This design comes from an exercise in tuning for small area and a short achievable clock period on the open sky130 flow, not from production work. Where RTL was checked, it was by simulation tests only, not by an equivalence proof against the original. The series may have gaps, and a smaller design here may also do less where the tests do not look. For runs 2 and 3, only the layout was checked, not whether the RTL still works. Power and IR drop assume default switching activity.

==> flow/design.v <==
module mac(
  input clk,
  input rst,
  input signed [7:0] in_a,
  input signed [7:0] in_b,
  output logic signed [15:0] out);
  logic [7:0] reg_a;
  logic [7:0] reg_b;
  logic [15:0] reg_c;
  always@(posedge clk) begin
    if (rst) begin
      reg_a <= 8'h00;
      reg_b <= 8'h00;
    end
    else begin
      reg_a <= in_a;
      reg_b <= in_b;
    end
  end
  always@(posedge clk) begin
    if (rst) begin
      reg_c <= 16'h0000;
    end
    else begin
      reg_c <= (reg_a*reg_b) + reg_c;
    end
  end  
  assign out = reg_c;
endmodule
==> flow/run.sh <==
#!/bin/bash
# synth_recipe.tcl (not shown) runs the flow's synth.tcl, then flattens the netlist and writes it again
# the make line also repeats each setting of config.mk as NAME=value (left out here)
make -C /OpenROAD-flow-scripts/flow DESIGN_CONFIG=/design/flow/config.mk WORK_HOME=/design/flow/orfs CLKGATE_MAP_FILE= SYNTH_SCRIPT=/design/flow/synth_recipe.tcl finish
==> flow/config.mk <==
export PLATFORM = sky130hd
export DESIGN_NAME = mac
export DESIGN_NICKNAME = mac
export VERILOG_FILES = /design/flow/design.v
export SDC_FILE = /design/flow/constraint.sdc
export NUM_CORES = 4
export LEC_CHECK = 0
export CAP_MARGIN = 20
export CORE_MARGIN = 2
export CORE_UTILIZATION = 40
export SLEW_MARGIN = 20
==> flow/constraint.sdc <==
create_clock -name core_clock -period 4.2 [get_ports {clk}]
set_input_delay 0.8400 -clock core_clock [delete_from_list [all_inputs] [get_ports {clk}]]
set_output_delay 0.8400 -clock core_clock [all_outputs]
set_load 0.01 [all_outputs]
==> impl_results.md, run 1 <==
* Outcome: timing/DRC/antenna clean
* GRT Residual Overflow at 0
* Final setup slack of the worst path at 125 ps
* Clk pin slew, worst setup/hold paths at 70 ps
* Worst slack at placement at -129 ps
* Peak fanout along the critical path at 8
* VDD IR-drop max at 0.215 mV
* Synth cell count leaders: sky130_fd_sc_hd__inv_1, sky130_fd_sc_hd__fa_1, sky130_fd_sc_hd__and2_1, sky130_fd_sc_hd__ha_1
* First-pass detailed-route iteration total at 4
* Most numerous cell in the Yosys netlist: sky130_fd_sc_hd__inv_1
* Via/cell ratio at 4.60
* Global-route usage over all layers at 16.4%
* TritonCTS clock tree: built
* Number of buffers added by the clock tree synthesis step at 5
* PD cells at 396 nW/um2
* Synth warn at 1
* Area delta synth->final at 22.0%
* GR Layer Usage met2 at 25.8%
* Final cycle utilization of the critical path at 97.0%
* Pleak at 0.00199 uW
* Tightest Hold Check Type: flip-flop to flip-flop
* Later-pin clock latency in the skew report at 290 ps
* Gate count after technology mapping at 381
* Largest family of logic cells by synthesized area: adder cells
* Top-area cell type share of the netlist area at 29.2%
* Worst endpoint required time at 4430 ps
* Total setup violations reported at the end of the flow at 0
* Cell types with the largest area share after synthesis: sky130_fd_sc_hd__fa_1, sky130_fd_sc_hd__dfxtp_1, sky130_fd_sc_hd__ha_1
* Via Count at 2460
* Gpl congestion at 0.853
* Area leader, netlist: sky130_fd_sc_hd__fa_1
* Routing usage on met3 at 2.96%
* Port buffer count at 33
* Highest metal layer used by the detailed router: met4
* Post-CTS setup-driven buffer insertion count at 0
* Total I/O pin count at 34
* Post-synth ARST share at 0%
* Busiest layer in global routing: met2
* Share of cells above drive strength 1 at 13.3%
* Total of hold buffers inserted after clock tree synthesis at 0
* Hold Fails Final Rpt at 0
* H-tree lvl count at 2
* Filler-free cell count of the finished design at 535
* Via count of the first global-routing pass at 2581
* Sequential area share after synthesis at 18.7%
* Number of synthesized flops with an enable pin at 0
* Seq. cell area at 687 um2
* Synthesized area per cell at 9.01 um2
* Slew at the pin closest to its max-slew limit at 742 ps
* Type of origin of the critical path: flip-flop
* Die Footprint at 9340 um2
* Final net count at 532
* Number of buffers on the longest clock path at 2
* Antenna violations before repair at 0
* Largest net degree at the start of global routing at 22
* Wire length per cell at 13.3 um
* Met3 WL at 167 um
* Detailed-route DRC error count at 0
* Cell variety after synth at 43
* Complex-gate fraction of the synthesized area at 5.83%
* CTS root buf: sky130_fd_sc_hd__clkbuf_8
* Synthesized net count at 484
* Post-synth design cell area at 3430 um2
* Ant diodes at 0
* Count of max-cap constraint violations at 0
* Post-synthesis mux area share at 0.765%
* Met1 Track Usage GR at 23.5%
* Area fraction in and, or, nand and nor cells after synthesis at 20.1%
* Starting DRC count in detailed routing at 54
* Remaining number of nets flagged by the antenna check after routing at 0
* Detail Route met2 WL at 3.29 mm
* Final WL at 7.12 mm
* Die X at 96.6 um
* CTS-repair resized insts at 12
* Number of placed cells counting well taps at 525
* Area share of fa/ha/maj cells after synthesis at 41.9%
* Synth Area in XOR/XNOR at 1.53%
* Total half-perimeter wirelength after legalization and detailed placement at 5.98 mm
* Cell row count at 33
* Overall Power at 1660 uW
* Arrival time at the worst endpoint at 4310 ps
* Final max-slew violation count at 0
* Tightest hold margin at 597 ps
* Global-route wire length before repair at 12.5 mm
* Upper clock frequency limit at 245 MHz
* Most frequent standard cell in the layout excluding fill and tap cells: sky130_fd_sc_hd__inv_1
* Shortest clock period the worst path allows after layout at 4080 ps
* Critical path capture point type: flip-flop
* M1 WL at 3.56 mm
* Most frequent cells in the layout: sky130_fd_sc_hd__inv_1, sky130_fd_sc_hd__fa_1, sky130_fd_sc_hd__and2_1, sky130_fd_sc_hd__clkdlybuf4s50_1, sky130_fd_sc_hd__nand2_1
* Area used by multi-input combinational logic at 2490 um2
* Most frequently used flop master after synthesis: sky130_fd_sc_hd__dfxtp_1
* Filler cells at 792
* Die height at 96.6 um
* Critical path class: flip-flop to flip-flop
* Worst max-slew margin expressed relative to the limit at 50.4%
* #FFs+latches synth at 32
==> run 1: cell families after synthesis <==
logic type | count (synthesis)
XOR/XNOR | 6
flip-flops | 32
multiplexers | 2
buffers and inverters | 102
adder cells (fa/ha/maj) | 85
AO/OA/AOI/OAI | 27
AND/OR/NAND/NOR | 127
==> run 1: state kept, by name (all words and copies together) (netlist names) <==
signal	flops
reg_c	16
reg_a	8
reg_b	8
==> run 1: worst max-delay path, cell delays in order (launching register included) <==
cell	delay [ps]
sky130_fd_sc_hd__dfxtp_4	380
sky130_fd_sc_hd__and2_1	180
sky130_fd_sc_hd__fa_1	580
sky130_fd_sc_hd__fa_1	470
sky130_fd_sc_hd__fa_1	550
sky130_fd_sc_hd__inv_1	50
sky130_fd_sc_hd__fa_1	530
sky130_fd_sc_hd__inv_1	70
sky130_fd_sc_hd__ha_4	270
sky130_fd_sc_hd__nand4_1	140
sky130_fd_sc_hd__nor2_2	150
sky130_fd_sc_hd__a21oi_2	100
sky130_fd_sc_hd__or4_1	470
sky130_fd_sc_hd__nand4_1	80
==> run 1: area by class of cell <==
| class | count | share of cell area, % |
|---|---|---|
| clock buffer | 8 | 2.15 |
| multi-input combinational | 247 | 59.5 |
| timing repair buffer | 45 | 10.0 |
| tap | 105 | 3.14 |
| sequential | 32 | 16.4 |
| inverter | 98 | 8.78 |
==> run 1: metrics by stage <==
stage	area, um2	util [%]	TNS, ps
final	4190	50.7	0
after global routing	4190	50.7	-52.9
after CTS	4060	49.2	-3.57
after detailed placement	3950	47.9	-234
after global placement	3950	47.9	-160
after floorplan	3430	-	0
==> run 1: worst paths after layout <==
| path | end | from | depth (start not counted) | slack, ps |
|---|---|---|---|---|
| max | reg_c[14]$_SDFF_PP0_ | reg_a[3]$_SDFF_PP0_ | 13 | 120 |
| min reg2reg | reg_c[0]$_SDFF_PP0_ | reg_c[0]$_SDFF_PP0_ | 2 | 600 |
| max reg2reg | reg_c[14]$_SDFF_PP0_ | reg_a[3]$_SDFF_PP0_ | 13 | 120 |
| min | reg_c[0]$_SDFF_PP0_ | reg_c[0]$_SDFF_PP0_ | 2 | 600 |
==> run 1: where the power goes <==
| part | total, uW | leakage (uW) | switching [uW] | internal [uW] |
|---|---|---|---|---|
| registers | 412 | 0.000273 | 51.2 | 361 |
| logic | 987 | 0.00167 | 513 | 474 |
| clock network | 258 | 0.0000455 | 124 | 134 |
Figure 1. Sequential cells grouped by signal name (run 1).
Other sequential cells in the stronger gray, the rest of the logic in the fainter gray.
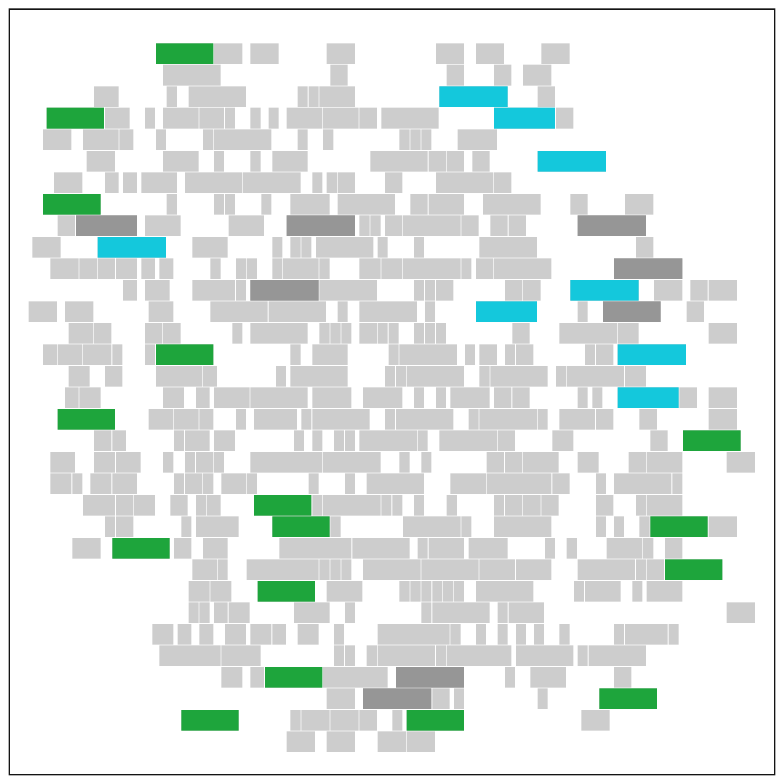
legend:
  reg_b:
    color: cyan
    placed_flops: 8
  reg_c:
    color: green
    placed_flops: 16
    where: all over the die
not colored: 8
sequential power: 412 uW
share of cell area taken by flip-flops and latches: 16.4%

Figure 2. Local utilization (run 1).
10 x 10 tiles, from black (low) to pale yellow (high), 0 to 100% covered.
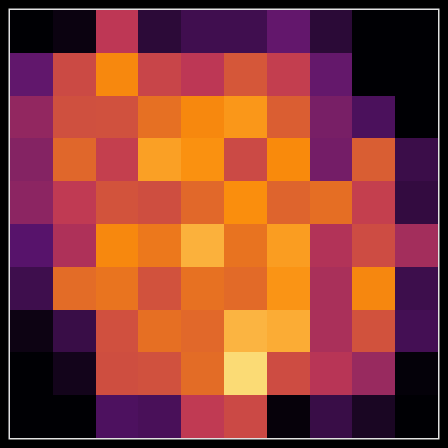
densest ninth of the die: middle
fullest tile: 92%
emptiest ninth of the die: top right
tiles over 75% full: 10%
nearly empty tiles: 12%
mean over tiles: 43%
Core Area: 8260 um2
starting utilization of the core area: 41.6%

Figure 3. Clock wiring as the flow saved it (run 1).
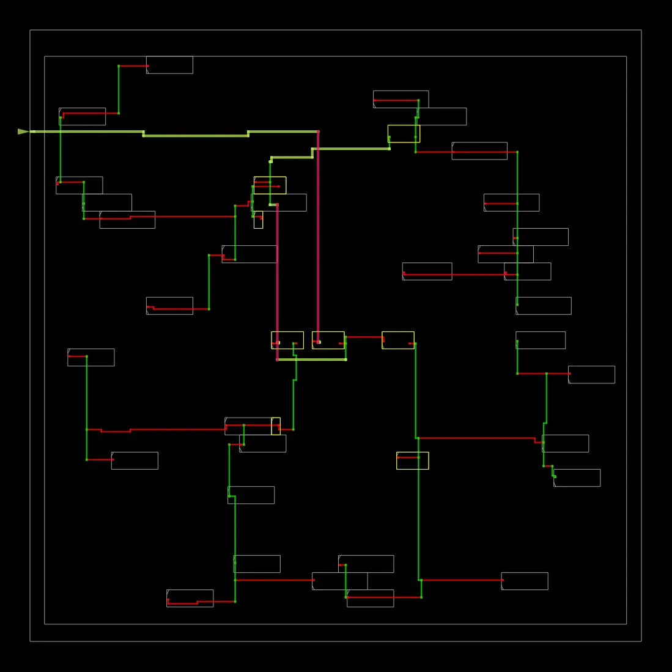
count of clock tree sinks: 32
sequential cell count: 32
clock tree skew after final layout: 8.76 ps

Figure 4. Clock distribution (run 1).
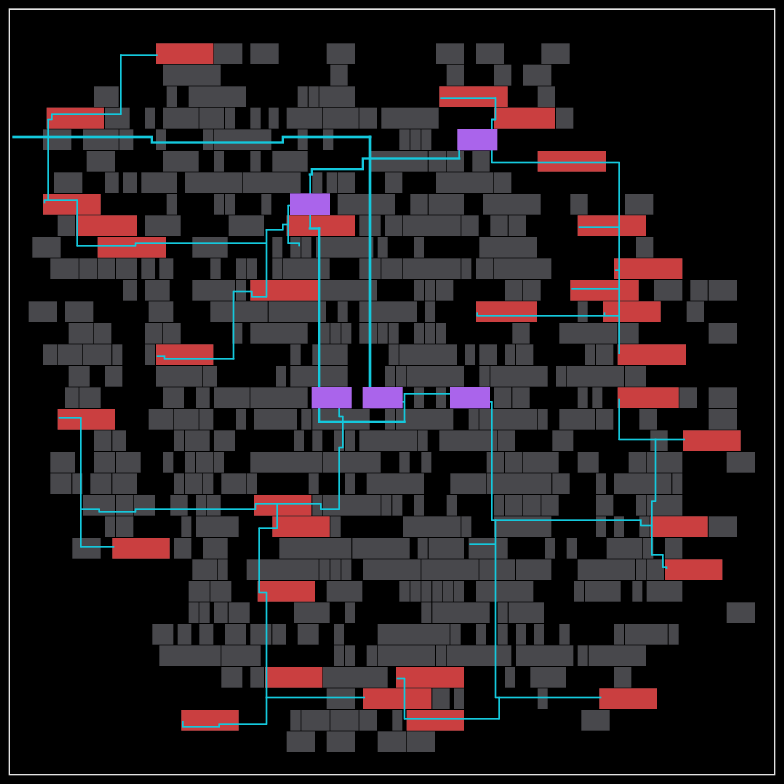

--- run 2 (diff from run 1) ---
==> flow/design.v (replaced) <==
module mac(
  input clk,
  input rst,
  input signed [7:0] in_a,
  input signed [7:0] in_b,
  output logic signed [15:0] out);
  logic [15:0] reg_p;
  logic [15:0] reg_c;
  always @(posedge clk) begin
    if (rst) begin
      reg_p <= 16'h0000;
      reg_c <= 16'h0000;
    end
    else begin
      reg_p <= $unsigned(in_a) * $unsigned(in_b);
      reg_c <= reg_c + reg_p;
    end
  end
  assign out = reg_c;
endmodule
Figure 5. Clock distribution (run 2).
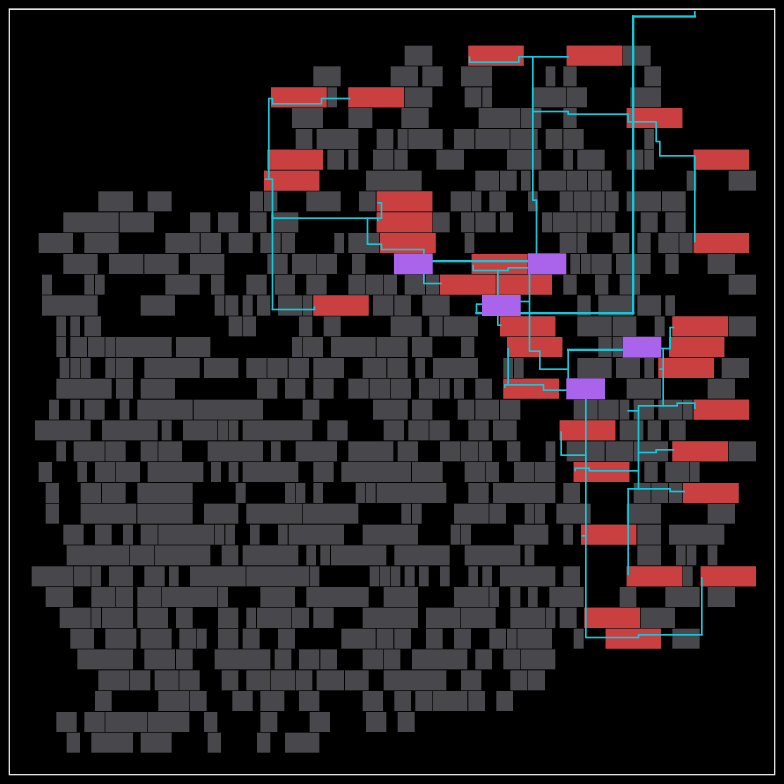
legend:
  cells driving clock nets:
    color: purple
    count: 5
  flip-flops:
    color: red
    count: 32
  clock wires:
    color: cyan
    length: 452 um
routed clock nets: 6
clock power share: 9.6%
clock network power: 240 uW
later-pin clock latency in the skew report: 270 ps
clock tree skew after final layout: 6.63 ps

Figure 6. The clock tree on the layout (run 2).
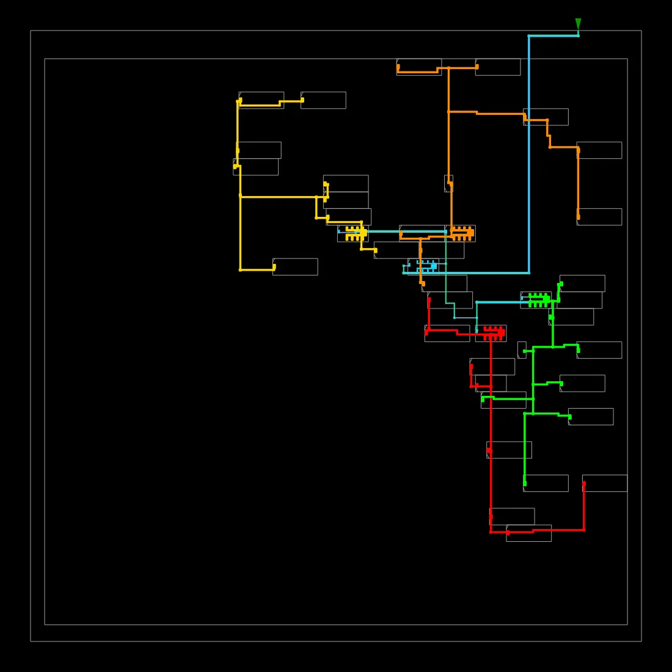
number of buffers added by the clock tree synthesis step: 5
H-tree lvl count: 2
CTS root buf: sky130_fd_sc_hd__clkbuf_8

==> impl_results.md, run 2 <==
* Total I/O pin count at 34 (unchanged)
* Net load switching power at 1050 uW (+52%)
* Synth warn at 1 (unchanged)
* Die height at 99.8 um (+3.3%)
* Area share of fa/ha/maj cells after synthesis at 37.6% (-4.3 points)
* Type of origin of the critical path: input port
* VDD IR-drop max at 0.236 mV (+9.4%)
* Count of clock tree sinks at 32 (unchanged)
* Largest family of logic cells by synthesized area: adder cells
* Total setup violations reported at the end of the flow at 4 (+4)
* Upper clock frequency limit at 228 MHz (-7.1%)
* Failing Checks: setup timing
* Area used by multi-input combinational logic at 2990 um2 (+20%)
* Hold Fails Final Rpt at 0 (unchanged)
* Top-area cell type share of the netlist area at 20.2% (-9.0 points)
* Launching element of the worst setup path: in_b[4]
* Crit Reg-Reg Endpoint: reg_c[14]$_SDFF_PP0_
* Slew at the pin closest to its max-slew limit at 628 ps (-113 ps)
* Largest net degree at the start of global routing at 41 (+86%)
* Remaining number of nets flagged by the antenna check after routing at 0 (unchanged)
* Die Footprint at 9960 um2 (+6.6%)
* Tightest Hold Check Type: flip-flop to flip-flop
* #FFs+latches synth at 32 (unchanged)
* Worst max-slew margin expressed relative to the limit at 57.0% (+6.6 points)
* Most frequent standard cell in the layout excluding fill and tap cells: sky130_fd_sc_hd__inv_1
* Detailed-route DRC error count at 0 (unchanged)
* Total of hold buffers inserted after clock tree synthesis at 0 (unchanged)
* Setup TNS at -451 ps (-451 ps)
* Largest registers: reg_c: 16 flops, reg_p: 16 flops
* Starting DRC count in detailed routing at 55 (+1.9%)
* Worst endpoint required time at 4360 ps (-70 ps)
* Worst setup slack for register-to-register paths at 1860 ps (+1740 ps)
* Count of max-cap constraint violations at 0 (unchanged)
* Post-synthesis mux area share at 1.84% (+1.1 points)
* Number of placed cells counting well taps at 599 (+14%)
* Arrival time at the worst endpoint at 4550 ps (+240 ps)
* Die X at 99.8 um (+3.3%)
* Port buffer count at 33 (unchanged)
* Logic pwr share at 72.0% (+12 points)
* Cell Int Power at 1440 uW (+49%)
* Synth cell count leaders: sky130_fd_sc_hd__inv_1, sky130_fd_sc_hd__ha_1, sky130_fd_sc_hd__and2_1
* Main power group: combinational logic
* Worst Setup EP: reg_p[12]$_SDFF_PP0_
* Share of cells above drive strength 1 at 25.9% (+13 points)
* Post-synth ARST share at 0% (unchanged)
* Total half-perimeter wirelength after legalization and detailed placement at 6.60 mm (+10%)
* Cell row count at 34 (+3.0%)
* Via count of the first global-routing pass at 3302 (+28%)
* Seq. cell area at 641 um2 (-6.7%)
* Crit Reg-Reg Startpoint: reg_c[0]$_SDFF_PP0_
* Antenna violations before repair at 0 (unchanged)
* Number of buffers on the longest clock path at 2 (unchanged)
* Final net count at 615 (+16%)
* Outcome: failed layout checks
* Critical path class: input port to flip-flop
* Worst Reg-to-Reg Cells at 8 (-5)
* GRT Residual Overflow at 0 (unchanged)
* Synthesized area per cell at 8.82 um2 (-2.1%)
* Gate count after technology mapping at 416 (+9.2%)
* Pleak at 0.00244 uW (+23%)
* Ant diodes at 0 (unchanged)
* Most frequently used flop master after synthesis: sky130_fd_sc_hd__dfxtp_1
* First-pass detailed-route iteration total at 4 (unchanged)
* Cell types with the largest area share after synthesis: sky130_fd_sc_hd__fa_1, sky130_fd_sc_hd__dfxtp_1, sky130_fd_sc_hd__ha_1
* Gpl congestion at 0.866 (+1.5%)
* Starting utilization of the core area at 41.7% (+0.11 points)
* Setup repair after global routing missed its margin: true
* Cell variety after synth at 47 (+9.3%)
* Peak fanout along the critical path at 5 (-3)
* Core Area at 8810 um2 (+6.6%)
* Via/cell ratio at 5.05 (+9.7%)
* Synth Area in XOR/XNOR at 2.39% (+0.86 points)
* Placement-stage cell area at 4560 um2 (+15%)
* Switch share at 42.1% (+0.58 points)
* Filler cells at 816 (+3.0%)
* Sequential power share at 18.4% (-6.5 points)
* Global-route wire length before repair at 14.4 mm (+16%)
* Most frequent cells in the layout: sky130_fd_sc_hd__inv_1, sky130_fd_sc_hd__buf_4, sky130_fd_sc_hd__ha_1, sky130_fd_sc_hd__and2_1
* Critical hold path startpoint: reg_p[0]$_SDFF_PP0_
* Shortest clock period the worst path allows after layout at 4390 ps (+313 ps)
* Final cycle utilization of the critical path at 104% (+7.4 points)
* Area leader, netlist: sky130_fd_sc_hd__fa_1
* Filler-free cell count of the finished design at 618 (+16%)
* Area fraction in and, or, nand and nor cells after synthesis at 21.3% (+1.2 points)
* Final max-slew violation count at 0 (unchanged)
* Most numerous cell in the Yosys netlist: sky130_fd_sc_hd__inv_1
* Post-synth design cell area at 3670 um2 (+6.9%)
* Reported combinational group power at 1790 uW (+81%)
* Critical path capture point type: flip-flop
* Complex-gate fraction of the synthesized area at 13.1% (+7.3 points)
* PD cells at 513 nW/um2 (+30%)
* Sequential power at 459 uW (+11%)
* TritonCTS clock tree: built
* Sequential area share after synthesis at 17.5% (-1.2 points)
* Number of synthesized flops with an enable pin at 0 (unchanged)
* Final setup slack of the worst path at -188 ps (-313 ps)
* Clk pin slew, worst setup/hold paths at 60 ps (about the same)
* Synthesized net count at 522 (+7.9%)
Figure 7. Cell sizes after repair (run 2).
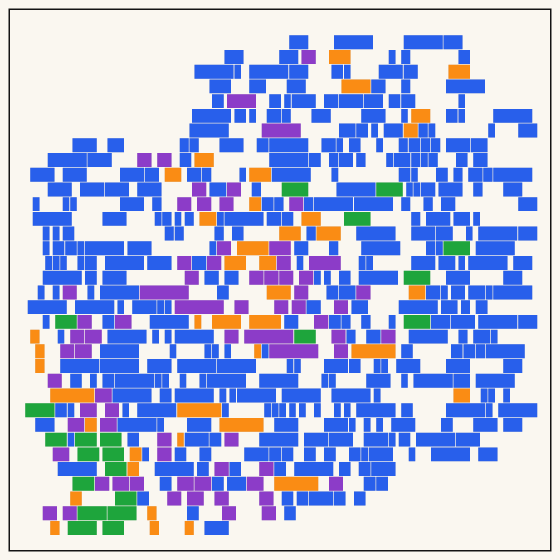
legend:
  drive 6 and up:
    color: green
    cells: 21
    share: 4.1%
    most_used: buf_6
  drive 3 to 4:
    color: purple
    cells: 71
    share: 14%
    most_used: buf_4
  drive 1 or less:
    color: blue
    cells: 378
    share: 74%
    most_used: inv_1
  drive 2:
    color: orange
    cells: 40
    share: 7.8%
    most_used: buf_2
Design Area, Final: 4860 um2
area delta synth->final: 32.4%
non-clock buffer count in the final layout: 92
final setup slack of the worst path: -188 ps

Figure 8. Wire density map (run 2).
Bar = 20 um. 20 x 20 tiles, from black (low) to pale yellow (high), scaled to the fullest tile. Values are wire area over tile area, all layers added.
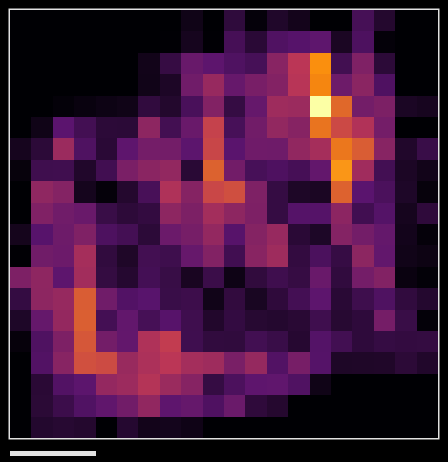
tiles over half the peak: 5.2%
densest ninth of the die: middle
emptiest ninth of the die: top left
nearly empty tiles: 22%
mean over tiles: 0.12
fullest tile: 0.63
final WL: 8.07 mm
Via Count: 3118
wire length per cell: 13.1 um
global-route usage over all layers: 17.4%

run 2: per-stage QoR:
stage / setup WS (ps) / total power, uW / utilization (%) / hold slack [ps]
floorplan: -249 / 1550 / - / 524
global placement: -957 / 2080 / 51.7 / 530
detailed placement: -1030 / 2110 / 51.7 / 554
CTS: -211 / 2430 / 54.3 / 576
global route: -256 / 2740 / 55.2 / 620
finish: -188 / 2490 / 55.2 / 564
run 2: layer usage:
metal	vias to the layer above	track usage (%)	wire length, um
li1	1570	-	-
met1	1497	21.2	3740
met2	39	32.4	4040
met3	12	1.88	139
met4	0	4.53	160
met5	-	0	0
run 2: worst min-delay path by stage:
| stage | endpoint | slack, ps | depth (start not counted) |
|---|---|---|---|
| after floorplan | reg_c[0]$_SDFF_PP0_ | 520 | 2 |
| after global placement | reg_c[0]$_SDFF_PP0_ | 530 | 2 |
| after detailed placement | reg_c[0]$_SDFF_PP0_ | 550 | 2 |
| after CTS | reg_c[0]$_SDFF_PP0_ | 580 | 2 |
| after global routing | reg_c[0]$_SDFF_PP0_ | 620 | 2 |
| final | reg_c[0]$_SDFF_PP0_ | 560 | 2 |
run 2: what timing repair did:
action | in CTS | in global routing
gates resized for setup | 95 | 18
setup buffers | 9 | 3
setup endpoints to repair | 9 | 7
pin swaps | 22 | 13
hold endpoints to repair | 0 | 0
run 2: area by class of cell:
| cell class | count | share of cell area [%] |
|---|---|---|
| multi-input cells | 322 | 61.5 |
| repair buffers | 92 | 16.4 |
| flip-flops and latches | 32 | 13.2 |
| inverters | 56 | 4.33 |
| well taps | 108 | 2.78 |
| clock buffers | 8 | 1.85 |
run 2: worst max-delay path, stage by stage:
cell	delay, ps
sky130_fd_sc_hd__buf_8	110
sky130_fd_sc_hd__buf_6	110
sky130_fd_sc_hd__buf_6	100
sky130_fd_sc_hd__and2_4	130
sky130_fd_sc_hd__fa_1	490
sky130_fd_sc_hd__fa_1	450
sky130_fd_sc_hd__fa_1	520
sky130_fd_sc_hd__inv_1	50
sky130_fd_sc_hd__fa_1	470
sky130_fd_sc_hd__inv_1	40
sky130_fd_sc_hd__ha_2	180
sky130_fd_sc_hd__a21o_1	180
sky130_fd_sc_hd__a21o_1	150
sky130_fd_sc_hd__a21o_1	190
sky130_fd_sc_hd__a41oi_2	230
sky130_fd_sc_hd__mux2_4	330
Figure 9. Clock wiring as the flow saved it (run 2).
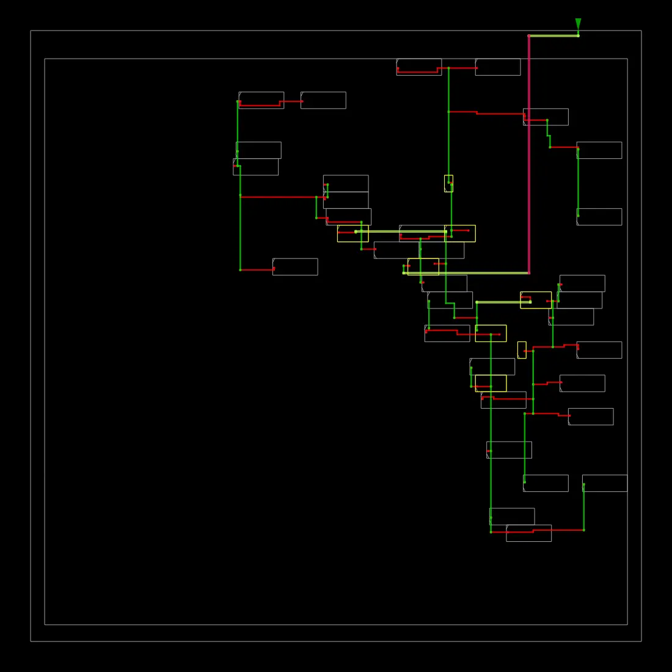

--- run 3 (changed files replaced; the others as in run 2) ---
==> flow/design.v <==
module mac(
  input clk,
  input rst,
  input signed [7:0] in_a,
  input signed [7:0] in_b,
  output logic signed [15:0] out);
  logic [7:0] ga;
  logic [15:0] row0_d, row1_d;
  logic [15:0] row0, row1;
  logic [15:0] reg_c;
  wire pp0_0, pp0_1, pp0_2, pp0_3, pp0_4, pp0_5, pp0_6, pp0_7, pp1_0, pp1_1, pp1_2, pp1_3, pp1_4, pp1_5, pp1_6, pp1_7, pp2_0, pp2_1, pp2_2, pp2_3, pp2_4, pp2_5, pp2_6, pp2_7, pp3_0, pp3_1, pp3_2, pp3_3, pp3_4, pp3_5, pp3_6, pp3_7, pp4_0, pp4_1, pp4_2, pp4_3, pp4_4, pp4_5, pp4_6, pp4_7, pp5_0, pp5_1, pp5_2, pp5_3, pp5_4, pp5_5, pp5_6, pp5_7, pp6_0, pp6_1, pp6_2, pp6_3, pp6_4, pp6_5, pp6_6, pp6_7, pp7_0, pp7_1, pp7_2, pp7_3, pp7_4, pp7_5, pp7_6, pp7_7, s1, c2, s3, c4, s5, c6, s7, c8, s9, c10, s11, c12, s13, c14, s15, c16, s17, c18, s19, c20, s21, c22, s23, c24, s25, c26, s27, c28, s29, c30, s31, c32, s33, c34, s35, c36, s37, c38, s39, c40, s41, c42, s43, c44, s45, c46, s47, c48, s49, c50, s51, c52, s53, c54, s55, c56, s57, c58, s59, c60, s61, c62, s63, c64, s65, c66, s67, c68, s69, c70, s71, c72, s73, c74, s75, c76, s77, c78, s79, c80, s81, c82, s83, c84;
  assign ga = rst ? 8'h00 : in_a;
  assign pp0_0 = ga[0] & in_b[0];
  assign pp0_1 = ga[0] & in_b[1];
  assign pp0_2 = ga[0] & in_b[2];
  assign pp0_3 = ga[0] & in_b[3];
  assign pp0_4 = ga[0] & in_b[4];
  assign pp0_5 = ga[0] & in_b[5];
  assign pp0_6 = ga[0] & in_b[6];
  assign pp0_7 = ga[0] & in_b[7];
  assign pp1_0 = ga[1] & in_b[0];
  assign pp1_1 = ga[1] & in_b[1];
  assign pp1_2 = ga[1] & in_b[2];
  assign pp1_3 = ga[1] & in_b[3];
  assign pp1_4 = ga[1] & in_b[4];
  assign pp1_5 = ga[1] & in_b[5];
  assign pp1_6 = ga[1] & in_b[6];
  assign pp1_7 = ga[1] & in_b[7];
  assign pp2_0 = ga[2] & in_b[0];
  assign pp2_1 = ga[2] & in_b[1];
  assign pp2_2 = ga[2] & in_b[2];
  assign pp2_3 = ga[2] & in_b[3];
  assign pp2_4 = ga[2] & in_b[4];
  assign pp2_5 = ga[2] & in_b[5];
  assign pp2_6 = ga[2] & in_b[6];
  assign pp2_7 = ga[2] & in_b[7];
  assign pp3_0 = ga[3] & in_b[0];
  assign pp3_1 = ga[3] & in_b[1];
  assign pp3_2 = ga[3] & in_b[2];
  assign pp3_3 = ga[3] & in_b[3];
  assign pp3_4 = ga[3] & in_b[4];
  assign pp3_5 = ga[3] & in_b[5];
  assign pp3_6 = ga[3] & in_b[6];
  assign pp3_7 = ga[3] & in_b[7];
  assign pp4_0 = ga[4] & in_b[0];
  assign pp4_1 = ga[4] & in_b[1];
  assign pp4_2 = ga[4] & in_b[2];
  assign pp4_3 = ga[4] & in_b[3];
  assign pp4_4 = ga[4] & in_b[4];
  assign pp4_5 = ga[4] & in_b[5];
  assign pp4_6 = ga[4] & in_b[6];
  assign pp4_7 = ga[4] & in_b[7];
  assign pp5_0 = ga[5] & in_b[0];
  assign pp5_1 = ga[5] & in_b[1];
  assign pp5_2 = ga[5] & in_b[2];
  assign pp5_3 = ga[5] & in_b[3];
  assign pp5_4 = ga[5] & in_b[4];
  assign pp5_5 = ga[5] & in_b[5];
  assign pp5_6 = ga[5] & in_b[6];
  assign pp5_7 = ga[5] & in_b[7];
  assign pp6_0 = ga[6] & in_b[0];
  assign pp6_1 = ga[6] & in_b[1];
  assign pp6_2 = ga[6] & in_b[2];
  assign pp6_3 = ga[6] & in_b[3];
  assign pp6_4 = ga[6] & in_b[4];
  assign pp6_5 = ga[6] & in_b[5];
  assign pp6_6 = ga[6] & in_b[6];
  assign pp6_7 = ga[6] & in_b[7];
  assign pp7_0 = ga[7] & in_b[0];
  assign pp7_1 = ga[7] & in_b[1];
  assign pp7_2 = ga[7] & in_b[2];
  assign pp7_3 = ga[7] & in_b[3];
  assign pp7_4 = ga[7] & in_b[4];
  assign pp7_5 = ga[7] & in_b[5];
  assign pp7_6 = ga[7] & in_b[6];
  assign pp7_7 = ga[7] & in_b[7];
  assign s1 = pp0_2 ^ pp1_1;
  assign c2 = pp0_2 & pp1_1;
  assign s3 = pp0_3 ^ pp1_2 ^ pp2_1;
  assign c4 = (pp0_3 & pp1_2) | (pp0_3 & pp2_1) | (pp1_2 & pp2_1);
  assign s5 = pp3_0 ^ c2;
  assign c6 = pp3_0 & c2;
  assign s7 = pp0_4 ^ pp1_3 ^ pp2_2;
  assign c8 = (pp0_4 & pp1_3) | (pp0_4 & pp2_2) | (pp1_3 & pp2_2);
  assign s9 = pp3_1 ^ pp4_0 ^ c4;
  assign c10 = (pp3_1 & pp4_0) | (pp3_1 & c4) | (pp4_0 & c4);
  assign s11 = c6 ^ s7;
  assign c12 = c6 & s7;
  assign s13 = pp0_5 ^ pp1_4 ^ pp2_3;
  assign c14 = (pp0_5 & pp1_4) | (pp0_5 & pp2_3) | (pp1_4 & pp2_3);
  assign s15 = pp3_2 ^ pp4_1 ^ pp5_0;
  assign c16 = (pp3_2 & pp4_1) | (pp3_2 & pp5_0) | (pp4_1 & pp5_0);
  assign s17 = c8 ^ s13 ^ s15;
  assign c18 = (c8 & s13) | (c8 & s15) | (s13 & s15);
  assign s19 = c12 ^ c10;
  assign c20 = c12 & c10;
  assign s21 = pp0_6 ^ pp1_5 ^ pp2_4;
  assign c22 = (pp0_6 & pp1_5) | (pp0_6 & pp2_4) | (pp1_5 & pp2_4);
  assign s23 = pp3_3 ^ pp4_2 ^ pp5_1;
  assign c24 = (pp3_3 & pp4_2) | (pp3_3 & pp5_1) | (pp4_2 & pp5_1);
  assign s25 = pp6_0 ^ c14 ^ c16;
  assign c26 = (pp6_0 & c14) | (pp6_0 & c16) | (c14 & c16);
  assign s27 = s21 ^ s23 ^ c18;
  assign c28 = (s21 & s23) | (s21 & c18) | (s23 & c18);
  assign s29 = s25 ^ c20;
  assign c30 = s25 & c20;
  assign s31 = pp0_7 ^ pp1_6 ^ pp2_5;
  assign c32 = (pp0_7 & pp1_6) | (pp0_7 & pp2_5) | (pp1_6 & pp2_5);
  assign s33 = pp3_4 ^ pp4_3 ^ pp5_2;
  assign c34 = (pp3_4 & pp4_3) | (pp3_4 & pp5_2) | (pp4_3 & pp5_2);
  assign s35 = pp6_1 ^ pp7_0 ^ c22;
  assign c36 = (pp6_1 & pp7_0) | (pp6_1 & c22) | (pp7_0 & c22);
  assign s37 = c24 ^ s31 ^ s33;
  assign c38 = (c24 & s31) | (c24 & s33) | (s31 & s33);
  assign s39 = c26 ^ s35 ^ s37;
  assign c40 = (c26 & s35) | (c26 & s37) | (s35 & s37);
  assign s41 = c30 ^ c28;
  assign c42 = c30 & c28;
  assign s43 = pp1_7 ^ pp2_6 ^ pp3_5;
  assign c44 = (pp1_7 & pp2_6) | (pp1_7 & pp3_5) | (pp2_6 & pp3_5);
  assign s45 = pp4_4 ^ pp5_3 ^ pp6_2;
  assign c46 = (pp4_4 & pp5_3) | (pp4_4 & pp6_2) | (pp5_3 & pp6_2);
  assign s47 = pp7_1 ^ c32 ^ c34;
  assign c48 = (pp7_1 & c32) | (pp7_1 & c34) | (c32 & c34);
  assign s49 = s43 ^ s45 ^ c36;
  assign c50 = (s43 & s45) | (s43 & c36) | (s45 & c36);
  assign s51 = c38 ^ s47 ^ s49;
  assign c52 = (c38 & s47) | (c38 & s49) | (s47 & s49);
  assign s53 = c40 ^ c42;
  assign c54 = c40 & c42;
  assign s55 = pp2_7 ^ pp3_6 ^ pp4_5;
  assign c56 = (pp2_7 & pp3_6) | (pp2_7 & pp4_5) | (pp3_6 & pp4_5);
  assign s57 = pp5_4 ^ pp6_3 ^ pp7_2;
  assign c58 = (pp5_4 & pp6_3) | (pp5_4 & pp7_2) | (pp6_3 & pp7_2);
  assign s59 = c44 ^ c46 ^ s55;
  assign c60 = (c44 & c46) | (c44 & s55) | (c46 & s55);
  assign s61 = s57 ^ c48 ^ s59;
  assign c62 = (s57 & c48) | (s57 & s59) | (c48 & s59);
  assign s63 = c50 ^ s61 ^ c54;
  assign c64 = (c50 & s61) | (c50 & c54) | (s61 & c54);
  assign s65 = pp3_7 ^ pp4_6 ^ pp5_5;
  assign c66 = (pp3_7 & pp4_6) | (pp3_7 & pp5_5) | (pp4_6 & pp5_5);
  assign s67 = pp6_4 ^ pp7_3 ^ c56;
  assign c68 = (pp6_4 & pp7_3) | (pp6_4 & c56) | (pp7_3 & c56);
  assign s69 = c58 ^ s65 ^ c60;
  assign c70 = (c58 & s65) | (c58 & c60) | (s65 & c60);
  assign s71 = s67 ^ c62 ^ s69;
  assign c72 = (s67 & c62) | (s67 & s69) | (c62 & s69);
  assign s73 = pp4_7 ^ pp5_6 ^ pp6_5;
  assign c74 = (pp4_7 & pp5_6) | (pp4_7 & pp6_5) | (pp5_6 & pp6_5);
  assign s75 = pp7_4 ^ c66 ^ s73;
  assign c76 = (pp7_4 & c66) | (pp7_4 & s73) | (c66 & s73);
  assign s77 = c68 ^ s75 ^ c70;
  assign c78 = (c68 & s75) | (c68 & c70) | (s75 & c70);
  assign s79 = pp5_7 ^ pp6_6 ^ pp7_5;
  assign c80 = (pp5_7 & pp6_6) | (pp5_7 & pp7_5) | (pp6_6 & pp7_5);
  assign s81 = c74 ^ s79 ^ c76;
  assign c82 = (c74 & s79) | (c74 & c76) | (s79 & c76);
  assign s83 = pp6_7 ^ pp7_6 ^ c80;
  assign c84 = (pp6_7 & pp7_6) | (pp6_7 & c80) | (pp7_6 & c80);
  assign row0_d = {1'b0, pp7_7, s83, s81, c72, s71, c52, s51, s39, s29, s17, s11, s3, pp2_0, pp0_1, pp0_0};
  assign row1_d = {1'b0, c84, c82, c78, s77, c64, s63, s53, s41, s27, s19, s9, s5, s1, pp1_0, 1'b0};
  always @(posedge clk) begin
    row0 <= row0_d;
    row1 <= row1_d;
    if (rst)
      reg_c <= 16'h0000;
    else
      reg_c <= reg_c + row0 + row1;
  end
  assign out = reg_c;
endmodule
Figure 10. Clock wiring as the flow saved it (run 3).
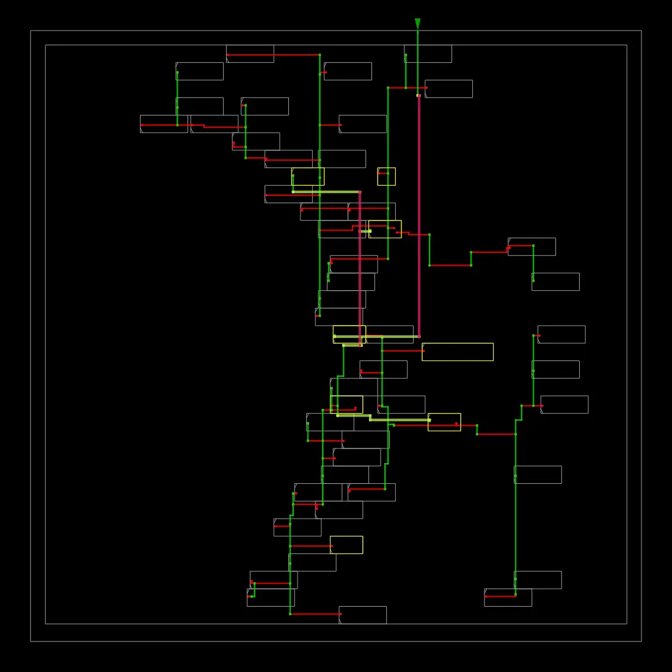
count of clock tree sinks: 45
clock tree skew after final layout: 6.46 ps
sequential cell count: 45
clock network power: 340 uW

Figure 11. The clock tree on the layout (run 3).
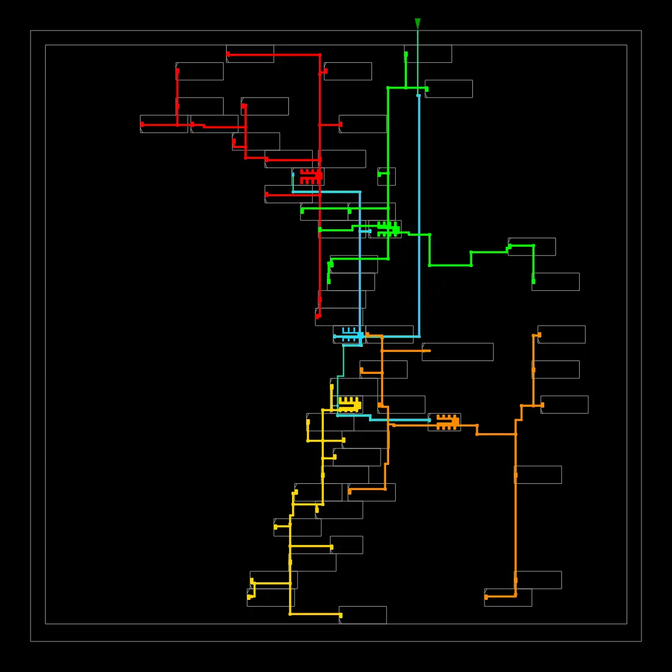

Figure 12. Sequential cells grouped by signal name (run 3).
Other cells in gray.
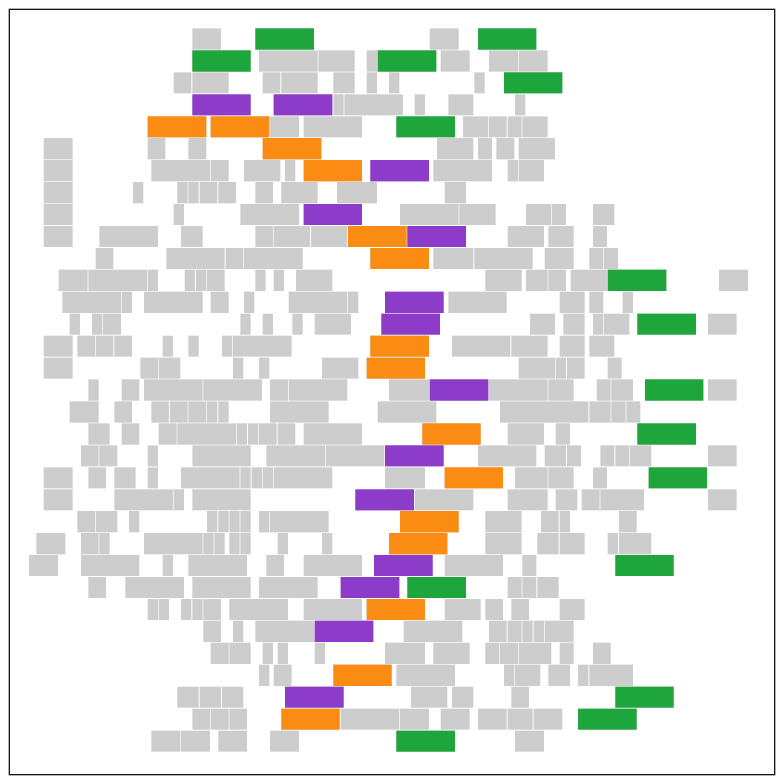
legend:
  row0:
    color: orange
    placed_flops: 15
  reg_c:
    color: green
    placed_flops: 16
  row1:
    color: purple
    placed_flops: 14
Seq. cell area: 901 um2
share of cell area taken by flip-flops and latches: 23.0%
final core utilization: 48.4%
sequential power: 594 uW

Figure 13. Local utilization (run 3).
9 x 9 tiles, from black (low) to pale yellow (high), 0 to 100% covered.
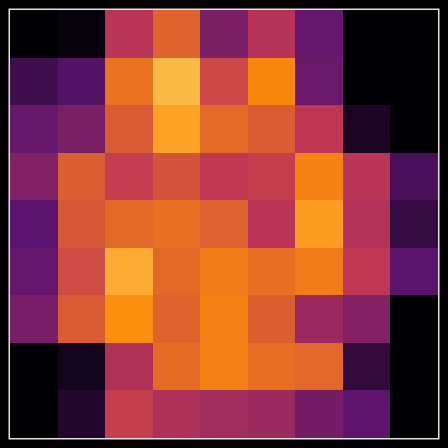
emptiest ninth of the die: top right
tiles over 75% full: 6.2%
mean over tiles: 42%
nearly empty tiles: 15%
Core Area: 8090 um2
starting utilization of the core area: 40.7%

==> impl_results.md, run 3 <==
* Gate count after technology mapping at 312 (-25%)
* Via Count at 2244 (-28%)
* Worst endpoint required time at 4370 ps (about the same)
* TritonCTS clock tree: built
* First-pass detailed-route iteration total at 4 (unchanged)
* CTS-repair resized insts at 0 (-100%)
* Synth warn at 1 (unchanged)
* Final cycle utilization of the critical path at 90.3% (-14 points)
* Antenna violations before repair at 0 (unchanged)
* Slew at the pin closest to its max-slew limit at 387 ps (-241 ps)
* Type of origin of the critical path: input port
* Via count of the first global-routing pass at 2282 (-31%)
* Cell variety after synth at 47 (unchanged)
* Peak fanout along the critical path at 7 (+2)
* Cell row count at 33 (-2.9%)
* Number of synthesized flops with an enable pin at 0 (unchanged)
* Register name with the most flops: reg_c
* Arrival time at the worst endpoint at 3960 ps (-590 ps)
* Global-route usage over all layers at 15.6% (-1.7 points)
* Largest registers: reg_c: 16 flops, row0: 15 flops, row1: 14 flops
* Filler cells at 778 (-4.7%)
* Most frequently used flop master after synthesis: sky130_fd_sc_hd__dfxtp_1
* Final WL at 6.33 mm (-22%)
* Critical path class: input port to flip-flop
* #FFs+latches synth at 45 (+41%)
* Top-area cell type share of the netlist area at 30.4% (+10 points)
* Post-synth ARST share at 0% (unchanged)
* Number of buffers added by the clock tree synthesis step at 5 (unchanged)
* Filler-free cell count of the finished design at 462 (-25%)
* Final max-slew violation count at 0 (unchanged)
* Count of max-cap constraint violations at 0 (unchanged)
* Outcome: timing/DRC/antenna clean
* Area leader, netlist: sky130_fd_sc_hd__fa_1
* Shortest clock period the worst path allows after layout at 3790 ps (-597 ps)
* Total setup violations reported at the end of the flow at 0 (-4)
* Later-pin clock latency in the skew report at 290 ps (+20 ps)
* Max reg flops at 16
* Number of instances on the worst hold path at 2 (unchanged)
* Synthesized area per cell at 10.6 um2 (+20%)
* Post-synth design cell area at 3290 um2 (-10%)
* Final net count at 446 (-27%)
* Die height at 94.7 um (-5.1%)
* Global-route wire length before repair at 11.0 mm (-24%)
* Gpl congestion at 0.818 (-5.5%)
* Tightest Hold Check Type: flip-flop to flip-flop
* Number of placed cells counting well taps at 454 (-24%)
* Upper clock frequency limit at 264 MHz (+16%)
* Remaining number of nets flagged by the antenna check after routing at 0 (unchanged)
* Synthesized net count at 402 (-23%)
* CTS root buf: sky130_fd_sc_hd__clkbuf_8
* Total of hold buffers inserted after clock tree synthesis at 0 (unchanged)
* Worst Reg-to-Reg Cells at 9 (+1)
* Most frequent cells in the layout: sky130_fd_sc_hd__fa_1, sky130_fd_sc_hd__dfxtp_1, sky130_fd_sc_hd__nand2_1, sky130_fd_sc_hd__and2_1, sky130_fd_sc_hd__clkdlybuf4s50_1
* Clk pin slew, worst setup/hold paths at 80 ps (+20 ps)
* Critical path capture point type: flip-flop
* VDD IR-drop max at 0.194 mV (-18%)
* Total I/O pin count at 34 (unchanged)
* Post-CTS setup-driven buffer insertion count at 0 (-9)
* Number of buffers on the longest clock path at 2 (unchanged)
* GRT Residual Overflow at 0 (unchanged)
* H-tree lvl count at 2 (unchanged)
* Detailed-route DRC error count at 0 (unchanged)
* Area delta synth->final at 18.9%
* Die Footprint at 8970 um2 (-9.9%)
* Worst max-slew margin expressed relative to the limit at 73.5% (+16 points)
* Ant diodes at 0 (unchanged)
* Setup TNS at 0 ps (+451 ps)
* Die X at 94.7 um (-5.1%)
* Largest net degree at the start of global routing at 25 (-39%)
* Setup repair after global routing missed its margin: false
* Most numerous cell in the Yosys netlist: sky130_fd_sc_hd__fa_1
* Wire length per cell at 13.7 um (+4.9%)
* Port buffer count at 33 (unchanged)
* PD cells at 498 nW/um2 (-3.0%)
* Via/cell ratio at 4.86 (-3.7%)
* Pleak at 0.00178 uW (-27%)
* Hold Fails Final Rpt at 0 (unchanged)
* Synth cell count leaders: sky130_fd_sc_hd__fa_1, sky130_fd_sc_hd__dfxtp_1, sky130_fd_sc_hd__nand2_1
* Sequential area share after synthesis at 27.4% (+9.9 points)
* Starting DRC count in detailed routing at 59 (+7.3%)
* Tightest hold margin at 563 ps (-0.367 ps)
* Share of cells above drive strength 1 at 8.96% (-17 points)
* Total half-perimeter wirelength after legalization and detailed placement at 5.21 mm (-21%)
* Most frequent standard cell in the layout excluding fill and tap cells: sky130_fd_sc_hd__fa_1
* Cell types with the largest area share after synthesis: sky130_fd_sc_hd__fa_1, sky130_fd_sc_hd__dfxtp_1, sky130_fd_sc_hd__ha_1
run 3: changes by cell type in the layout (fill, tap and decap cells not counted), sizes merged, moves of 6 or more:
cell / change
a21o: -7
a21oi: -6
and2: -15
buf: -62
clkdlybuf4s50: +15
dfxtp: +13
fa: +13
ha: -29
inv: -26
nand3: +6
nor2: -12
o21ai: -11
run 3: area by class of cell:
cell class | count | area [um2] | share of cell area, %
flip-flops and latches | 45 | 901 | 23.0
well taps | 105 | 131 | 3.36
inverters | 30 | 113 | 2.88
clock buffers | 6 | 82.6 | 2.11
clock inverters | 2 | 37.5 | 0.959
multi-input cells | 232 | 2250 | 57.5
repair buffers | 42 | 398 | 10.2
run 3: worst max-delay path, cell delays in order:
cell and delay (ps):
sky130_fd_sc_hd__clkdlybuf4s50_1 530, sky130_fd_sc_hd__nor2b_1 390, sky130_fd_sc_hd__and2_1 210, sky130_fd_sc_hd__fa_1 440
sky130_fd_sc_hd__fa_1 500, sky130_fd_sc_hd__fa_1 400, sky130_fd_sc_hd__ha_1 230, sky130_fd_sc_hd__fa_1 420
run 3: worst paths after layout:
check                      startpoint                    to  slack [ps]
setup / recovery                  rst       row1[9]$_DFF_P_         410
hold / removal        row0[0]$_DFF_P_   reg_c[0]$_SDFF_PP0_         560
setup reg to reg  reg_c[1]$_SDFF_PP0_  reg_c[13]$_SDFF_PP0_        1510
hold reg to reg       row0[0]$_DFF_P_   reg_c[0]$_SDFF_PP0_         560
run 3: report_power, final:
part | leakage [uW] | internal (uW) | switching, uW
combinational | 0.00135 | 485 | 529
clock | 0.0000574 | 193 | 146
sequential | 0.000373 | 524 | 70.6
total | 0.00178 | 1200 | 746
run 3: routing by layer:
layer	up-vias	wire length [um]	GRT usage, %
met2	49	2880	24.5
met4	0	85	4.83
met1	1089	3190	23.0
li1	1099	-	-
met3	7	173	1.44
met5	-	0	0
run 3: through the flow:
stage	worst slack (ps)	total power [uW]	cell area, um2
after CTS	396	1960	3910
after global placement	193	1600	3790
after floorplan	489	1340	3290
final	409	1950	3910
after detailed placement	80.6	1610	3790
after global routing	259	2130	3910
run 3: logic make-up after synthesis:
family	after synthesis	synth area share, %
AOI/OAI and AO/OA	39	9.20
xor gates and xnor gates	5	1.33
adders and majority gates	72	38.8
buffers and inverters	35	4.26
DFF	45	27.4
muxes	2	0.798
and+or+nand+nor	114	18.3
Figure 14. Clock distribution (run 3).
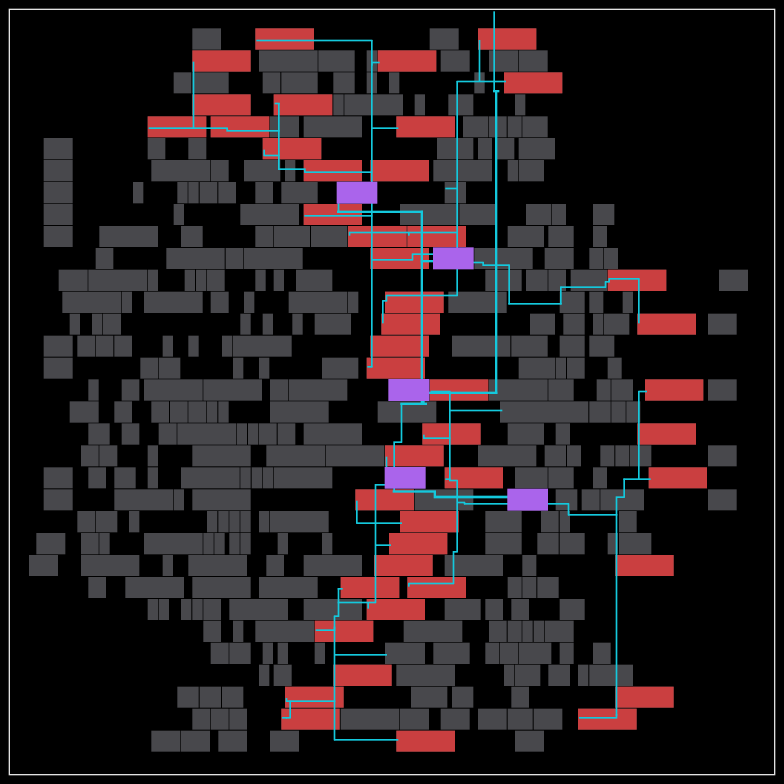

==> run 4: a larger rewrite; changed files in full <==
==> flow/design.v <==
module mac(
  input clk,
  input rst,
  input signed [7:0] in_a,
  input signed [7:0] in_b,
  output logic signed [15:0] out);
  logic rst_q;
  logic [15:0] row0_d, row1_d;
  logic [15:0] row0, row1;
  logic [15:0] reg_c;
  wire pp0_0, pp0_1, pp0_2, pp0_3, pp0_4, pp0_5, pp0_6, pp0_7, pp1_0, pp1_1, pp1_2, pp1_3, pp1_4, pp1_5, pp1_6, pp1_7, pp2_0, pp2_1, pp2_2, pp2_3, pp2_4, pp2_5, pp2_6, pp2_7, pp3_0, pp3_1, pp3_2, pp3_3, pp3_4, pp3_5, pp3_6, pp3_7, pp4_0, pp4_1, pp4_2, pp4_3, pp4_4, pp4_5, pp4_6, pp4_7, pp5_0, pp5_1, pp5_2, pp5_3, pp5_4, pp5_5, pp5_6, pp5_7, pp6_0, pp6_1, pp6_2, pp6_3, pp6_4, pp6_5, pp6_6, pp6_7, pp7_0, pp7_1, pp7_2, pp7_3, pp7_4, pp7_5, pp7_6, pp7_7, s1, c2, s3, c4, s5, c6, s7, c8, s9, c10, s11, c12, s13, c14, s15, c16, s17, c18, s19, c20, s21, c22, s23, c24, s25, c26, s27, c28, s29, c30, s31, c32, s33, c34, s35, c36, s37, c38, s39, c40, s41, c42, s43, c44, s45, c46, s47, c48, s49, c50, s51, c52, s53, c54, s55, c56, s57, c58, s59, c60, s61, c62, s63, c64, s65, c66, s67, c68, s69, c70, s71, c72, s73, c74, s75, c76, s77, c78, s79, c80, s81, c82, s83, c84;
  assign pp0_0 = in_a[0] & in_b[0];
  assign pp0_1 = in_a[0] & in_b[1];
  assign pp0_2 = in_a[0] & in_b[2];
  assign pp0_3 = in_a[0] & in_b[3];
  assign pp0_4 = in_a[0] & in_b[4];
  assign pp0_5 = in_a[0] & in_b[5];
  assign pp0_6 = in_a[0] & in_b[6];
  assign pp0_7 = in_a[0] & in_b[7];
  assign pp1_0 = in_a[1] & in_b[0];
  assign pp1_1 = in_a[1] & in_b[1];
  assign pp1_2 = in_a[1] & in_b[2];
  assign pp1_3 = in_a[1] & in_b[3];
  assign pp1_4 = in_a[1] & in_b[4];
  assign pp1_5 = in_a[1] & in_b[5];
  assign pp1_6 = in_a[1] & in_b[6];
  assign pp1_7 = in_a[1] & in_b[7];
  assign pp2_0 = in_a[2] & in_b[0];
  assign pp2_1 = in_a[2] & in_b[1];
  assign pp2_2 = in_a[2] & in_b[2];
  assign pp2_3 = in_a[2] & in_b[3];
  assign pp2_4 = in_a[2] & in_b[4];
  assign pp2_5 = in_a[2] & in_b[5];
  assign pp2_6 = in_a[2] & in_b[6];
  assign pp2_7 = in_a[2] & in_b[7];
  assign pp3_0 = in_a[3] & in_b[0];
  assign pp3_1 = in_a[3] & in_b[1];
  assign pp3_2 = in_a[3] & in_b[2];
  assign pp3_3 = in_a[3] & in_b[3];
  assign pp3_4 = in_a[3] & in_b[4];
  assign pp3_5 = in_a[3] & in_b[5];
  assign pp3_6 = in_a[3] & in_b[6];
  assign pp3_7 = in_a[3] & in_b[7];
  assign pp4_0 = in_a[4] & in_b[0];
  assign pp4_1 = in_a[4] & in_b[1];
  assign pp4_2 = in_a[4] & in_b[2];
  assign pp4_3 = in_a[4] & in_b[3];
  assign pp4_4 = in_a[4] & in_b[4];
  assign pp4_5 = in_a[4] & in_b[5];
  assign pp4_6 = in_a[4] & in_b[6];
  assign pp4_7 = in_a[4] & in_b[7];
  assign pp5_0 = in_a[5] & in_b[0];
  assign pp5_1 = in_a[5] & in_b[1];
  assign pp5_2 = in_a[5] & in_b[2];
  assign pp5_3 = in_a[5] & in_b[3];
  assign pp5_4 = in_a[5] & in_b[4];
  assign pp5_5 = in_a[5] & in_b[5];
  assign pp5_6 = in_a[5] & in_b[6];
  assign pp5_7 = in_a[5] & in_b[7];
  assign pp6_0 = in_a[6] & in_b[0];
  assign pp6_1 = in_a[6] & in_b[1];
  assign pp6_2 = in_a[6] & in_b[2];
  assign pp6_3 = in_a[6] & in_b[3];
  assign pp6_4 = in_a[6] & in_b[4];
  assign pp6_5 = in_a[6] & in_b[5];
  assign pp6_6 = in_a[6] & in_b[6];
  assign pp6_7 = in_a[6] & in_b[7];
  assign pp7_0 = in_a[7] & in_b[0];
  assign pp7_1 = in_a[7] & in_b[1];
  assign pp7_2 = in_a[7] & in_b[2];
  assign pp7_3 = in_a[7] & in_b[3];
  assign pp7_4 = in_a[7] & in_b[4];
  assign pp7_5 = in_a[7] & in_b[5];
  assign pp7_6 = in_a[7] & in_b[6];
  assign pp7_7 = in_a[7] & in_b[7];
  assign s1 = pp0_2 ^ pp1_1;
  assign c2 = pp0_2 & pp1_1;
  assign s3 = pp0_3 ^ pp1_2 ^ pp2_1;
  assign c4 = (pp0_3 & pp1_2) | (pp0_3 & pp2_1) | (pp1_2 & pp2_1);
  assign s5 = pp3_0 ^ c2;
  assign c6 = pp3_0 & c2;
  assign s7 = pp0_4 ^ pp1_3 ^ pp2_2;
  assign c8 = (pp0_4 & pp1_3) | (pp0_4 & pp2_2) | (pp1_3 & pp2_2);
  assign s9 = pp3_1 ^ pp4_0 ^ c4;
  assign c10 = (pp3_1 & pp4_0) | (pp3_1 & c4) | (pp4_0 & c4);
  assign s11 = c6 ^ s7;
  assign c12 = c6 & s7;
  assign s13 = pp0_5 ^ pp1_4 ^ pp2_3;
  assign c14 = (pp0_5 & pp1_4) | (pp0_5 & pp2_3) | (pp1_4 & pp2_3);
  assign s15 = pp3_2 ^ pp4_1 ^ pp5_0;
  assign c16 = (pp3_2 & pp4_1) | (pp3_2 & pp5_0) | (pp4_1 & pp5_0);
  assign s17 = c8 ^ s13 ^ s15;
  assign c18 = (c8 & s13) | (c8 & s15) | (s13 & s15);
  assign s19 = c12 ^ c10;
  assign c20 = c12 & c10;
  assign s21 = pp0_6 ^ pp1_5 ^ pp2_4;
  assign c22 = (pp0_6 & pp1_5) | (pp0_6 & pp2_4) | (pp1_5 & pp2_4);
  assign s23 = pp3_3 ^ pp4_2 ^ pp5_1;
  assign c24 = (pp3_3 & pp4_2) | (pp3_3 & pp5_1) | (pp4_2 & pp5_1);
  assign s25 = pp6_0 ^ c14 ^ c16;
  assign c26 = (pp6_0 & c14) | (pp6_0 & c16) | (c14 & c16);
  assign s27 = s21 ^ s23 ^ c18;
  assign c28 = (s21 & s23) | (s21 & c18) | (s23 & c18);
  assign s29 = s25 ^ c20;
  assign c30 = s25 & c20;
  assign s31 = pp0_7 ^ pp1_6 ^ pp2_5;
  assign c32 = (pp0_7 & pp1_6) | (pp0_7 & pp2_5) | (pp1_6 & pp2_5);
  assign s33 = pp3_4 ^ pp4_3 ^ pp5_2;
  assign c34 = (pp3_4 & pp4_3) | (pp3_4 & pp5_2) | (pp4_3 & pp5_2);
  assign s35 = pp6_1 ^ pp7_0 ^ c22;
  assign c36 = (pp6_1 & pp7_0) | (pp6_1 & c22) | (pp7_0 & c22);
  assign s37 = c24 ^ s31 ^ s33;
  assign c38 = (c24 & s31) | (c24 & s33) | (s31 & s33);
  assign s39 = c26 ^ s35 ^ s37;
  assign c40 = (c26 & s35) | (c26 & s37) | (s35 & s37);
  assign s41 = c30 ^ c28;
  assign c42 = c30 & c28;
  assign s43 = pp1_7 ^ pp2_6 ^ pp3_5;
  assign c44 = (pp1_7 & pp2_6) | (pp1_7 & pp3_5) | (pp2_6 & pp3_5);
  assign s45 = pp4_4 ^ pp5_3 ^ pp6_2;
  assign c46 = (pp4_4 & pp5_3) | (pp4_4 & pp6_2) | (pp5_3 & pp6_2);
  assign s47 = pp7_1 ^ c32 ^ c34;
  assign c48 = (pp7_1 & c32) | (pp7_1 & c34) | (c32 & c34);
  assign s49 = s43 ^ s45 ^ c36;
  assign c50 = (s43 & s45) | (s43 & c36) | (s45 & c36);
  assign s51 = c38 ^ s47 ^ s49;
  assign c52 = (c38 & s47) | (c38 & s49) | (s47 & s49);
  assign s53 = c40 ^ c42;
  assign c54 = c40 & c42;
  assign s55 = pp2_7 ^ pp3_6 ^ pp4_5;
  assign c56 = (pp2_7 & pp3_6) | (pp2_7 & pp4_5) | (pp3_6 & pp4_5);
  assign s57 = pp5_4 ^ pp6_3 ^ pp7_2;
  assign c58 = (pp5_4 & pp6_3) | (pp5_4 & pp7_2) | (pp6_3 & pp7_2);
  assign s59 = c44 ^ c46 ^ s55;
  assign c60 = (c44 & c46) | (c44 & s55) | (c46 & s55);
  assign s61 = s57 ^ c48 ^ s59;
  assign c62 = (s57 & c48) | (s57 & s59) | (c48 & s59);
  assign s63 = c50 ^ s61 ^ c54;
  assign c64 = (c50 & s61) | (c50 & c54) | (s61 & c54);
  assign s65 = pp3_7 ^ pp4_6 ^ pp5_5;
  assign c66 = (pp3_7 & pp4_6) | (pp3_7 & pp5_5) | (pp4_6 & pp5_5);
  assign s67 = pp6_4 ^ pp7_3 ^ c56;
  assign c68 = (pp6_4 & pp7_3) | (pp6_4 & c56) | (pp7_3 & c56);
  assign s69 = c58 ^ s65 ^ c60;
  assign c70 = (c58 & s65) | (c58 & c60) | (s65 & c60);
  assign s71 = s67 ^ c62 ^ s69;
  assign c72 = (s67 & c62) | (s67 & s69) | (c62 & s69);
  assign s73 = pp4_7 ^ pp5_6 ^ pp6_5;
  assign c74 = (pp4_7 & pp5_6) | (pp4_7 & pp6_5) | (pp5_6 & pp6_5);
  assign s75 = pp7_4 ^ c66 ^ s73;
  assign c76 = (pp7_4 & c66) | (pp7_4 & s73) | (c66 & s73);
  assign s77 = c68 ^ s75 ^ c70;
  assign c78 = (c68 & s75) | (c68 & c70) | (s75 & c70);
  assign s79 = pp5_7 ^ pp6_6 ^ pp7_5;
  assign c80 = (pp5_7 & pp6_6) | (pp5_7 & pp7_5) | (pp6_6 & pp7_5);
  assign s81 = c74 ^ s79 ^ c76;
  assign c82 = (c74 & s79) | (c74 & c76) | (s79 & c76);
  assign s83 = pp6_7 ^ pp7_6 ^ c80;
  assign c84 = (pp6_7 & pp7_6) | (pp6_7 & c80) | (pp7_6 & c80);
  assign row0_d = {1'b0, pp7_7, s83, s81, c72, s71, c52, s51, s39, s29, s17, s11, s3, pp2_0, pp0_1, pp0_0};
  assign row1_d = {1'b0, c84, c82, c78, s77, c64, s63, s53, s41, s27, s19, s9, s5, s1, pp1_0, 1'b0};
  always @(posedge clk) begin
    row0 <= row0_d;
    row1 <= row1_d;
    rst_q <= rst;
    if (rst || rst_q)
      reg_c <= 16'h0000;
    else
      reg_c <= reg_c + row0 + row1;
  end
  assign out = reg_c;
endmodule
Figure 15. Clock distribution (run 4).
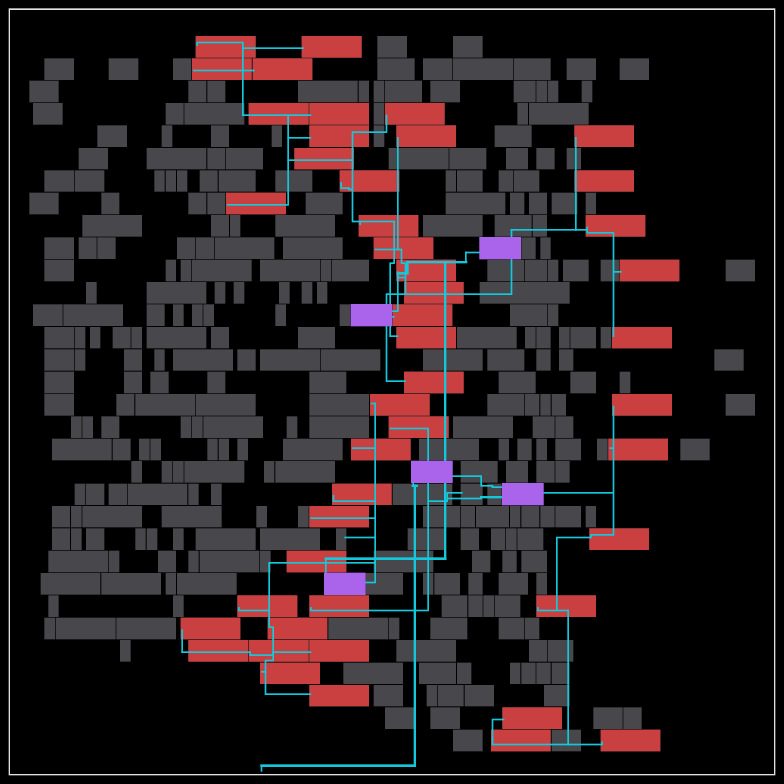
legend:
  cells driving clock nets:
    color: purple
    count: 5
  clock wires:
    color: cyan
    length: 586 um
  flip-flops:
    color: red
    count: 46
routed clock nets: 6
clock network power: 326 uW
clock power share: 15.4%

Figure 16. Clock wiring as the flow saved it (run 4).
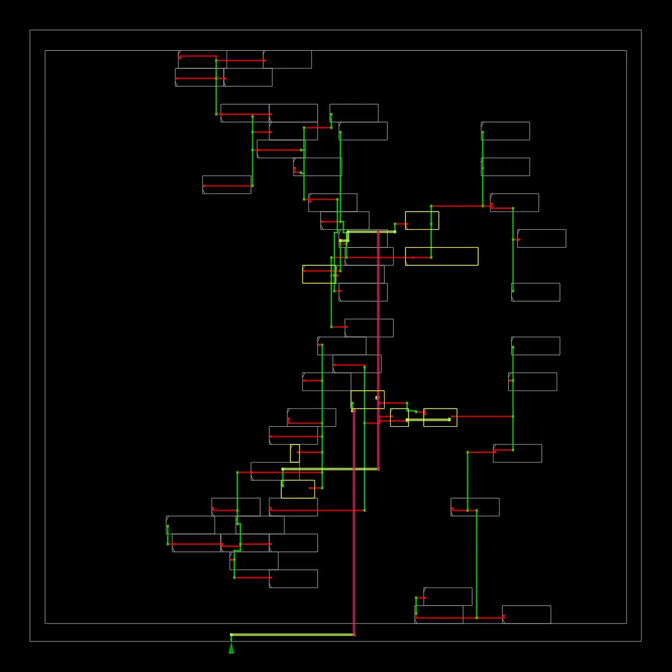
number of clock buffers in the layout: 6
clock tree skew after final layout: 7.51 ps
sequential cell count: 46
later-pin clock latency in the skew report: 300 ps

Figure 17. Local utilization (run 4).
9 x 9 tiles, from black (low) to pale yellow (high), 0 to 100% covered.
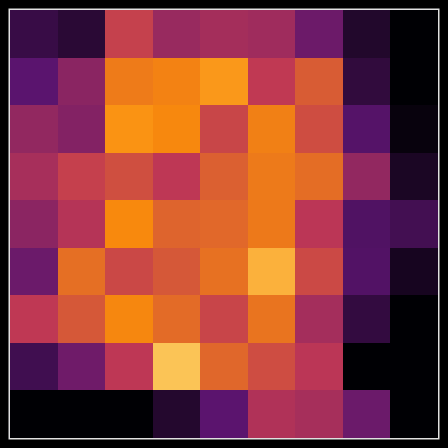
mean over tiles: 42%
fullest tile: 87%
densest ninth of the die: middle
nearly empty tiles: 11%
tiles over 75% full: 4.9%
final core utilization: 48.2%
starting utilization of the core area: 41.1%
Core Area: 7690 um2

Figure 18. The clock tree on the layout (run 4).
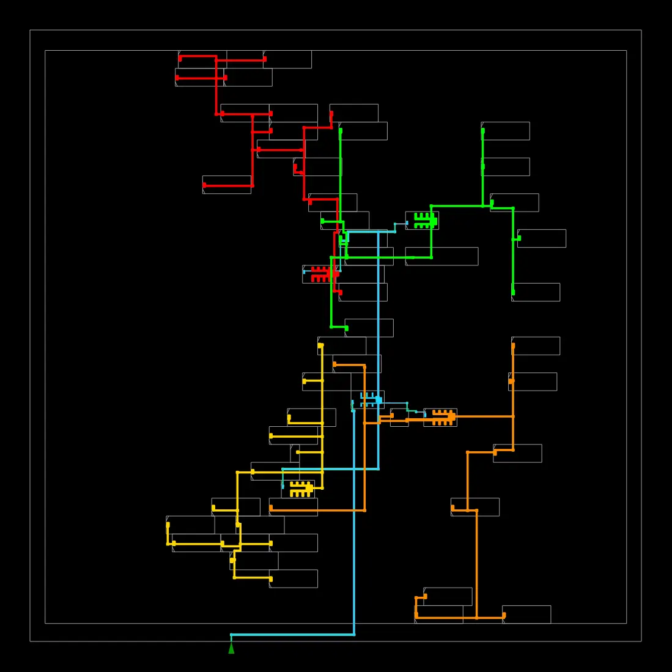
count of clock tree sinks: 46

==> impl_results.md, run 4 <==
* Remaining number of nets flagged by the antenna check after routing at 0 (unchanged)
* Count of max-cap constraint violations at 0 (unchanged)
* Final max-slew violation count at 0 (unchanged)
* Gpl congestion at 0.852 (+4.2%)
* Most numerous cell in the Yosys netlist: sky130_fd_sc_hd__fa_1
* Worst endpoint required time at 4380 ps (about the same)
* Final net count at 427 (-4.3%)
* Starting DRC count in detailed routing at 36 (-39%)
* Via/cell ratio at 4.65 (-4.3%)
* Synth warn at 1 (unchanged)
* Largest stage delay on the critical path at 560 ps (+30 ps)
* Dominant delay contributor by cell family on the critical path: adder cells
* Global-route usage over all layers at 14.8% (-0.87 points)
* Setup repair after global routing missed its margin: false
* CTS-repair resized insts at 0 (unchanged)
* Clk pin slew, worst setup/hold paths at 80 ps (about the same)
* Area fraction in and, or, nand and nor cells after synthesis at 16.9% (-1.4 points)
* Gate count after technology mapping at 300 (-3.8%)
* VDD IR-drop max at 0.194 mV (about the same)
* Share of cells above drive strength 1 at 3.85% (-5.1 points)
* Shortest clock period the worst path allows after layout at 3470 ps (-323 ps)
* Largest family of logic cells by synthesized area: adder cells
* Worst max-slew margin expressed relative to the limit at 78.0% (+4.5 points)
* Number of synthesized flops with an enable pin at 0 (unchanged)
* Max reg flops at 16 (unchanged)
* Number of buffers on the longest clock path at 2 (unchanged)
* Area delta synth->final at 17.4%
* Die Footprint at 8620 um2 (-3.9%)
* Most frequent standard cell in the layout excluding fill and tap cells: sky130_fd_sc_hd__fa_1
* Detailed-route DRC error count at 0 (unchanged)
* Wire length per cell at 13.1 um (-4.7%)
* First-pass detailed-route iteration total at 6 (+2)
* Cell breakdown of the critical path: clkdlybuf4s50_1 > and2_1 > fa_1 > fa_1 > fa_1 > ha_1 > fa_1
* Final WL at 5.75 mm (-9.2%)
* Total of hold buffers inserted after clock tree synthesis at 0 (unchanged)
* Total half-perimeter wirelength after legalization and detailed placement at 4.78 mm (-8.3%)
* Port buffer count at 33 (unchanged)
* TritonCTS clock tree: built
* Worst path bufs/invs at 1 (unchanged)
* Outcome: timing/DRC/antenna clean
* Type of origin of the critical path: input port
* Antenna violations before repair at 0 (unchanged)
* Final setup slack of the worst path at 731 ps (+323 ps)
* Final cycle utilization of the critical path at 82.6% (-7.7 points)
* Top-area cell type share of the netlist area at 31.7% (+1.3 points)
* Sequential area share after synthesis at 29.1% (+1.8 points)
* Largest registers: reg_c: 16 flops, row0: 15 flops, row1: 14 flops
* Crit Reg-Reg Startpoint: reg_c[1]$_SDFF_PP0_
* Cell types with the largest area share after synthesis: sky130_fd_sc_hd__fa_1, sky130_fd_sc_hd__dfxtp_1, sky130_fd_sc_hd__ha_1
* Critical path class: input port to flip-flop
* Upper clock frequency limit at 288 MHz (+9.3%)
* Overall Power at 2110 uW (+8.3%)
* Post-synthesis mux area share at 0% (-0.80 points)
* Crit-path most repeated cell: sky130_fd_sc_hd__fa_1
* Critical hold path startpoint: row0[0]$_DFF_P_
* #FFs+latches synth at 46 (+2.2%)
* Global-route wire length before repair at 10.1 mm (-8.4%)
* Synth cell count leaders: sky130_fd_sc_hd__fa_1, sky130_fd_sc_hd__dfxtp_1, sky130_fd_sc_hd__nand2_1
* Complex-gate fraction of the synthesized area at 5.94% (-3.3 points)
* Arrival time at the worst endpoint at 3650 ps (-310 ps)
* Post-CTS setup-driven buffer insertion count at 0 (unchanged)
* Synth Area in XOR/XNOR at 3.33% (+2.0 points)
* Ant diodes at 0 (unchanged)
* Die X at 92.9 um (-2.0%)
* Via count of the first global-routing pass at 2107 (-7.7%)
* Register name with the most flops: reg_c
* Area share of fa/ha/maj cells after synthesis at 40.4% (+1.6 points)
* Most frequently used flop master after synthesis: sky130_fd_sc_hd__dfxtp_1
* Hold Fails Final Rpt at 0 (unchanged)
* Area leader, netlist: sky130_fd_sc_hd__fa_1
* H-tree lvl count at 2 (unchanged)
* Peak fanout along the critical path at 8 (+1)
* Total I/O pin count at 34 (unchanged)
* Cell row count at 32 (-3.0%)
* Filler cells at 723 (-7.1%)
* Tightest hold margin at 607 ps (+43.5 ps)
* Slew at the pin closest to its max-slew limit at 325 ps (-61.9 ps)
* PD cells at 569 nW/um2 (+14%)
* Post-synth ARST share at 0% (unchanged)
* Via Count at 2046 (-8.8%)
* Critical path capture point type: flip-flop
* Cell variety after synth at 33 (-30%)
* Die height at 92.9 um (-2.0%)
* Setup TNS at 0 ps (unchanged)
* Tightest Hold Check Type: flip-flop to flip-flop
* Most frequent cells in the layout: sky130_fd_sc_hd__fa_1, sky130_fd_sc_hd__dfxtp_1, sky130_fd_sc_hd__nand2_1, sky130_fd_sc_hd__clkdlybuf4s50_1, sky130_fd_sc_hd__and2_1
* Number of buffers added by the clock tree synthesis step at 5 (unchanged)
* Slowest library cell on the worst path: sky130_fd_sc_hd__fa_1
* GRT Residual Overflow at 0 (unchanged)
* Launching element of the worst setup path: in_b[7]
* Worst slack at placement at 421 ps (+340 ps)
* Post-synth design cell area at 3160 um2 (-4.0%)
* CTS root buf: sky130_fd_sc_hd__clkbuf_8
* Largest net degree at the start of global routing at 17 (-32%)
* Pleak at 0.00167 uW (-6.4%)
* Synthesized net count at 390 (-3.0%)
* Synthesized area per cell at 10.5 um2 (-0.19%)
* Total setup violations reported at the end of the flow at 0 (unchanged)
==> run 4: logic make-up (layout without fill, tap and decap cells) <==
group / Yosys count / after routing
compound gates: 29 / 29
xor+xnor: 12 / 12
fa+ha+maj: 72 / 72
buf+inv: 34 / 72
flops: 46 / 46
simple gates: 107 / 107
==> run 4: per-stage QoR <==
stage          cells  area, um2
2_1_floorplan    300       3160
3_3_place_gp     432       3600
3_5_place_dp     432       3600
4_1_cts          440       3710
5_1_grt          440       3710
6_report         440       3710
==> run 4: per-layer routing <==
metal	share of wire (%)	GRT usage (%)	vias up
met5	0	0	-
met4	1.2	4.04	0
met3	2.6	2.03	5
met2	45	23.2	37
met1	51	21.4	979
li1	-	-	1025
==> run 4: area by class of cell <==
type                            instances  area (um2)  area share [%]
Inverter                               31         116            3.14
Sequential cell                        46         921            24.8
Tap cell                              102         128            3.44
Timing Repair Buffer                   33         330            8.91
Clock inverter                          2        37.5            1.01
Multi-Input combinational cell        220        2100            56.7
Clock buffer                            6        72.6            1.96
==> run 4: worst min-delay path: stages, from the launching register on <==
cell                      delay [ps]
sky130_fd_sc_hd__dfxtp_1         340
sky130_fd_sc_hd__ha_1            120
sky130_fd_sc_hd__inv_1            30
sky130_fd_sc_hd__nor2_1           80
==> run 4: worst paths after layout <==
kind,endpoint,slack [ps],cells past startpoint
min reg2reg,reg_c[0]$_SDFF_PP0_,610,3
max reg2reg,reg_c[15]$_SDFF_PP0_,1450,10
min,reg_c[0]$_SDFF_PP0_,610,3
max,row1[9]$_DFF_P_,730,7
==> run 4: report_power, final <==
part | internal, uW | switching [uW] | leakage (uW) | total, uW
clock network | 178 | 148 | 0.0000514 | 326
registers | 543 | 68.5 | 0.000382 | 611
logic | 552 | 621 | 0.00123 | 1170
--- run 5 (diff from run 4) ---
--- a/flow/config.mk
+++ b/flow/config.mk
@@ -9,3 +9,4 @@
 export CORE_MARGIN = 2
 export CORE_UTILIZATION = 40
+export SETUP_SLACK_MARGIN = 0.6
 export SLEW_MARGIN = 20
Figure 19. Sequential cells grouped by signal name (run 5).
Other sequential cells in the stronger gray, the rest of the logic in the fainter gray.
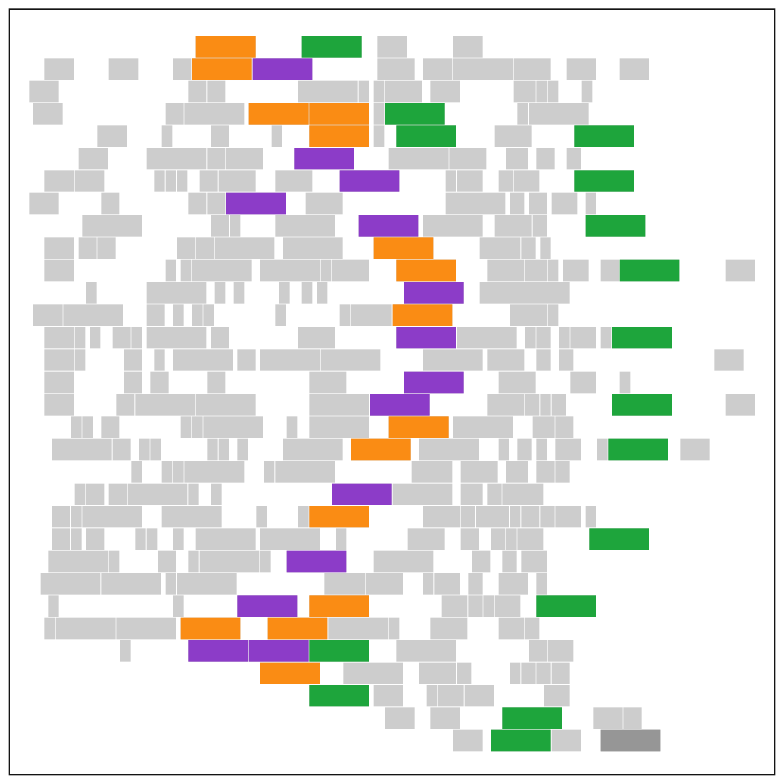
legend:
  row0:
    color: orange
    placed_flops: 15
  reg_c:
    color: green
    placed_flops: 16
  row1:
    color: purple
    placed_flops: 14
not colored: 1
Seq. cell area: 921 um2
sequential power: 611 uW
share of cell area taken by flip-flops and latches: 24.8%

Figure 20. Cell sizes after repair (run 5).
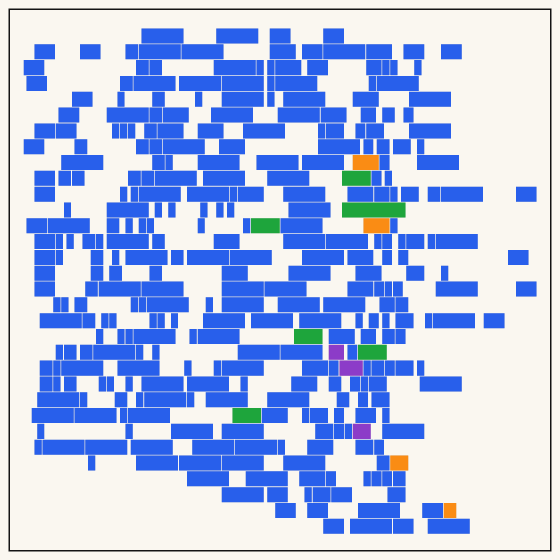
legend:
  drive 2:
    color: orange
    cells: 4
    share: 1.2%
  drive 1 or less:
    color: blue
    cells: 325
    share: 96%
    most_used: fa_1
  drive 3 to 4:
    color: purple
    cells: 3
    share: 0.89%
  drive 6 and up:
    color: green
    cells: 6
    share: 1.8%
    most_used: clkbuf_8
Design Area, Final: 3710 um2
non-clock buffer count in the final layout: 33
area delta synth->final: 17.4%
final setup slack of the worst path: 731 ps

==> impl_results.md, run 5 <==
* CTS root buf: sky130_fd_sc_hd__clkbuf_8
* Area share of fa/ha/maj cells after synthesis at 40.4% (unchanged)
* Cell row count at 32 (unchanged)
* Placement-stage cell area at 3600 um2 (unchanged)
* Post-synth ARST share at 0% (unchanged)
* Tightest Hold Check Type: flip-flop to flip-flop
* Worst Reg-to-Reg Cells at 10 (unchanged)
* Cell Int Power at 1270 uW (unchanged)
* Synthesized area per cell at 10.5 um2 (unchanged)
* Die height at 92.9 um (unchanged)
* Antenna violations before repair at 0 (unchanged)
* Top-area cell type share of the netlist area at 31.7% (unchanged)
* Worst max-slew margin expressed relative to the limit at 78.0% (unchanged)
* Via count of the first global-routing pass at 2107 (unchanged)
* Global-route usage over all layers at 14.8% (unchanged)
* Hold Fails Final Rpt at 0 (unchanged)
* Number of placed cells counting well taps at 432 (unchanged)
* Critical path class: input port to flip-flop
* Clock power share at 15.4% (about the same)
* Cell types with the largest area share after synthesis: sky130_fd_sc_hd__fa_1, sky130_fd_sc_hd__dfxtp_1, sky130_fd_sc_hd__ha_1
* Core Area at 7690 um2 (unchanged)
* Total setup violations reported at the end of the flow at 0 (unchanged)
* CTS-repair resized insts at 0 (unchanged)
* Worst Hold End: reg_c[0]$_SDFF_PP0_
* Area fraction in and, or, nand and nor cells after synthesis at 16.9% (unchanged)
* Largest net degree at the start of global routing at 17 (unchanged)
* Upper clock frequency limit at 288 MHz (unchanged)
* Wire length per cell at 13.1 um (unchanged)
* Remaining number of nets flagged by the antenna check after routing at 0 (unchanged)
* Port buffer count at 33 (unchanged)
* Critical path capture point type: flip-flop
* Crit Reg-Reg Endpoint: reg_c[15]$_SDFF_PP0_
* Type of origin of the critical path: input port
* Final WL at 5.75 mm (unchanged)
* Gate count after technology mapping at 300 (unchanged)
* Clock tree skew after final layout at 7.51 ps (unchanged)
* TritonCTS clock tree: built
* Filler-free cell count of the finished design at 440 (unchanged)
* Largest family of logic cells by synthesized area: adder cells
* Post-synth design cell area at 3160 um2 (unchanged)
* Final max-slew violation count at 0 (unchanged)
* Max reg flops at 16 (unchanged)
* Worst slack at placement at 421 ps (unchanged)
* Number of synthesized flops with an enable pin at 0 (unchanged)
* Register name with the most flops: reg_c
* #FFs+latches synth at 46 (unchanged)
* Peak fanout along the critical path at 8 (unchanged)
* Synth warn at 1 (unchanged)
* H-tree lvl count at 2 (unchanged)
* Most frequent cells in the layout: sky130_fd_sc_hd__fa_1, sky130_fd_sc_hd__dfxtp_1, sky130_fd_sc_hd__nand2_1, sky130_fd_sc_hd__clkdlybuf4s50_1, sky130_fd_sc_hd__and2_1
* Total half-perimeter wirelength after legalization and detailed placement at 4.78 mm (unchanged)
* Logic pwr share at 55.6% (about the same)
* Final cycle utilization of the critical path at 82.6% (unchanged)
* Share of cells above drive strength 1 at 3.85% (unchanged)
* Via/cell ratio at 4.65 (unchanged)
* Cell variety after synth at 33 (unchanged)
* Arrival time at the worst endpoint at 3650 ps (about the same)
* Complex-gate fraction of the synthesized area at 5.94% (unchanged)
* GRT Residual Overflow at 0 (unchanged)
* Via Count at 2046 (unchanged)
* Final net count at 427 (unchanged)
* First-pass detailed-route iteration total at 6 (unchanged)
* Clk pin slew, worst setup/hold paths at 80 ps (about the same)
* Synth cell count leaders: sky130_fd_sc_hd__fa_1, sky130_fd_sc_hd__dfxtp_1, sky130_fd_sc_hd__nand2_1
* Post-synthesis mux area share at 0% (unchanged)
* Most numerous cell in the Yosys netlist: sky130_fd_sc_hd__fa_1
* Global-route wire length before repair at 10.1 mm (unchanged)
* Tightest hold margin at 607 ps (unchanged)
* Number of buffers added by the clock tree synthesis step at 5 (unchanged)
* Sequential power share at 29.0% (about the same)
* Most frequent standard cell in the layout excluding fill and tap cells: sky130_fd_sc_hd__fa_1
* Gpl congestion at 0.852 (unchanged)
* Sequential area share after synthesis at 29.1% (unchanged)
* Area leader, netlist: sky130_fd_sc_hd__fa_1
* Most frequently used flop master after synthesis: sky130_fd_sc_hd__dfxtp_1
* Die Footprint at 8620 um2 (unchanged)
* Outcome: timing/DRC/antenna clean
* Number of instances on the worst hold path at 3 (unchanged)
* Net load switching power at 837 uW (unchanged)
* Count of clock tree sinks at 46 (unchanged)
* Largest registers: reg_c: 16 flops, row0: 15 flops, row1: 14 flops
* Die X at 92.9 um (unchanged)
* Number of buffers on the longest clock path at 2 (unchanged)
* Critical hold path startpoint: row0[0]$_DFF_P_
* Total of hold buffers inserted after clock tree synthesis at 0 (unchanged)
* Count of max-cap constraint violations at 0 (unchanged)
* Synth Area in XOR/XNOR at 3.33% (unchanged)
* Worst endpoint required time at 4380 ps (about the same)
* Total I/O pin count at 34 (unchanged)
* Synthesized net count at 390 (unchanged)
* Slew at the pin closest to its max-slew limit at 325 ps (unchanged)
* Later-pin clock latency in the skew report at 300 ps (about the same)
* Worst setup slack for register-to-register paths at 1450 ps (about the same)
[run 5: power by group through the flow]
stage,Combinational (uW),Clock [uW],Sequential (uW)
after floorplan,902,0,625
after global placement,1150,0,623
after detailed placement,1170,0,623
after CTS,1180,337,615
after global routing,1330,354,627
final,1170,326,611
[run 5: area by class of cell]
| type | instances | area, um2 |
|---|---|---|
| fill | 723 | 3980 |
| multi-input combinational | 220 | 2100 |
| sequential | 46 | 921 |
| timing repair buffer | 33 | 330 |
| tap | 102 | 128 |
| inverter | 31 | 116 |
| clock buffer | 6 | 72.6 |
| clock inverter | 2 | 37.5 |
[run 5: critical path, stage by stage]
cell                              delay (ps)
sky130_fd_sc_hd__clkdlybuf4s50_1         540
sky130_fd_sc_hd__and2_1                  240
sky130_fd_sc_hd__fa_1                    560
sky130_fd_sc_hd__fa_1                    450
sky130_fd_sc_hd__fa_1                    380
sky130_fd_sc_hd__ha_1                    210
sky130_fd_sc_hd__fa_1                    420
[run 5: worst max-delay path by stage]
stage,start,end,depth (start not counted)
2_1_floorplan,in_b[7],row1[9]$_DFF_P_,6
3_3_place_gp,in_b[7],row1[9]$_DFF_P_,7
3_5_place_dp,in_a[0],row1[9]$_DFF_P_,11
4_1_cts,in_a[0],row1[9]$_DFF_P_,11
5_1_grt,in_a[0],row1[9]$_DFF_P_,11
6_report,in_b[7],row1[9]$_DFF_P_,7
[run 5: routing by layer]
metal | up-vias | global-route usage (%) | share of wire [%]
met2 | 37 | 23.2 | 45
met5 | - | 0 | 0
met1 | 979 | 21.4 | 51
met4 | 0 | 4.04 | 1.2
met3 | 5 | 2.03 | 2.6
li1 | 1025 | - | -
[run 5: stage by stage]
step / total power [uW] / util [%]
final: 2110 / 48.2
after global routing: 2310 / 48.2
after CTS: 2130 / 48.2
after detailed placement: 1790 / 46.8
after global placement: 1770 / 46.8
after floorplan: 1530 / -
[run 5: cell families after synthesis]
kind of cell             after synthesis
buffers and inverters                 34
AND/OR/NAND/NOR                      107
flip-flops                            46
AO/OA/AOI/OAI                         29
XOR/XNOR                              12
adder cells (fa/ha/maj)               72
--- run 6 (diff from run 5) ---
--- a/flow/config.mk
+++ b/flow/config.mk
@@ -9,4 +9,4 @@
 export CORE_MARGIN = 2
 export CORE_UTILIZATION = 40
-export SETUP_SLACK_MARGIN = 0.6
+export SETUP_SLACK_MARGIN = 1.0
 export SLEW_MARGIN = 20
Figure 21. Clock distribution (run 6).
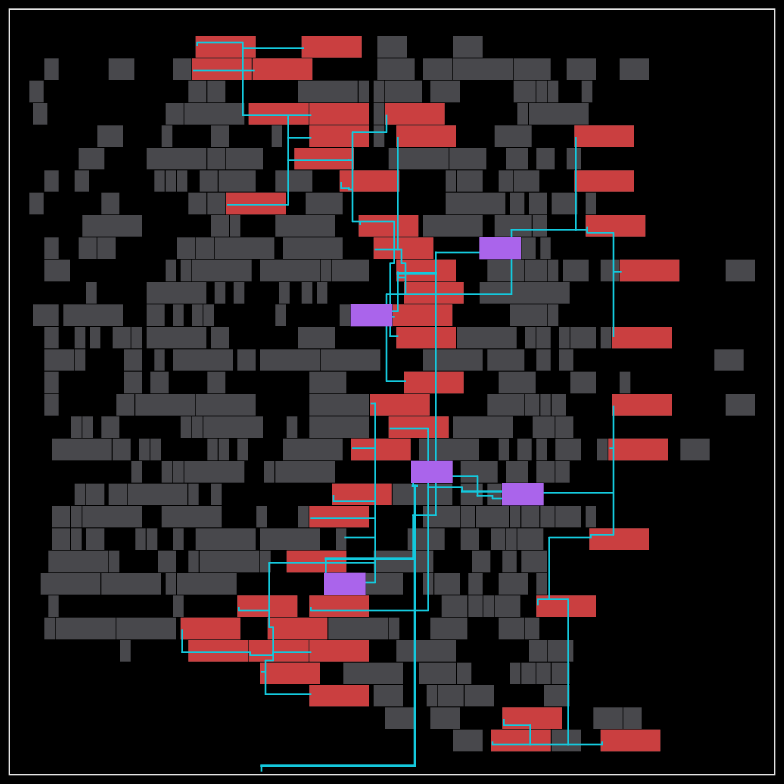
legend:
  cells driving clock nets:
    color: purple
    count: 5
  flip-flops:
    color: red
    count: 46
  clock wires:
    color: cyan
    length: 588 um
routed clock nets: 6
clock power share: 15.5%
clock network power: 325 uW
clock tree skew after final layout: 8.30 ps

Figure 22. The clock tree on the layout (run 6).
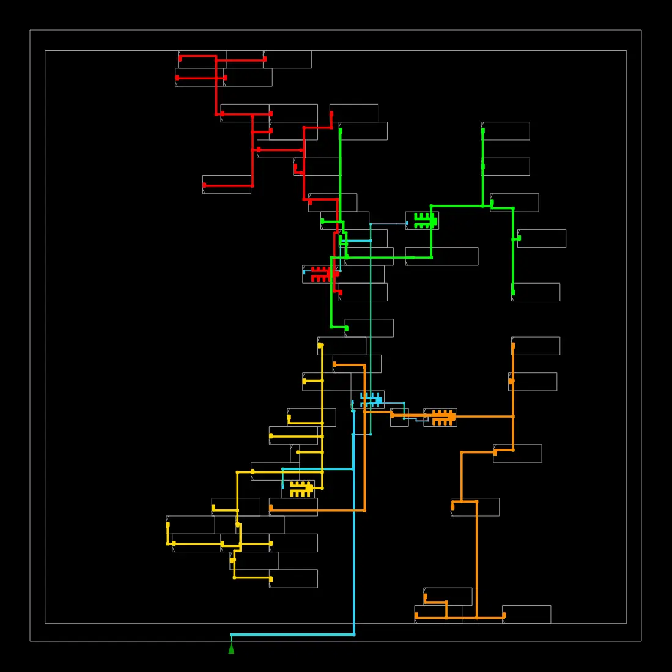

==> impl_results.md, run 6 <==
* Die Footprint at 8620 um2 (unchanged)
* Via/cell ratio at 4.66 (+0.20%)
* Number of buffers on the longest clock path at 2 (unchanged)
* Slowest library cell on the worst path: sky130_fd_sc_hd__fa_1
* Most frequently used flop master after synthesis: sky130_fd_sc_hd__dfxtp_1
* Port buffer count at 33 (unchanged)
* Upper clock frequency limit at 318 MHz (+10%)
* Overall Power at 2100 uW (-0.33%)
* Final WL at 5.78 mm (+0.63%)
* Worst setup slack for register-to-register paths at 1440 ps (about the same)
* Post-synth design cell area at 3160 um2 (unchanged)
* Cell breakdown of the critical path: dlygate4sd2_1 > and2_1 > fa_1 > fa_1 > fa_1 > ha_1 > fa_1
* Tightest hold margin at 607 ps (-0.00100 ps)
* Hold Fails Final Rpt at 0 (unchanged)
* Cell variety after synth at 33 (unchanged)
* Busiest layer in global routing: met2
* Worst Setup EP: row1[9]$_DFF_P_
* Most frequent cells in the layout: sky130_fd_sc_hd__fa_1, sky130_fd_sc_hd__dfxtp_1, sky130_fd_sc_hd__nand2_1, sky130_fd_sc_hd__and2_1, sky130_fd_sc_hd__inv_1
* Remaining number of nets flagged by the antenna check after routing at 0 (unchanged)
* Worst endpoint required time at 4380 ps (about the same)
* Final max-slew violation count at 0 (unchanged)
* Crit Reg-Reg Endpoint: reg_c[15]$_SDFF_PP0_
* Type of origin of the critical path: input port
* Post-synth ARST share at 0% (unchanged)
* Via count of the first global-routing pass at 2100 (-0.33%)
* H-tree lvl count at 2 (unchanged)
* CTS root buf: sky130_fd_sc_hd__clkbuf_8
* Cell Int Power at 1270 uW (-0.52%)
* Die X at 92.9 um (unchanged)
* Via Count at 2050 (+0.20%)
* Worst path bufs/invs at 1 (unchanged)
* Met1 Track Usage GR at 21.5% (+0.10 points)
* GRT Residual Overflow at 0 (unchanged)
* Filler cells at 732 (+1.2%)
* Count of max-cap constraint violations at 0 (unchanged)
* GR Layer Usage met2 at 23.2% (-0.060 points)
* Peak fanout along the critical path at 8 (unchanged)
* Most frequent standard cell in the layout excluding fill and tap cells: sky130_fd_sc_hd__fa_1
* Count of clock tree sinks at 46 (unchanged)
* Max reg flops at 16 (unchanged)
* Worst max-slew margin expressed relative to the limit at 77.7% (-0.27 points)
* Clk pin slew, worst setup/hold paths at 80 ps (about the same)
* Synthesized net count at 390 (unchanged)
* Wire length per cell at 13.1 um (+0.63%)
* Top-area cell type share of the netlist area at 31.7% (unchanged)
* Net load switching power at 837 uW (about the same)
* Placement-stage cell area at 3600 um2 (unchanged)
* Final net count at 427 (unchanged)
* VDD IR-drop max at 0.193 mV
* Worst Reg-to-Reg Cells at 10 (unchanged)
* Synth cell count leaders: sky130_fd_sc_hd__fa_1, sky130_fd_sc_hd__dfxtp_1, sky130_fd_sc_hd__nand2_1
* Gpl congestion at 0.852 (unchanged)
* Total I/O pin count at 34 (unchanged)
* Filler-free cell count of the finished design at 440 (unchanged)
* Number of buffers added by the clock tree synthesis step at 5 (unchanged)
* Synth warn at 1 (unchanged)
* Largest registers: reg_c: 16 flops, row0: 15 flops, row1: 14 flops
* Core Area at 7690 um2 (unchanged)
* Launching element of the worst setup path: in_a[5]
* Most numerous cell in the Yosys netlist: sky130_fd_sc_hd__fa_1
* Synthesized area per cell at 10.5 um2 (unchanged)
* Share of cells above drive strength 1 at 6.80% (+3.0 points)
* Total half-perimeter wirelength after legalization and detailed placement at 4.78 mm (unchanged)
* Cell depth of the worst setup path at 7 (unchanged)
* Gate count after technology mapping at 300 (unchanged)
* Sequential area share after synthesis at 29.1% (unchanged)
* #FFs+latches synth at 46 (unchanged)
* Cell row count at 32 (unchanged)
* Sequential power share at 29.1% (about the same)
* Die height at 92.9 um (unchanged)
* Antenna violations before repair at 0 (unchanged)
* Global-route wire length before repair at 10.1 mm (+0.14%)
* Arrival time at the worst endpoint at 3320 ps (-330 ps)
* Crit-path most repeated cell: sky130_fd_sc_hd__fa_1
* Largest net degree at the start of global routing at 17 (unchanged)
* Later-pin clock latency in the skew report at 300 ps (about the same)
* Critical path capture point type: flip-flop
* Logic pwr share at 55.5% (about the same)
* Register name with the most flops: reg_c
* Cell types with the largest area share after synthesis: sky130_fd_sc_hd__fa_1, sky130_fd_sc_hd__dfxtp_1, sky130_fd_sc_hd__ha_1
* Routing usage on met3 at 2.03% (unchanged)
* Number of synthesized flops with an enable pin at 0 (unchanged)
* Outcome: timing/DRC/antenna clean
* First-pass detailed-route iteration total at 4 (-2)
* Critical hold path startpoint: row0[0]$_DFF_P_
* Largest stage delay on the critical path at 500 ps (-60 ps)
* Tightest Hold Check Type: flip-flop to flip-flop
* Number of instances on the worst hold path at 3 (unchanged)
* TritonCTS clock tree: built
* Slew at the pin closest to its max-slew limit at 329 ps (+3.98 ps)
* Final cycle utilization of the critical path at 74.9% (-7.7 points)
* Total of hold buffers inserted after clock tree synthesis at 0 (unchanged)
Figure 23. Sequential cells grouped by signal name (run 6).
Other sequential cells in the stronger gray, the rest of the logic in the fainter gray.
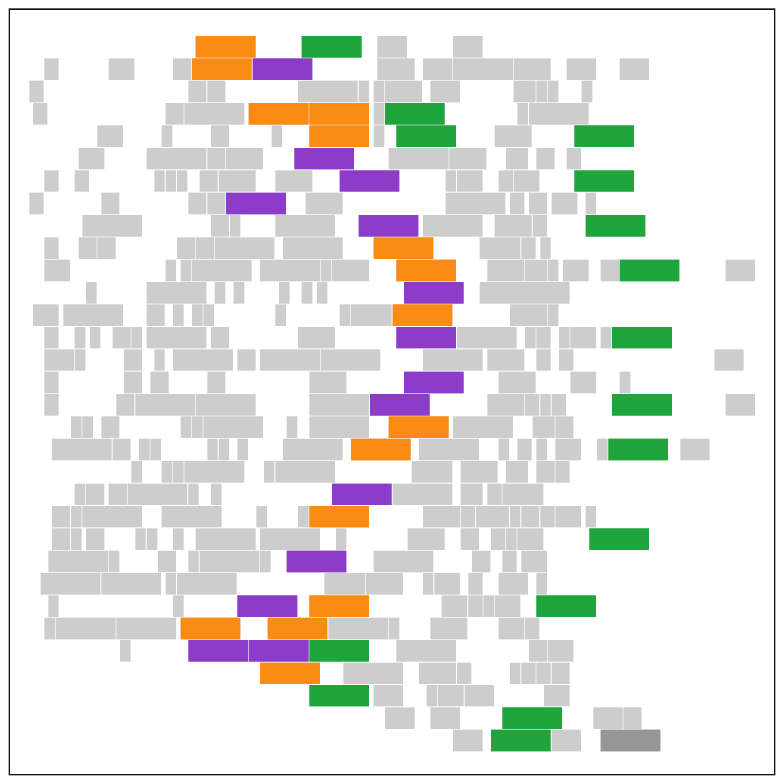
legend:
  row1:
    color: purple
    placed_flops: 14
  row0:
    color: orange
    placed_flops: 15
  reg_c:
    color: green
    placed_flops: 16
not colored: 1
share of cell area taken by flip-flops and latches: 25.2%
final core utilization: 47.5%

Figure 24. Cell sizes after repair (run 6).
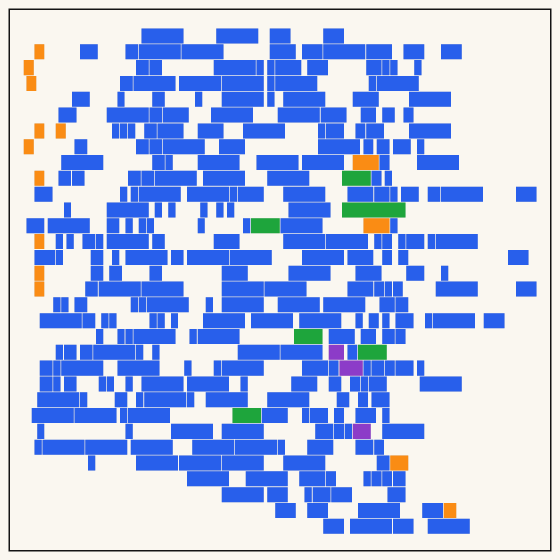
legend:
  drive 6 and up:
    color: green
    cells: 6
    share: 1.8%
    most_used: clkbuf_8
  drive 1 or less:
    color: blue
    cells: 315
    share: 93%
    most_used: fa_1
  drive 3 to 4:
    color: purple
    cells: 3
    share: 0.89%
  drive 2:
    color: orange
    cells: 14
    share: 4.1%
    most_used: clkbuf_2
area delta synth->final: 15.6%
final setup slack of the worst path: 1050 ps
Design Area, Final: 3650 um2

==> run 6: worst reg2reg max path, delay by kind of cell (launching register included) <==
family / cells / cell delay, ps
adder cells (fa/ha/maj): 3 / 1100
AO/OA/AOI/OAI: 4 / 810
AND/OR/NAND/NOR: 2 / 400
flip-flops: 1 / 330
buffers and inverters: 1 / 60
==> run 6: power by group through the flow <==
stage / combinational [uW] / sequential, uW / clock (uW)
after floorplan: 902 / 625 / 0
after global placement: 1150 / 623 / 0
after detailed placement: 1170 / 623 / 0
after CTS: 1170 / 615 / 337
after global routing: 1320 / 627 / 354
final: 1170 / 611 / 325
==> run 6: what timing repair did <==
action / in CTS / in global routing
setup endpoints to repair: 5 / 2
gates resized for setup: 15 / 20
setup buffers: 0 / 0
==> run 6: logic make-up (layout without fill, tap and decap cells) <==
logic type | after synthesis | count (layout) | share of synthesized area (%)
buffers and inverters | 34 | 72 | 4.28
and+or+nand+nor | 107 | 107 | 16.9
AOI/OAI and AO/OA | 29 | 29 | 5.94
xor gates and xnor gates | 12 | 12 | 3.33
DFF | 46 | 46 | 29.1
adders and majority gates | 72 | 72 | 40.4
==> run 6: final cells by class <==
type | count | area [um2] | share of cell area, %
clock inverters | 2 | 37.5 | 1.03
multi-input cells | 220 | 2100 | 57.6
clock buffers | 6 | 72.6 | 1.99
flip-flops and latches | 46 | 921 | 25.2
well taps | 102 | 128 | 3.49
inverters | 31 | 116 | 3.19
repair buffers | 33 | 274 | 7.50
==> run 6: worst min path at each step <==
stage / to / slack, ps
4_1_cts: reg_c[0]$_SDFF_PP0_ / 610
3_3_place_gp: reg_c[0]$_SDFF_PP0_ / 570
5_1_grt: reg_c[0]$_SDFF_PP0_ / 610
2_1_floorplan: reg_c[0]$_SDFF_PP0_ / 530
3_5_place_dp: reg_c[0]$_SDFF_PP0_ / 590
6_report: reg_c[0]$_SDFF_PP0_ / 610
==> run 6: layer usage <==
layer,up-vias,part of all wire [%]
li1,1022,-
met1,985,51
met2,41,46
met3,2,2.6
met4,0,0.59
met5,-,0
==> run 6: stage by stage <==
step                      worst slack (ps)  util (%)
after global routing                  1000      47.5
final                                 1050      47.5
after detailed placement               421      46.8
after global placement                 455      46.8
after CTS                             1010      48.0
after floorplan                       1110         -
Figure 25. Local utilization (run 6).
9 x 9 tiles, from black (low) to pale yellow (high), 0 to 100% covered.
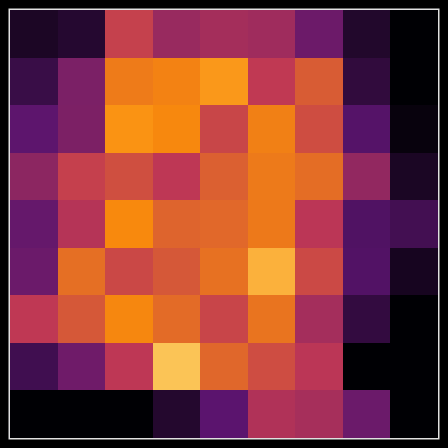

--- run 7 (diff from run 6) ---
--- a/flow/config.mk
+++ b/flow/config.mk
@@ -9,4 +9,4 @@
 export CORE_MARGIN = 2
 export CORE_UTILIZATION = 40
-export SETUP_SLACK_MARGIN = 1.0
+export SETUP_SLACK_MARGIN = 1.7
 export SLEW_MARGIN = 20
Figure 26. Local utilization (run 7).
9 x 9 tiles, from black (low) to pale yellow (high), 0 to 100% covered.
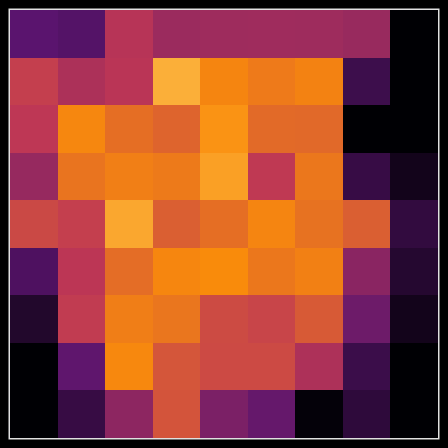
fullest tile: 83%
nearly empty tiles: 11%
emptiest ninth of the die: bottom right
tiles over 75% full: 4.9%
final core utilization: 51.8%

Figure 27. Sequential cells grouped by signal name (run 7).
Other sequential cells in the stronger gray, the rest of the logic in the fainter gray.
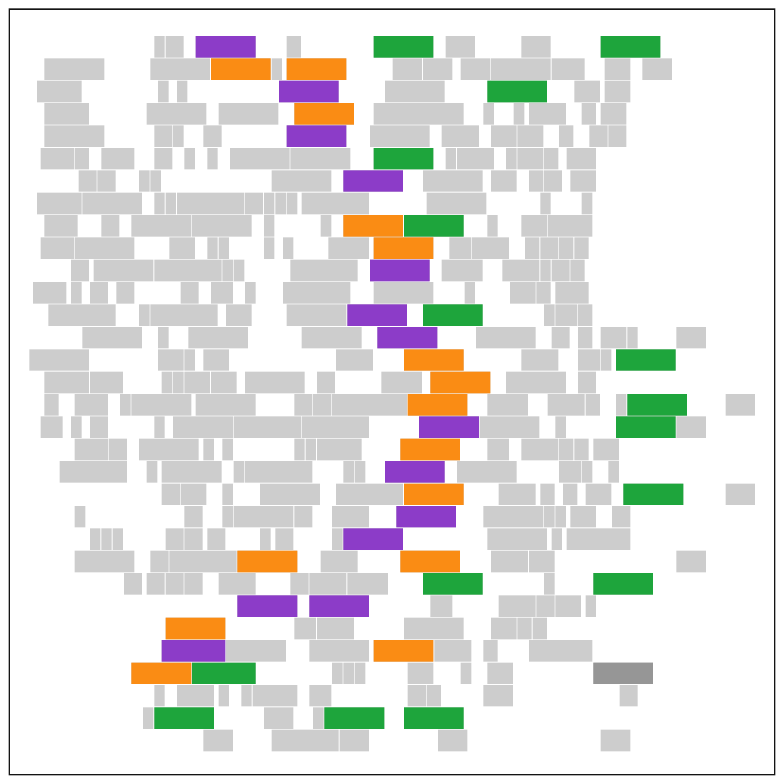
legend:
  row1:
    color: purple
    placed_flops: 14
  reg_c:
    color: green
    placed_flops: 16
  row0:
    color: orange
    placed_flops: 15
not colored: 1
share of cell area taken by flip-flops and latches: 23.2%
sequential power: 607 uW
Seq. cell area: 923 um2

==> impl_results.md, run 7 <==
* Arrival time at the worst endpoint at 3170 ps (-150 ps)
* Later-pin clock latency in the skew report at 300 ps (about the same)
* Count of clock tree sinks at 46 (unchanged)
* Largest registers: reg_c: 16 flops, row0: 15 flops, row1: 14 flops
* Total setup violations reported at the end of the flow at 0
* Starting DRC count in detailed routing at 53
* Most numerous cell in the Yosys netlist: sky130_fd_sc_hd__fa_1
* TritonCTS clock tree: built
* Crit Reg-Reg Startpoint: row1[1]$_DFF_P_
* Worst Reg-to-Reg Cells at 10 (unchanged)
* Detailed-route DRC error count at 0
* Via count of the first global-routing pass at 2172 (+3.4%)
* Global-route wire length before repair at 10.4 mm (+2.9%)
* Synth cell count leaders: sky130_fd_sc_hd__fa_1, sky130_fd_sc_hd__dfxtp_1, sky130_fd_sc_hd__nand2_1
* Hold Fails Final Rpt at 0 (unchanged)
* Sequential area share after synthesis at 29.1% (unchanged)
* Total half-perimeter wirelength after legalization and detailed placement at 4.94 mm (+3.3%)
* Final net count at 433 (+1.4%)
* Cell row count at 32 (unchanged)
* Number of buffers added by the clock tree synthesis step at 5 (unchanged)
* Number of placed cells counting well taps at 433
* Final WL at 6.16 mm (+6.5%)
* Overall Power at 2210 uW (+5.1%)
* Number of buffers on the longest clock path at 2 (unchanged)
* Filler-free cell count of the finished design at 446 (+1.4%)
* Most frequent cells in the layout: sky130_fd_sc_hd__dfxtp_1, sky130_fd_sc_hd__fa_1, sky130_fd_sc_hd__nand2_1, sky130_fd_sc_hd__inv_1, sky130_fd_sc_hd__and2_1
* Count of max-cap constraint violations at 0 (unchanged)
* Post-synth design cell area at 3160 um2 (unchanged)
* Total I/O pin count at 34 (unchanged)
* Most frequently used flop master after synthesis: sky130_fd_sc_hd__dfxtp_1
* Synthesized net count at 390 (unchanged)
* Core Area at 7690 um2 (unchanged)
* Cell types with the largest area share after synthesis: sky130_fd_sc_hd__fa_1, sky130_fd_sc_hd__dfxtp_1, sky130_fd_sc_hd__ha_1
* Max reg flops at 16 (unchanged)
* Starting utilization of the core area at 41.1%
* Setup TNS at 0 ps
* Total of hold buffers inserted after clock tree synthesis at 0 (unchanged)
* Crit Reg-Reg Endpoint: reg_c[15]$_SDFF_PP0_
* Area leader, netlist: sky130_fd_sc_hd__fa_1
* GRT Residual Overflow at 0 (unchanged)
* Gpl congestion at 0.876 (+2.9%)
* Via/cell ratio at 4.70 (+0.87%)
* Antenna violations before repair at 0 (unchanged)
* Post-synth ARST share at 0% (unchanged)
* Setup repair after global routing missed its margin: true
* Worst Hold End: reg_c[0]$_SDFF_PP0_
* Shortest clock period the worst path allows after layout at 2930 ps
* Ant diodes at 0
* Critical path class: input port to flip-flop
* Share of cells above drive strength 1 at 23.5% (+17 points)
* Worst setup slack for register-to-register paths at 1610 ps (+170 ps)
* Clk pin slew, worst setup/hold paths at 90 ps (about the same)
* Wire length per cell at 13.8 um (+5.0%)
* Synthesized area per cell at 10.5 um2 (unchanged)
* CTS root buf: sky130_fd_sc_hd__clkbuf_8
* Type of origin of the critical path: input port
* Die height at 92.9 um (unchanged)
* Die Footprint at 8620 um2 (unchanged)
* Critical path capture point type: flip-flop
* Worst max-slew margin expressed relative to the limit at 76.1% (-1.6 points)
* #FFs+latches synth at 46 (unchanged)
* Slew at the pin closest to its max-slew limit at 358 ps (+28.7 ps)
* Via Count at 2096 (+2.2%)
* Top-area cell type share of the netlist area at 31.7% (unchanged)
* Global-route usage over all layers at 15.5%
* Final cycle utilization of the critical path at 69.9% (-5.0 points)
* Critical hold path startpoint: row0[0]$_DFF_P_
* Number of synthesized flops with an enable pin at 0 (unchanged)
* First-pass detailed-route iteration total at 4 (unchanged)
* Worst endpoint required time at 4440 ps (+60 ps)
* Synth warn at 1 (unchanged)
* Tightest Hold Check Type: flip-flop to flip-flop
* Filler cells at 736 (+0.55%)
* Register name with the most flops: reg_c
* Launching element of the worst setup path: in_a[4]
* Final max-slew violation count at 0 (unchanged)
* Largest net degree at the start of global routing at 17 (unchanged)
* Outcome: timing/DRC/antenna clean
* Most frequent standard cell in the layout excluding fill and tap cells: sky130_fd_sc_hd__dfxtp_1
* Peak fanout along the critical path at 7 (-1)
* Gate count after technology mapping at 300 (unchanged)
* Cell variety after synth at 33 (unchanged)
* PD cells at 554 nW/um2
* Number of instances on the worst hold path at 3 (unchanged)
* Remaining number of nets flagged by the antenna check after routing at 0 (unchanged)
* Port buffer count at 33 (unchanged)
* VDD IR-drop max at 0.181 mV (-6.1%)
* Pleak at 0.00175 uW
* Area used by multi-input combinational logic at 2270 um2 (+7.9%)
* H-tree lvl count at 2 (unchanged)
* Die X at 92.9 um (unchanged)
* Upper clock frequency limit at 341 MHz (+7.2%)
* Area delta synth->final at 26.1%
Figure 28. Clock distribution (run 7).
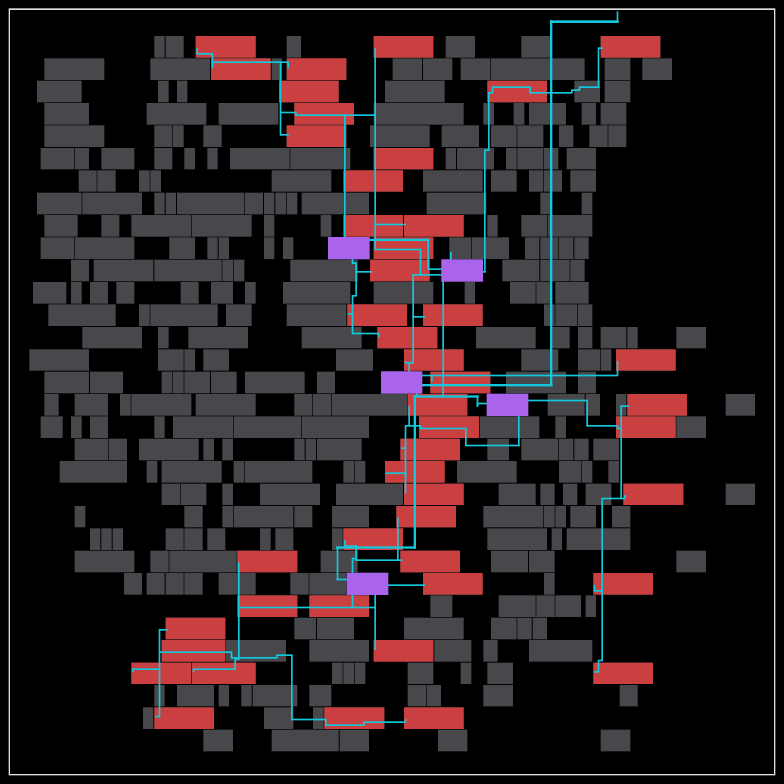
legend:
  flip-flops:
    color: red
    count: 46
  clock wires:
    color: cyan
    length: 573 um
  cells driving clock nets:
    color: purple
    count: 5
routed clock nets: 6
clock network power: 329 uW
clock tree skew after final layout: 12.4 ps
clock power share: 14.9%

Figure 29. Clock wiring as the flow saved it (run 7).
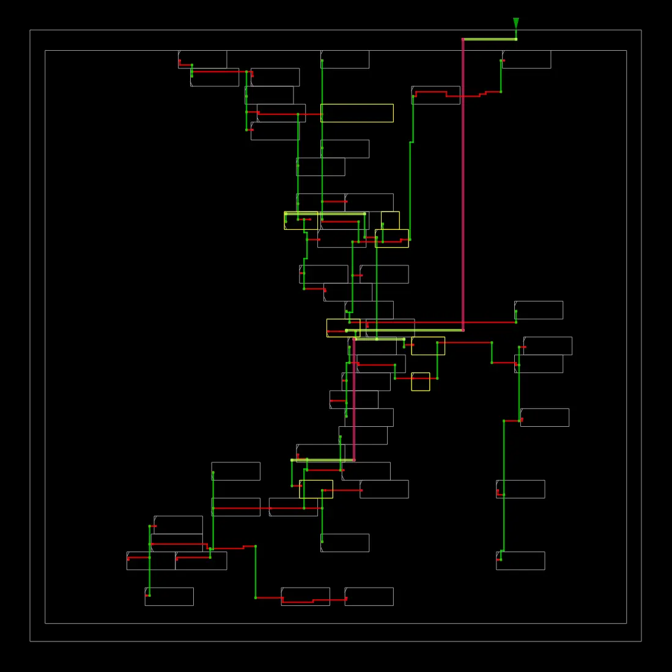
number of clock buffers in the layout: 5

## run 7: cell counts after synthesis
No cell type changed its count.
## run 7: area by class of cell
class	instances	area share, %
repair buffers	39	10.9
clock inverters	3	1.13
multi-input cells	220	57.0
flip-flops and latches	46	23.2
inverters	31	2.92
clock buffers	5	1.73
well taps	102	3.20
## run 7: logic make-up after synthesis
logic type / after synthesis / synth area share (%)
and+or+nand+nor: 107 / 16.9
adders and majority gates: 72 / 40.4
DFF: 46 / 29.1
buffers and inverters: 34 / 4.28
AOI/OAI and AO/OA: 29 / 5.94
xor gates and xnor gates: 12 / 3.33
## run 7: layer usage
layer	routed length, um	GRT usage [%]	part of all wire (%)
met1	3020	22.2	49
met2	2900	24.4	47
met3	156	2.20	2.5
met4	80	4.78	1.3
met5	0	0	0
## run 7: worst max-delay path by stage
stage | endpoint | slack, ps | cells past startpoint
2_1_floorplan | row1[9]$_DFF_P_ | 1180 | 6
3_3_place_gp | row1[9]$_DFF_P_ | 410 | 7
3_5_place_dp | row1[9]$_DFF_P_ | 320 | 7
4_1_cts | row1[9]$_DFF_P_ | 1230 | 7
5_1_grt | row1[9]$_DFF_P_ | 1240 | 9
6_report | row1[9]$_DFF_P_ | 1270 | 7
## run 7: what timing repair did
item / 4_1_cts / 5_1_grt
pin swaps: 13 / 14
resized for setup: 117 / 30
setup endpoints to repair: 21 / 15
buffers inserted: 3 / 2
## run 7: metrics by stage
stage	instance area, um2	setup WS [ps]	hold slack (ps)
CTS	3900	1230	572
finish	3990	1270	567
global placement	3670	411	546
floorplan	3220	1180	533
global route	3990	1240	624
detailed placement	3670	316	550
## run 7: report_power, final
group / internal, uW / switching [uW] / total (uW)
registers: 543 / 64.4 / 607
logic: 598 / 675 / 1270
clock network: 177 / 152 / 329
## run 7: critical path: stages
cell and delay (ps):
sky130_fd_sc_hd__buf_12 110, sky130_fd_sc_hd__and2_4 150, sky130_fd_sc_hd__fa_1 550, sky130_fd_sc_hd__fa_1 460, sky130_fd_sc_hd__fa_2 380, sky130_fd_sc_hd__ha_4 170, sky130_fd_sc_hd__fa_2 500
Figure 30. Cell sizes after repair (run 7).
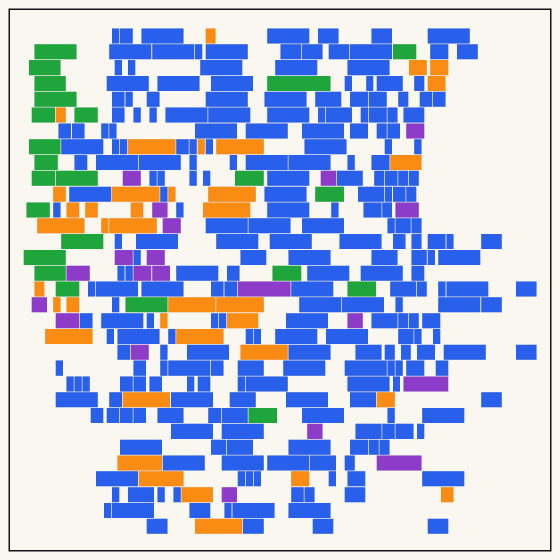

--- run 8 (diff from run 7) ---
--- a/flow/config.mk
+++ b/flow/config.mk
@@ -9,4 +9,4 @@
 export CORE_MARGIN = 2
 export CORE_UTILIZATION = 40
-export SETUP_SLACK_MARGIN = 1.7
+export SETUP_SLACK_MARGIN = 2.0
 export SLEW_MARGIN = 20
Figure 31. Cell sizes after repair (run 8).
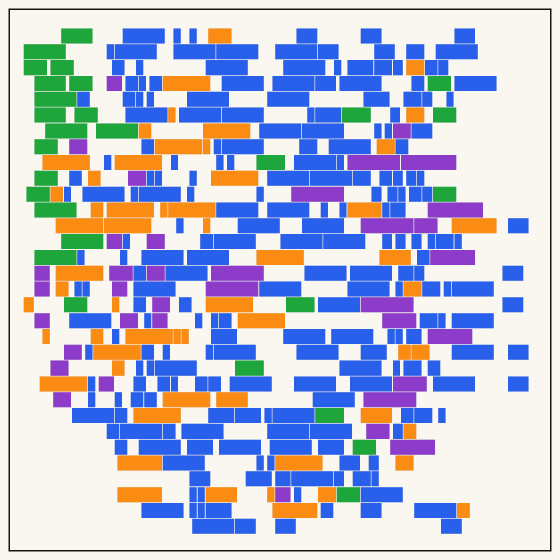
legend:
  drive 3 to 4:
    color: purple
    cells: 36
    share: 10%
    most_used: and2_4
  drive 6 and up:
    color: green
    cells: 28
    share: 8.0%
    most_used: buf_6
  drive 1 or less:
    color: blue
    cells: 231
    share: 66%
    most_used: dfxtp_1
  drive 2:
    color: orange
    cells: 57
    share: 16%
    most_used: fa_2
Design Area, Final: 4240 um2
area delta synth->final: 34.3%
final setup slack of the worst path: 1270 ps

Figure 32. Clock wiring as the flow saved it (run 8).
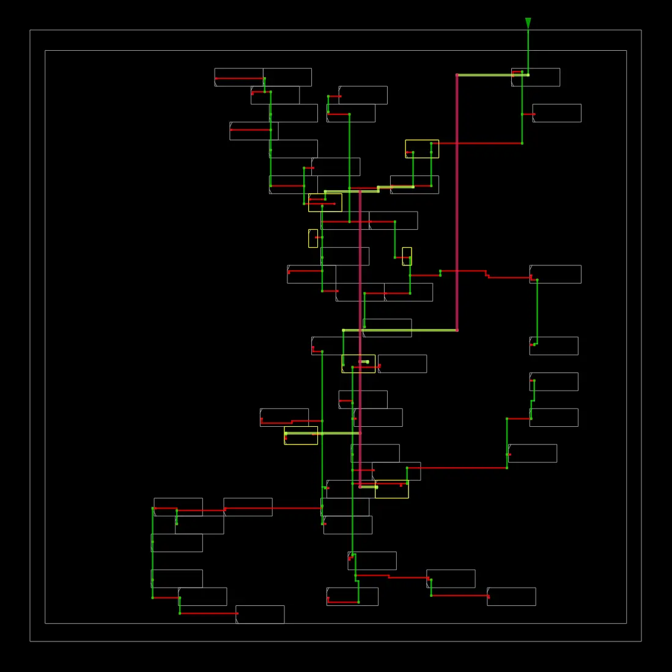
clock tree skew after final layout: 16.9 ps
number of clock buffers in the layout: 7

==> impl_results.md, run 8 <==
* Worst path bufs/invs at 1 (unchanged)
* Share of cells above drive strength 1 at 34.4% (+11 points)
* Slowest library cell on the worst path: sky130_fd_sc_hd__fa_1
* GR Layer Usage met2 at 26.3% (+1.9 points)
* Cell variety after synth at 33 (unchanged)
* Outcome: timing/DRC/antenna clean
* Critical path capture point type: flip-flop
* Global-route wire length before repair at 11.0 mm (+6.4%)
* Die Footprint at 8620 um2 (unchanged)
* Number of buffers added by the clock tree synthesis step at 5 (unchanged)
* Worst slack at placement at 316 ps (-0.559 ps)
* Register name with the most flops: reg_c
* Count of max-cap constraint violations at 0 (unchanged)
* Sequential power share at 24.7% (-2.8 points)
* Met1 Track Usage GR at 23.2% (+1.0 points)
* Type of origin of the critical path: input port
* PD cells at 582 nW/um2 (+4.9%)
Figure 33. The clock tree on the layout (run 8).
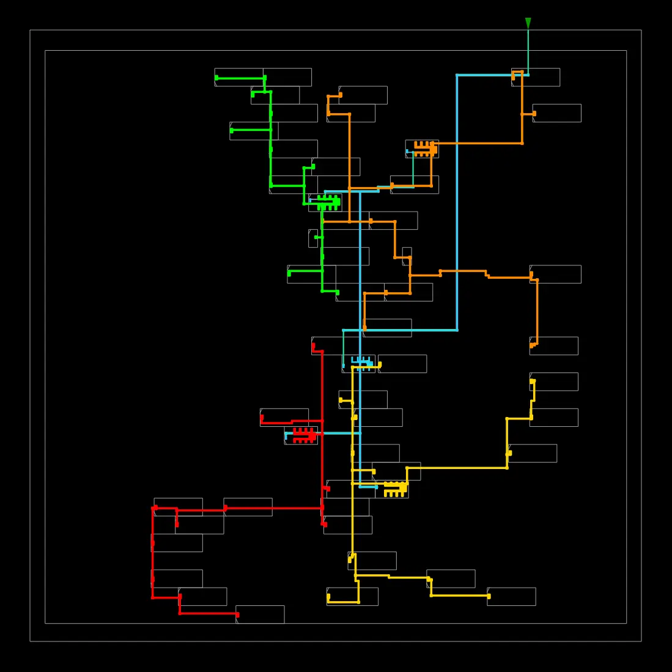

Figure 34. Clock distribution (run 8).
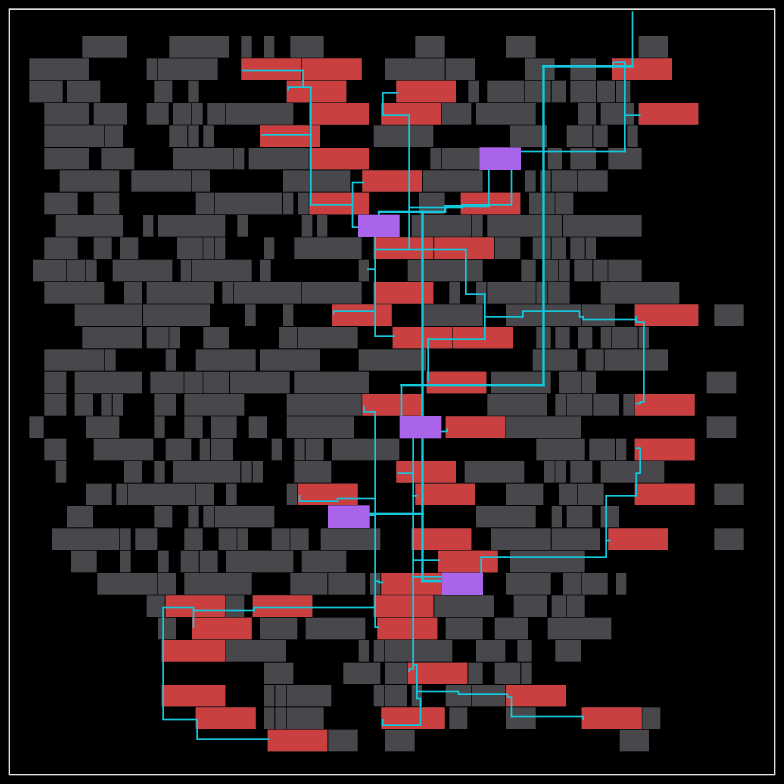
legend:
  clock wires:
    color: cyan
    length: 596 um
  cells driving clock nets:
    color: purple
    count: 5
  flip-flops:
    color: red
    count: 46
routed clock nets: 6
clock power share: 10.2%
clock network power: 252 uW

run 8: kinds of logic (layout without fill, tap and decap cells):
family | count (synthesis) | in the layout | synth area share, %
xor+xnor | 12 | 12 | 3.33
fa+ha+maj | 72 | 72 | 40.4
simple gates | 107 | 107 | 16.9
flops | 46 | 46 | 29.1
buf+inv | 34 | 86 | 4.28
compound gates | 29 | 29 | 5.94
run 8: area by class of cell:
cell class                 instances  share of cell area (%)
clock buffer                       7                    1.80
timing repair buffer              48                    12.4
sequential                        46                    21.8
inverter                          31                    2.74
tap                              102                    3.01
multi-input combinational        220                    58.3
run 8: final timing paths:
kind | startpoint | depth (start not counted) | slack (ps) | to
min reg2reg | row0[0]$_DFF_P_ | 3 | 570 | reg_c[0]$_SDFF_PP0_
max | in_a[3] | 7 | 1270 | row1[9]$_DFF_P_
max reg2reg | row1[1]$_DFF_P_ | 10 | 1580 | reg_c[15]$_SDFF_PP0_
min | row0[0]$_DFF_P_ | 3 | 570 | reg_c[0]$_SDFF_PP0_

-- re-timing with driven ports --
In the flow no input, the clock included, has a driving cell. The finished layouts below were timed again as built, in two steps.
Step 1 sets driving cells, clkbuf_16 on the clock port and buf_2 on the other inputs (assumed; they add their load-dependent delay and slew).
Step 2 also shifts input and output timing later by t, the mid clock arrival at the registers, as if the neighbouring blocks saw the same clock.
Slacks: ideal / step 1 / step 2; pairs: ideal / step 1.
| run | t, ns | setup WS [ns] | hold slack, ns |
|---|---|---|---|
| run 1 | 0.316 | 0.125 / 0.125 / 0.125 | 0.597 / 0.597 / 0.597 |
| run 2 | 0.299 | -0.188 / -0.199 / -0.498 | 0.564 / 0.564 / 0.564 |
| run 3 | 0.314 | 0.409 / 0.405 / 0.091 | 0.563 / 0.563 / 0.563 |
| run 4 | 0.319 | 0.731 / 0.736 / 0.417 | 0.607 / 0.607 / 0.607 |
| run 5 | 0.319 | 0.731 / 0.736 / 0.417 | 0.607 / 0.607 / 0.607 |
| run 6 | 0.317 | 1.054 / 1.060 / 0.744 | 0.607 / 0.607 / 0.607 |
| run 7 | 0.323 | 1.266 / 1.244 / 0.921 | 0.567 / 0.567 / 0.567 |
| run 8 | 0.322 | 1.269 / 1.252 / 0.930 | 0.573 / 0.573 / 0.573 |
The setup slack of run 7, which loses most, moves by -0.022 ns with the drivers and by -0.345 ns with both steps.
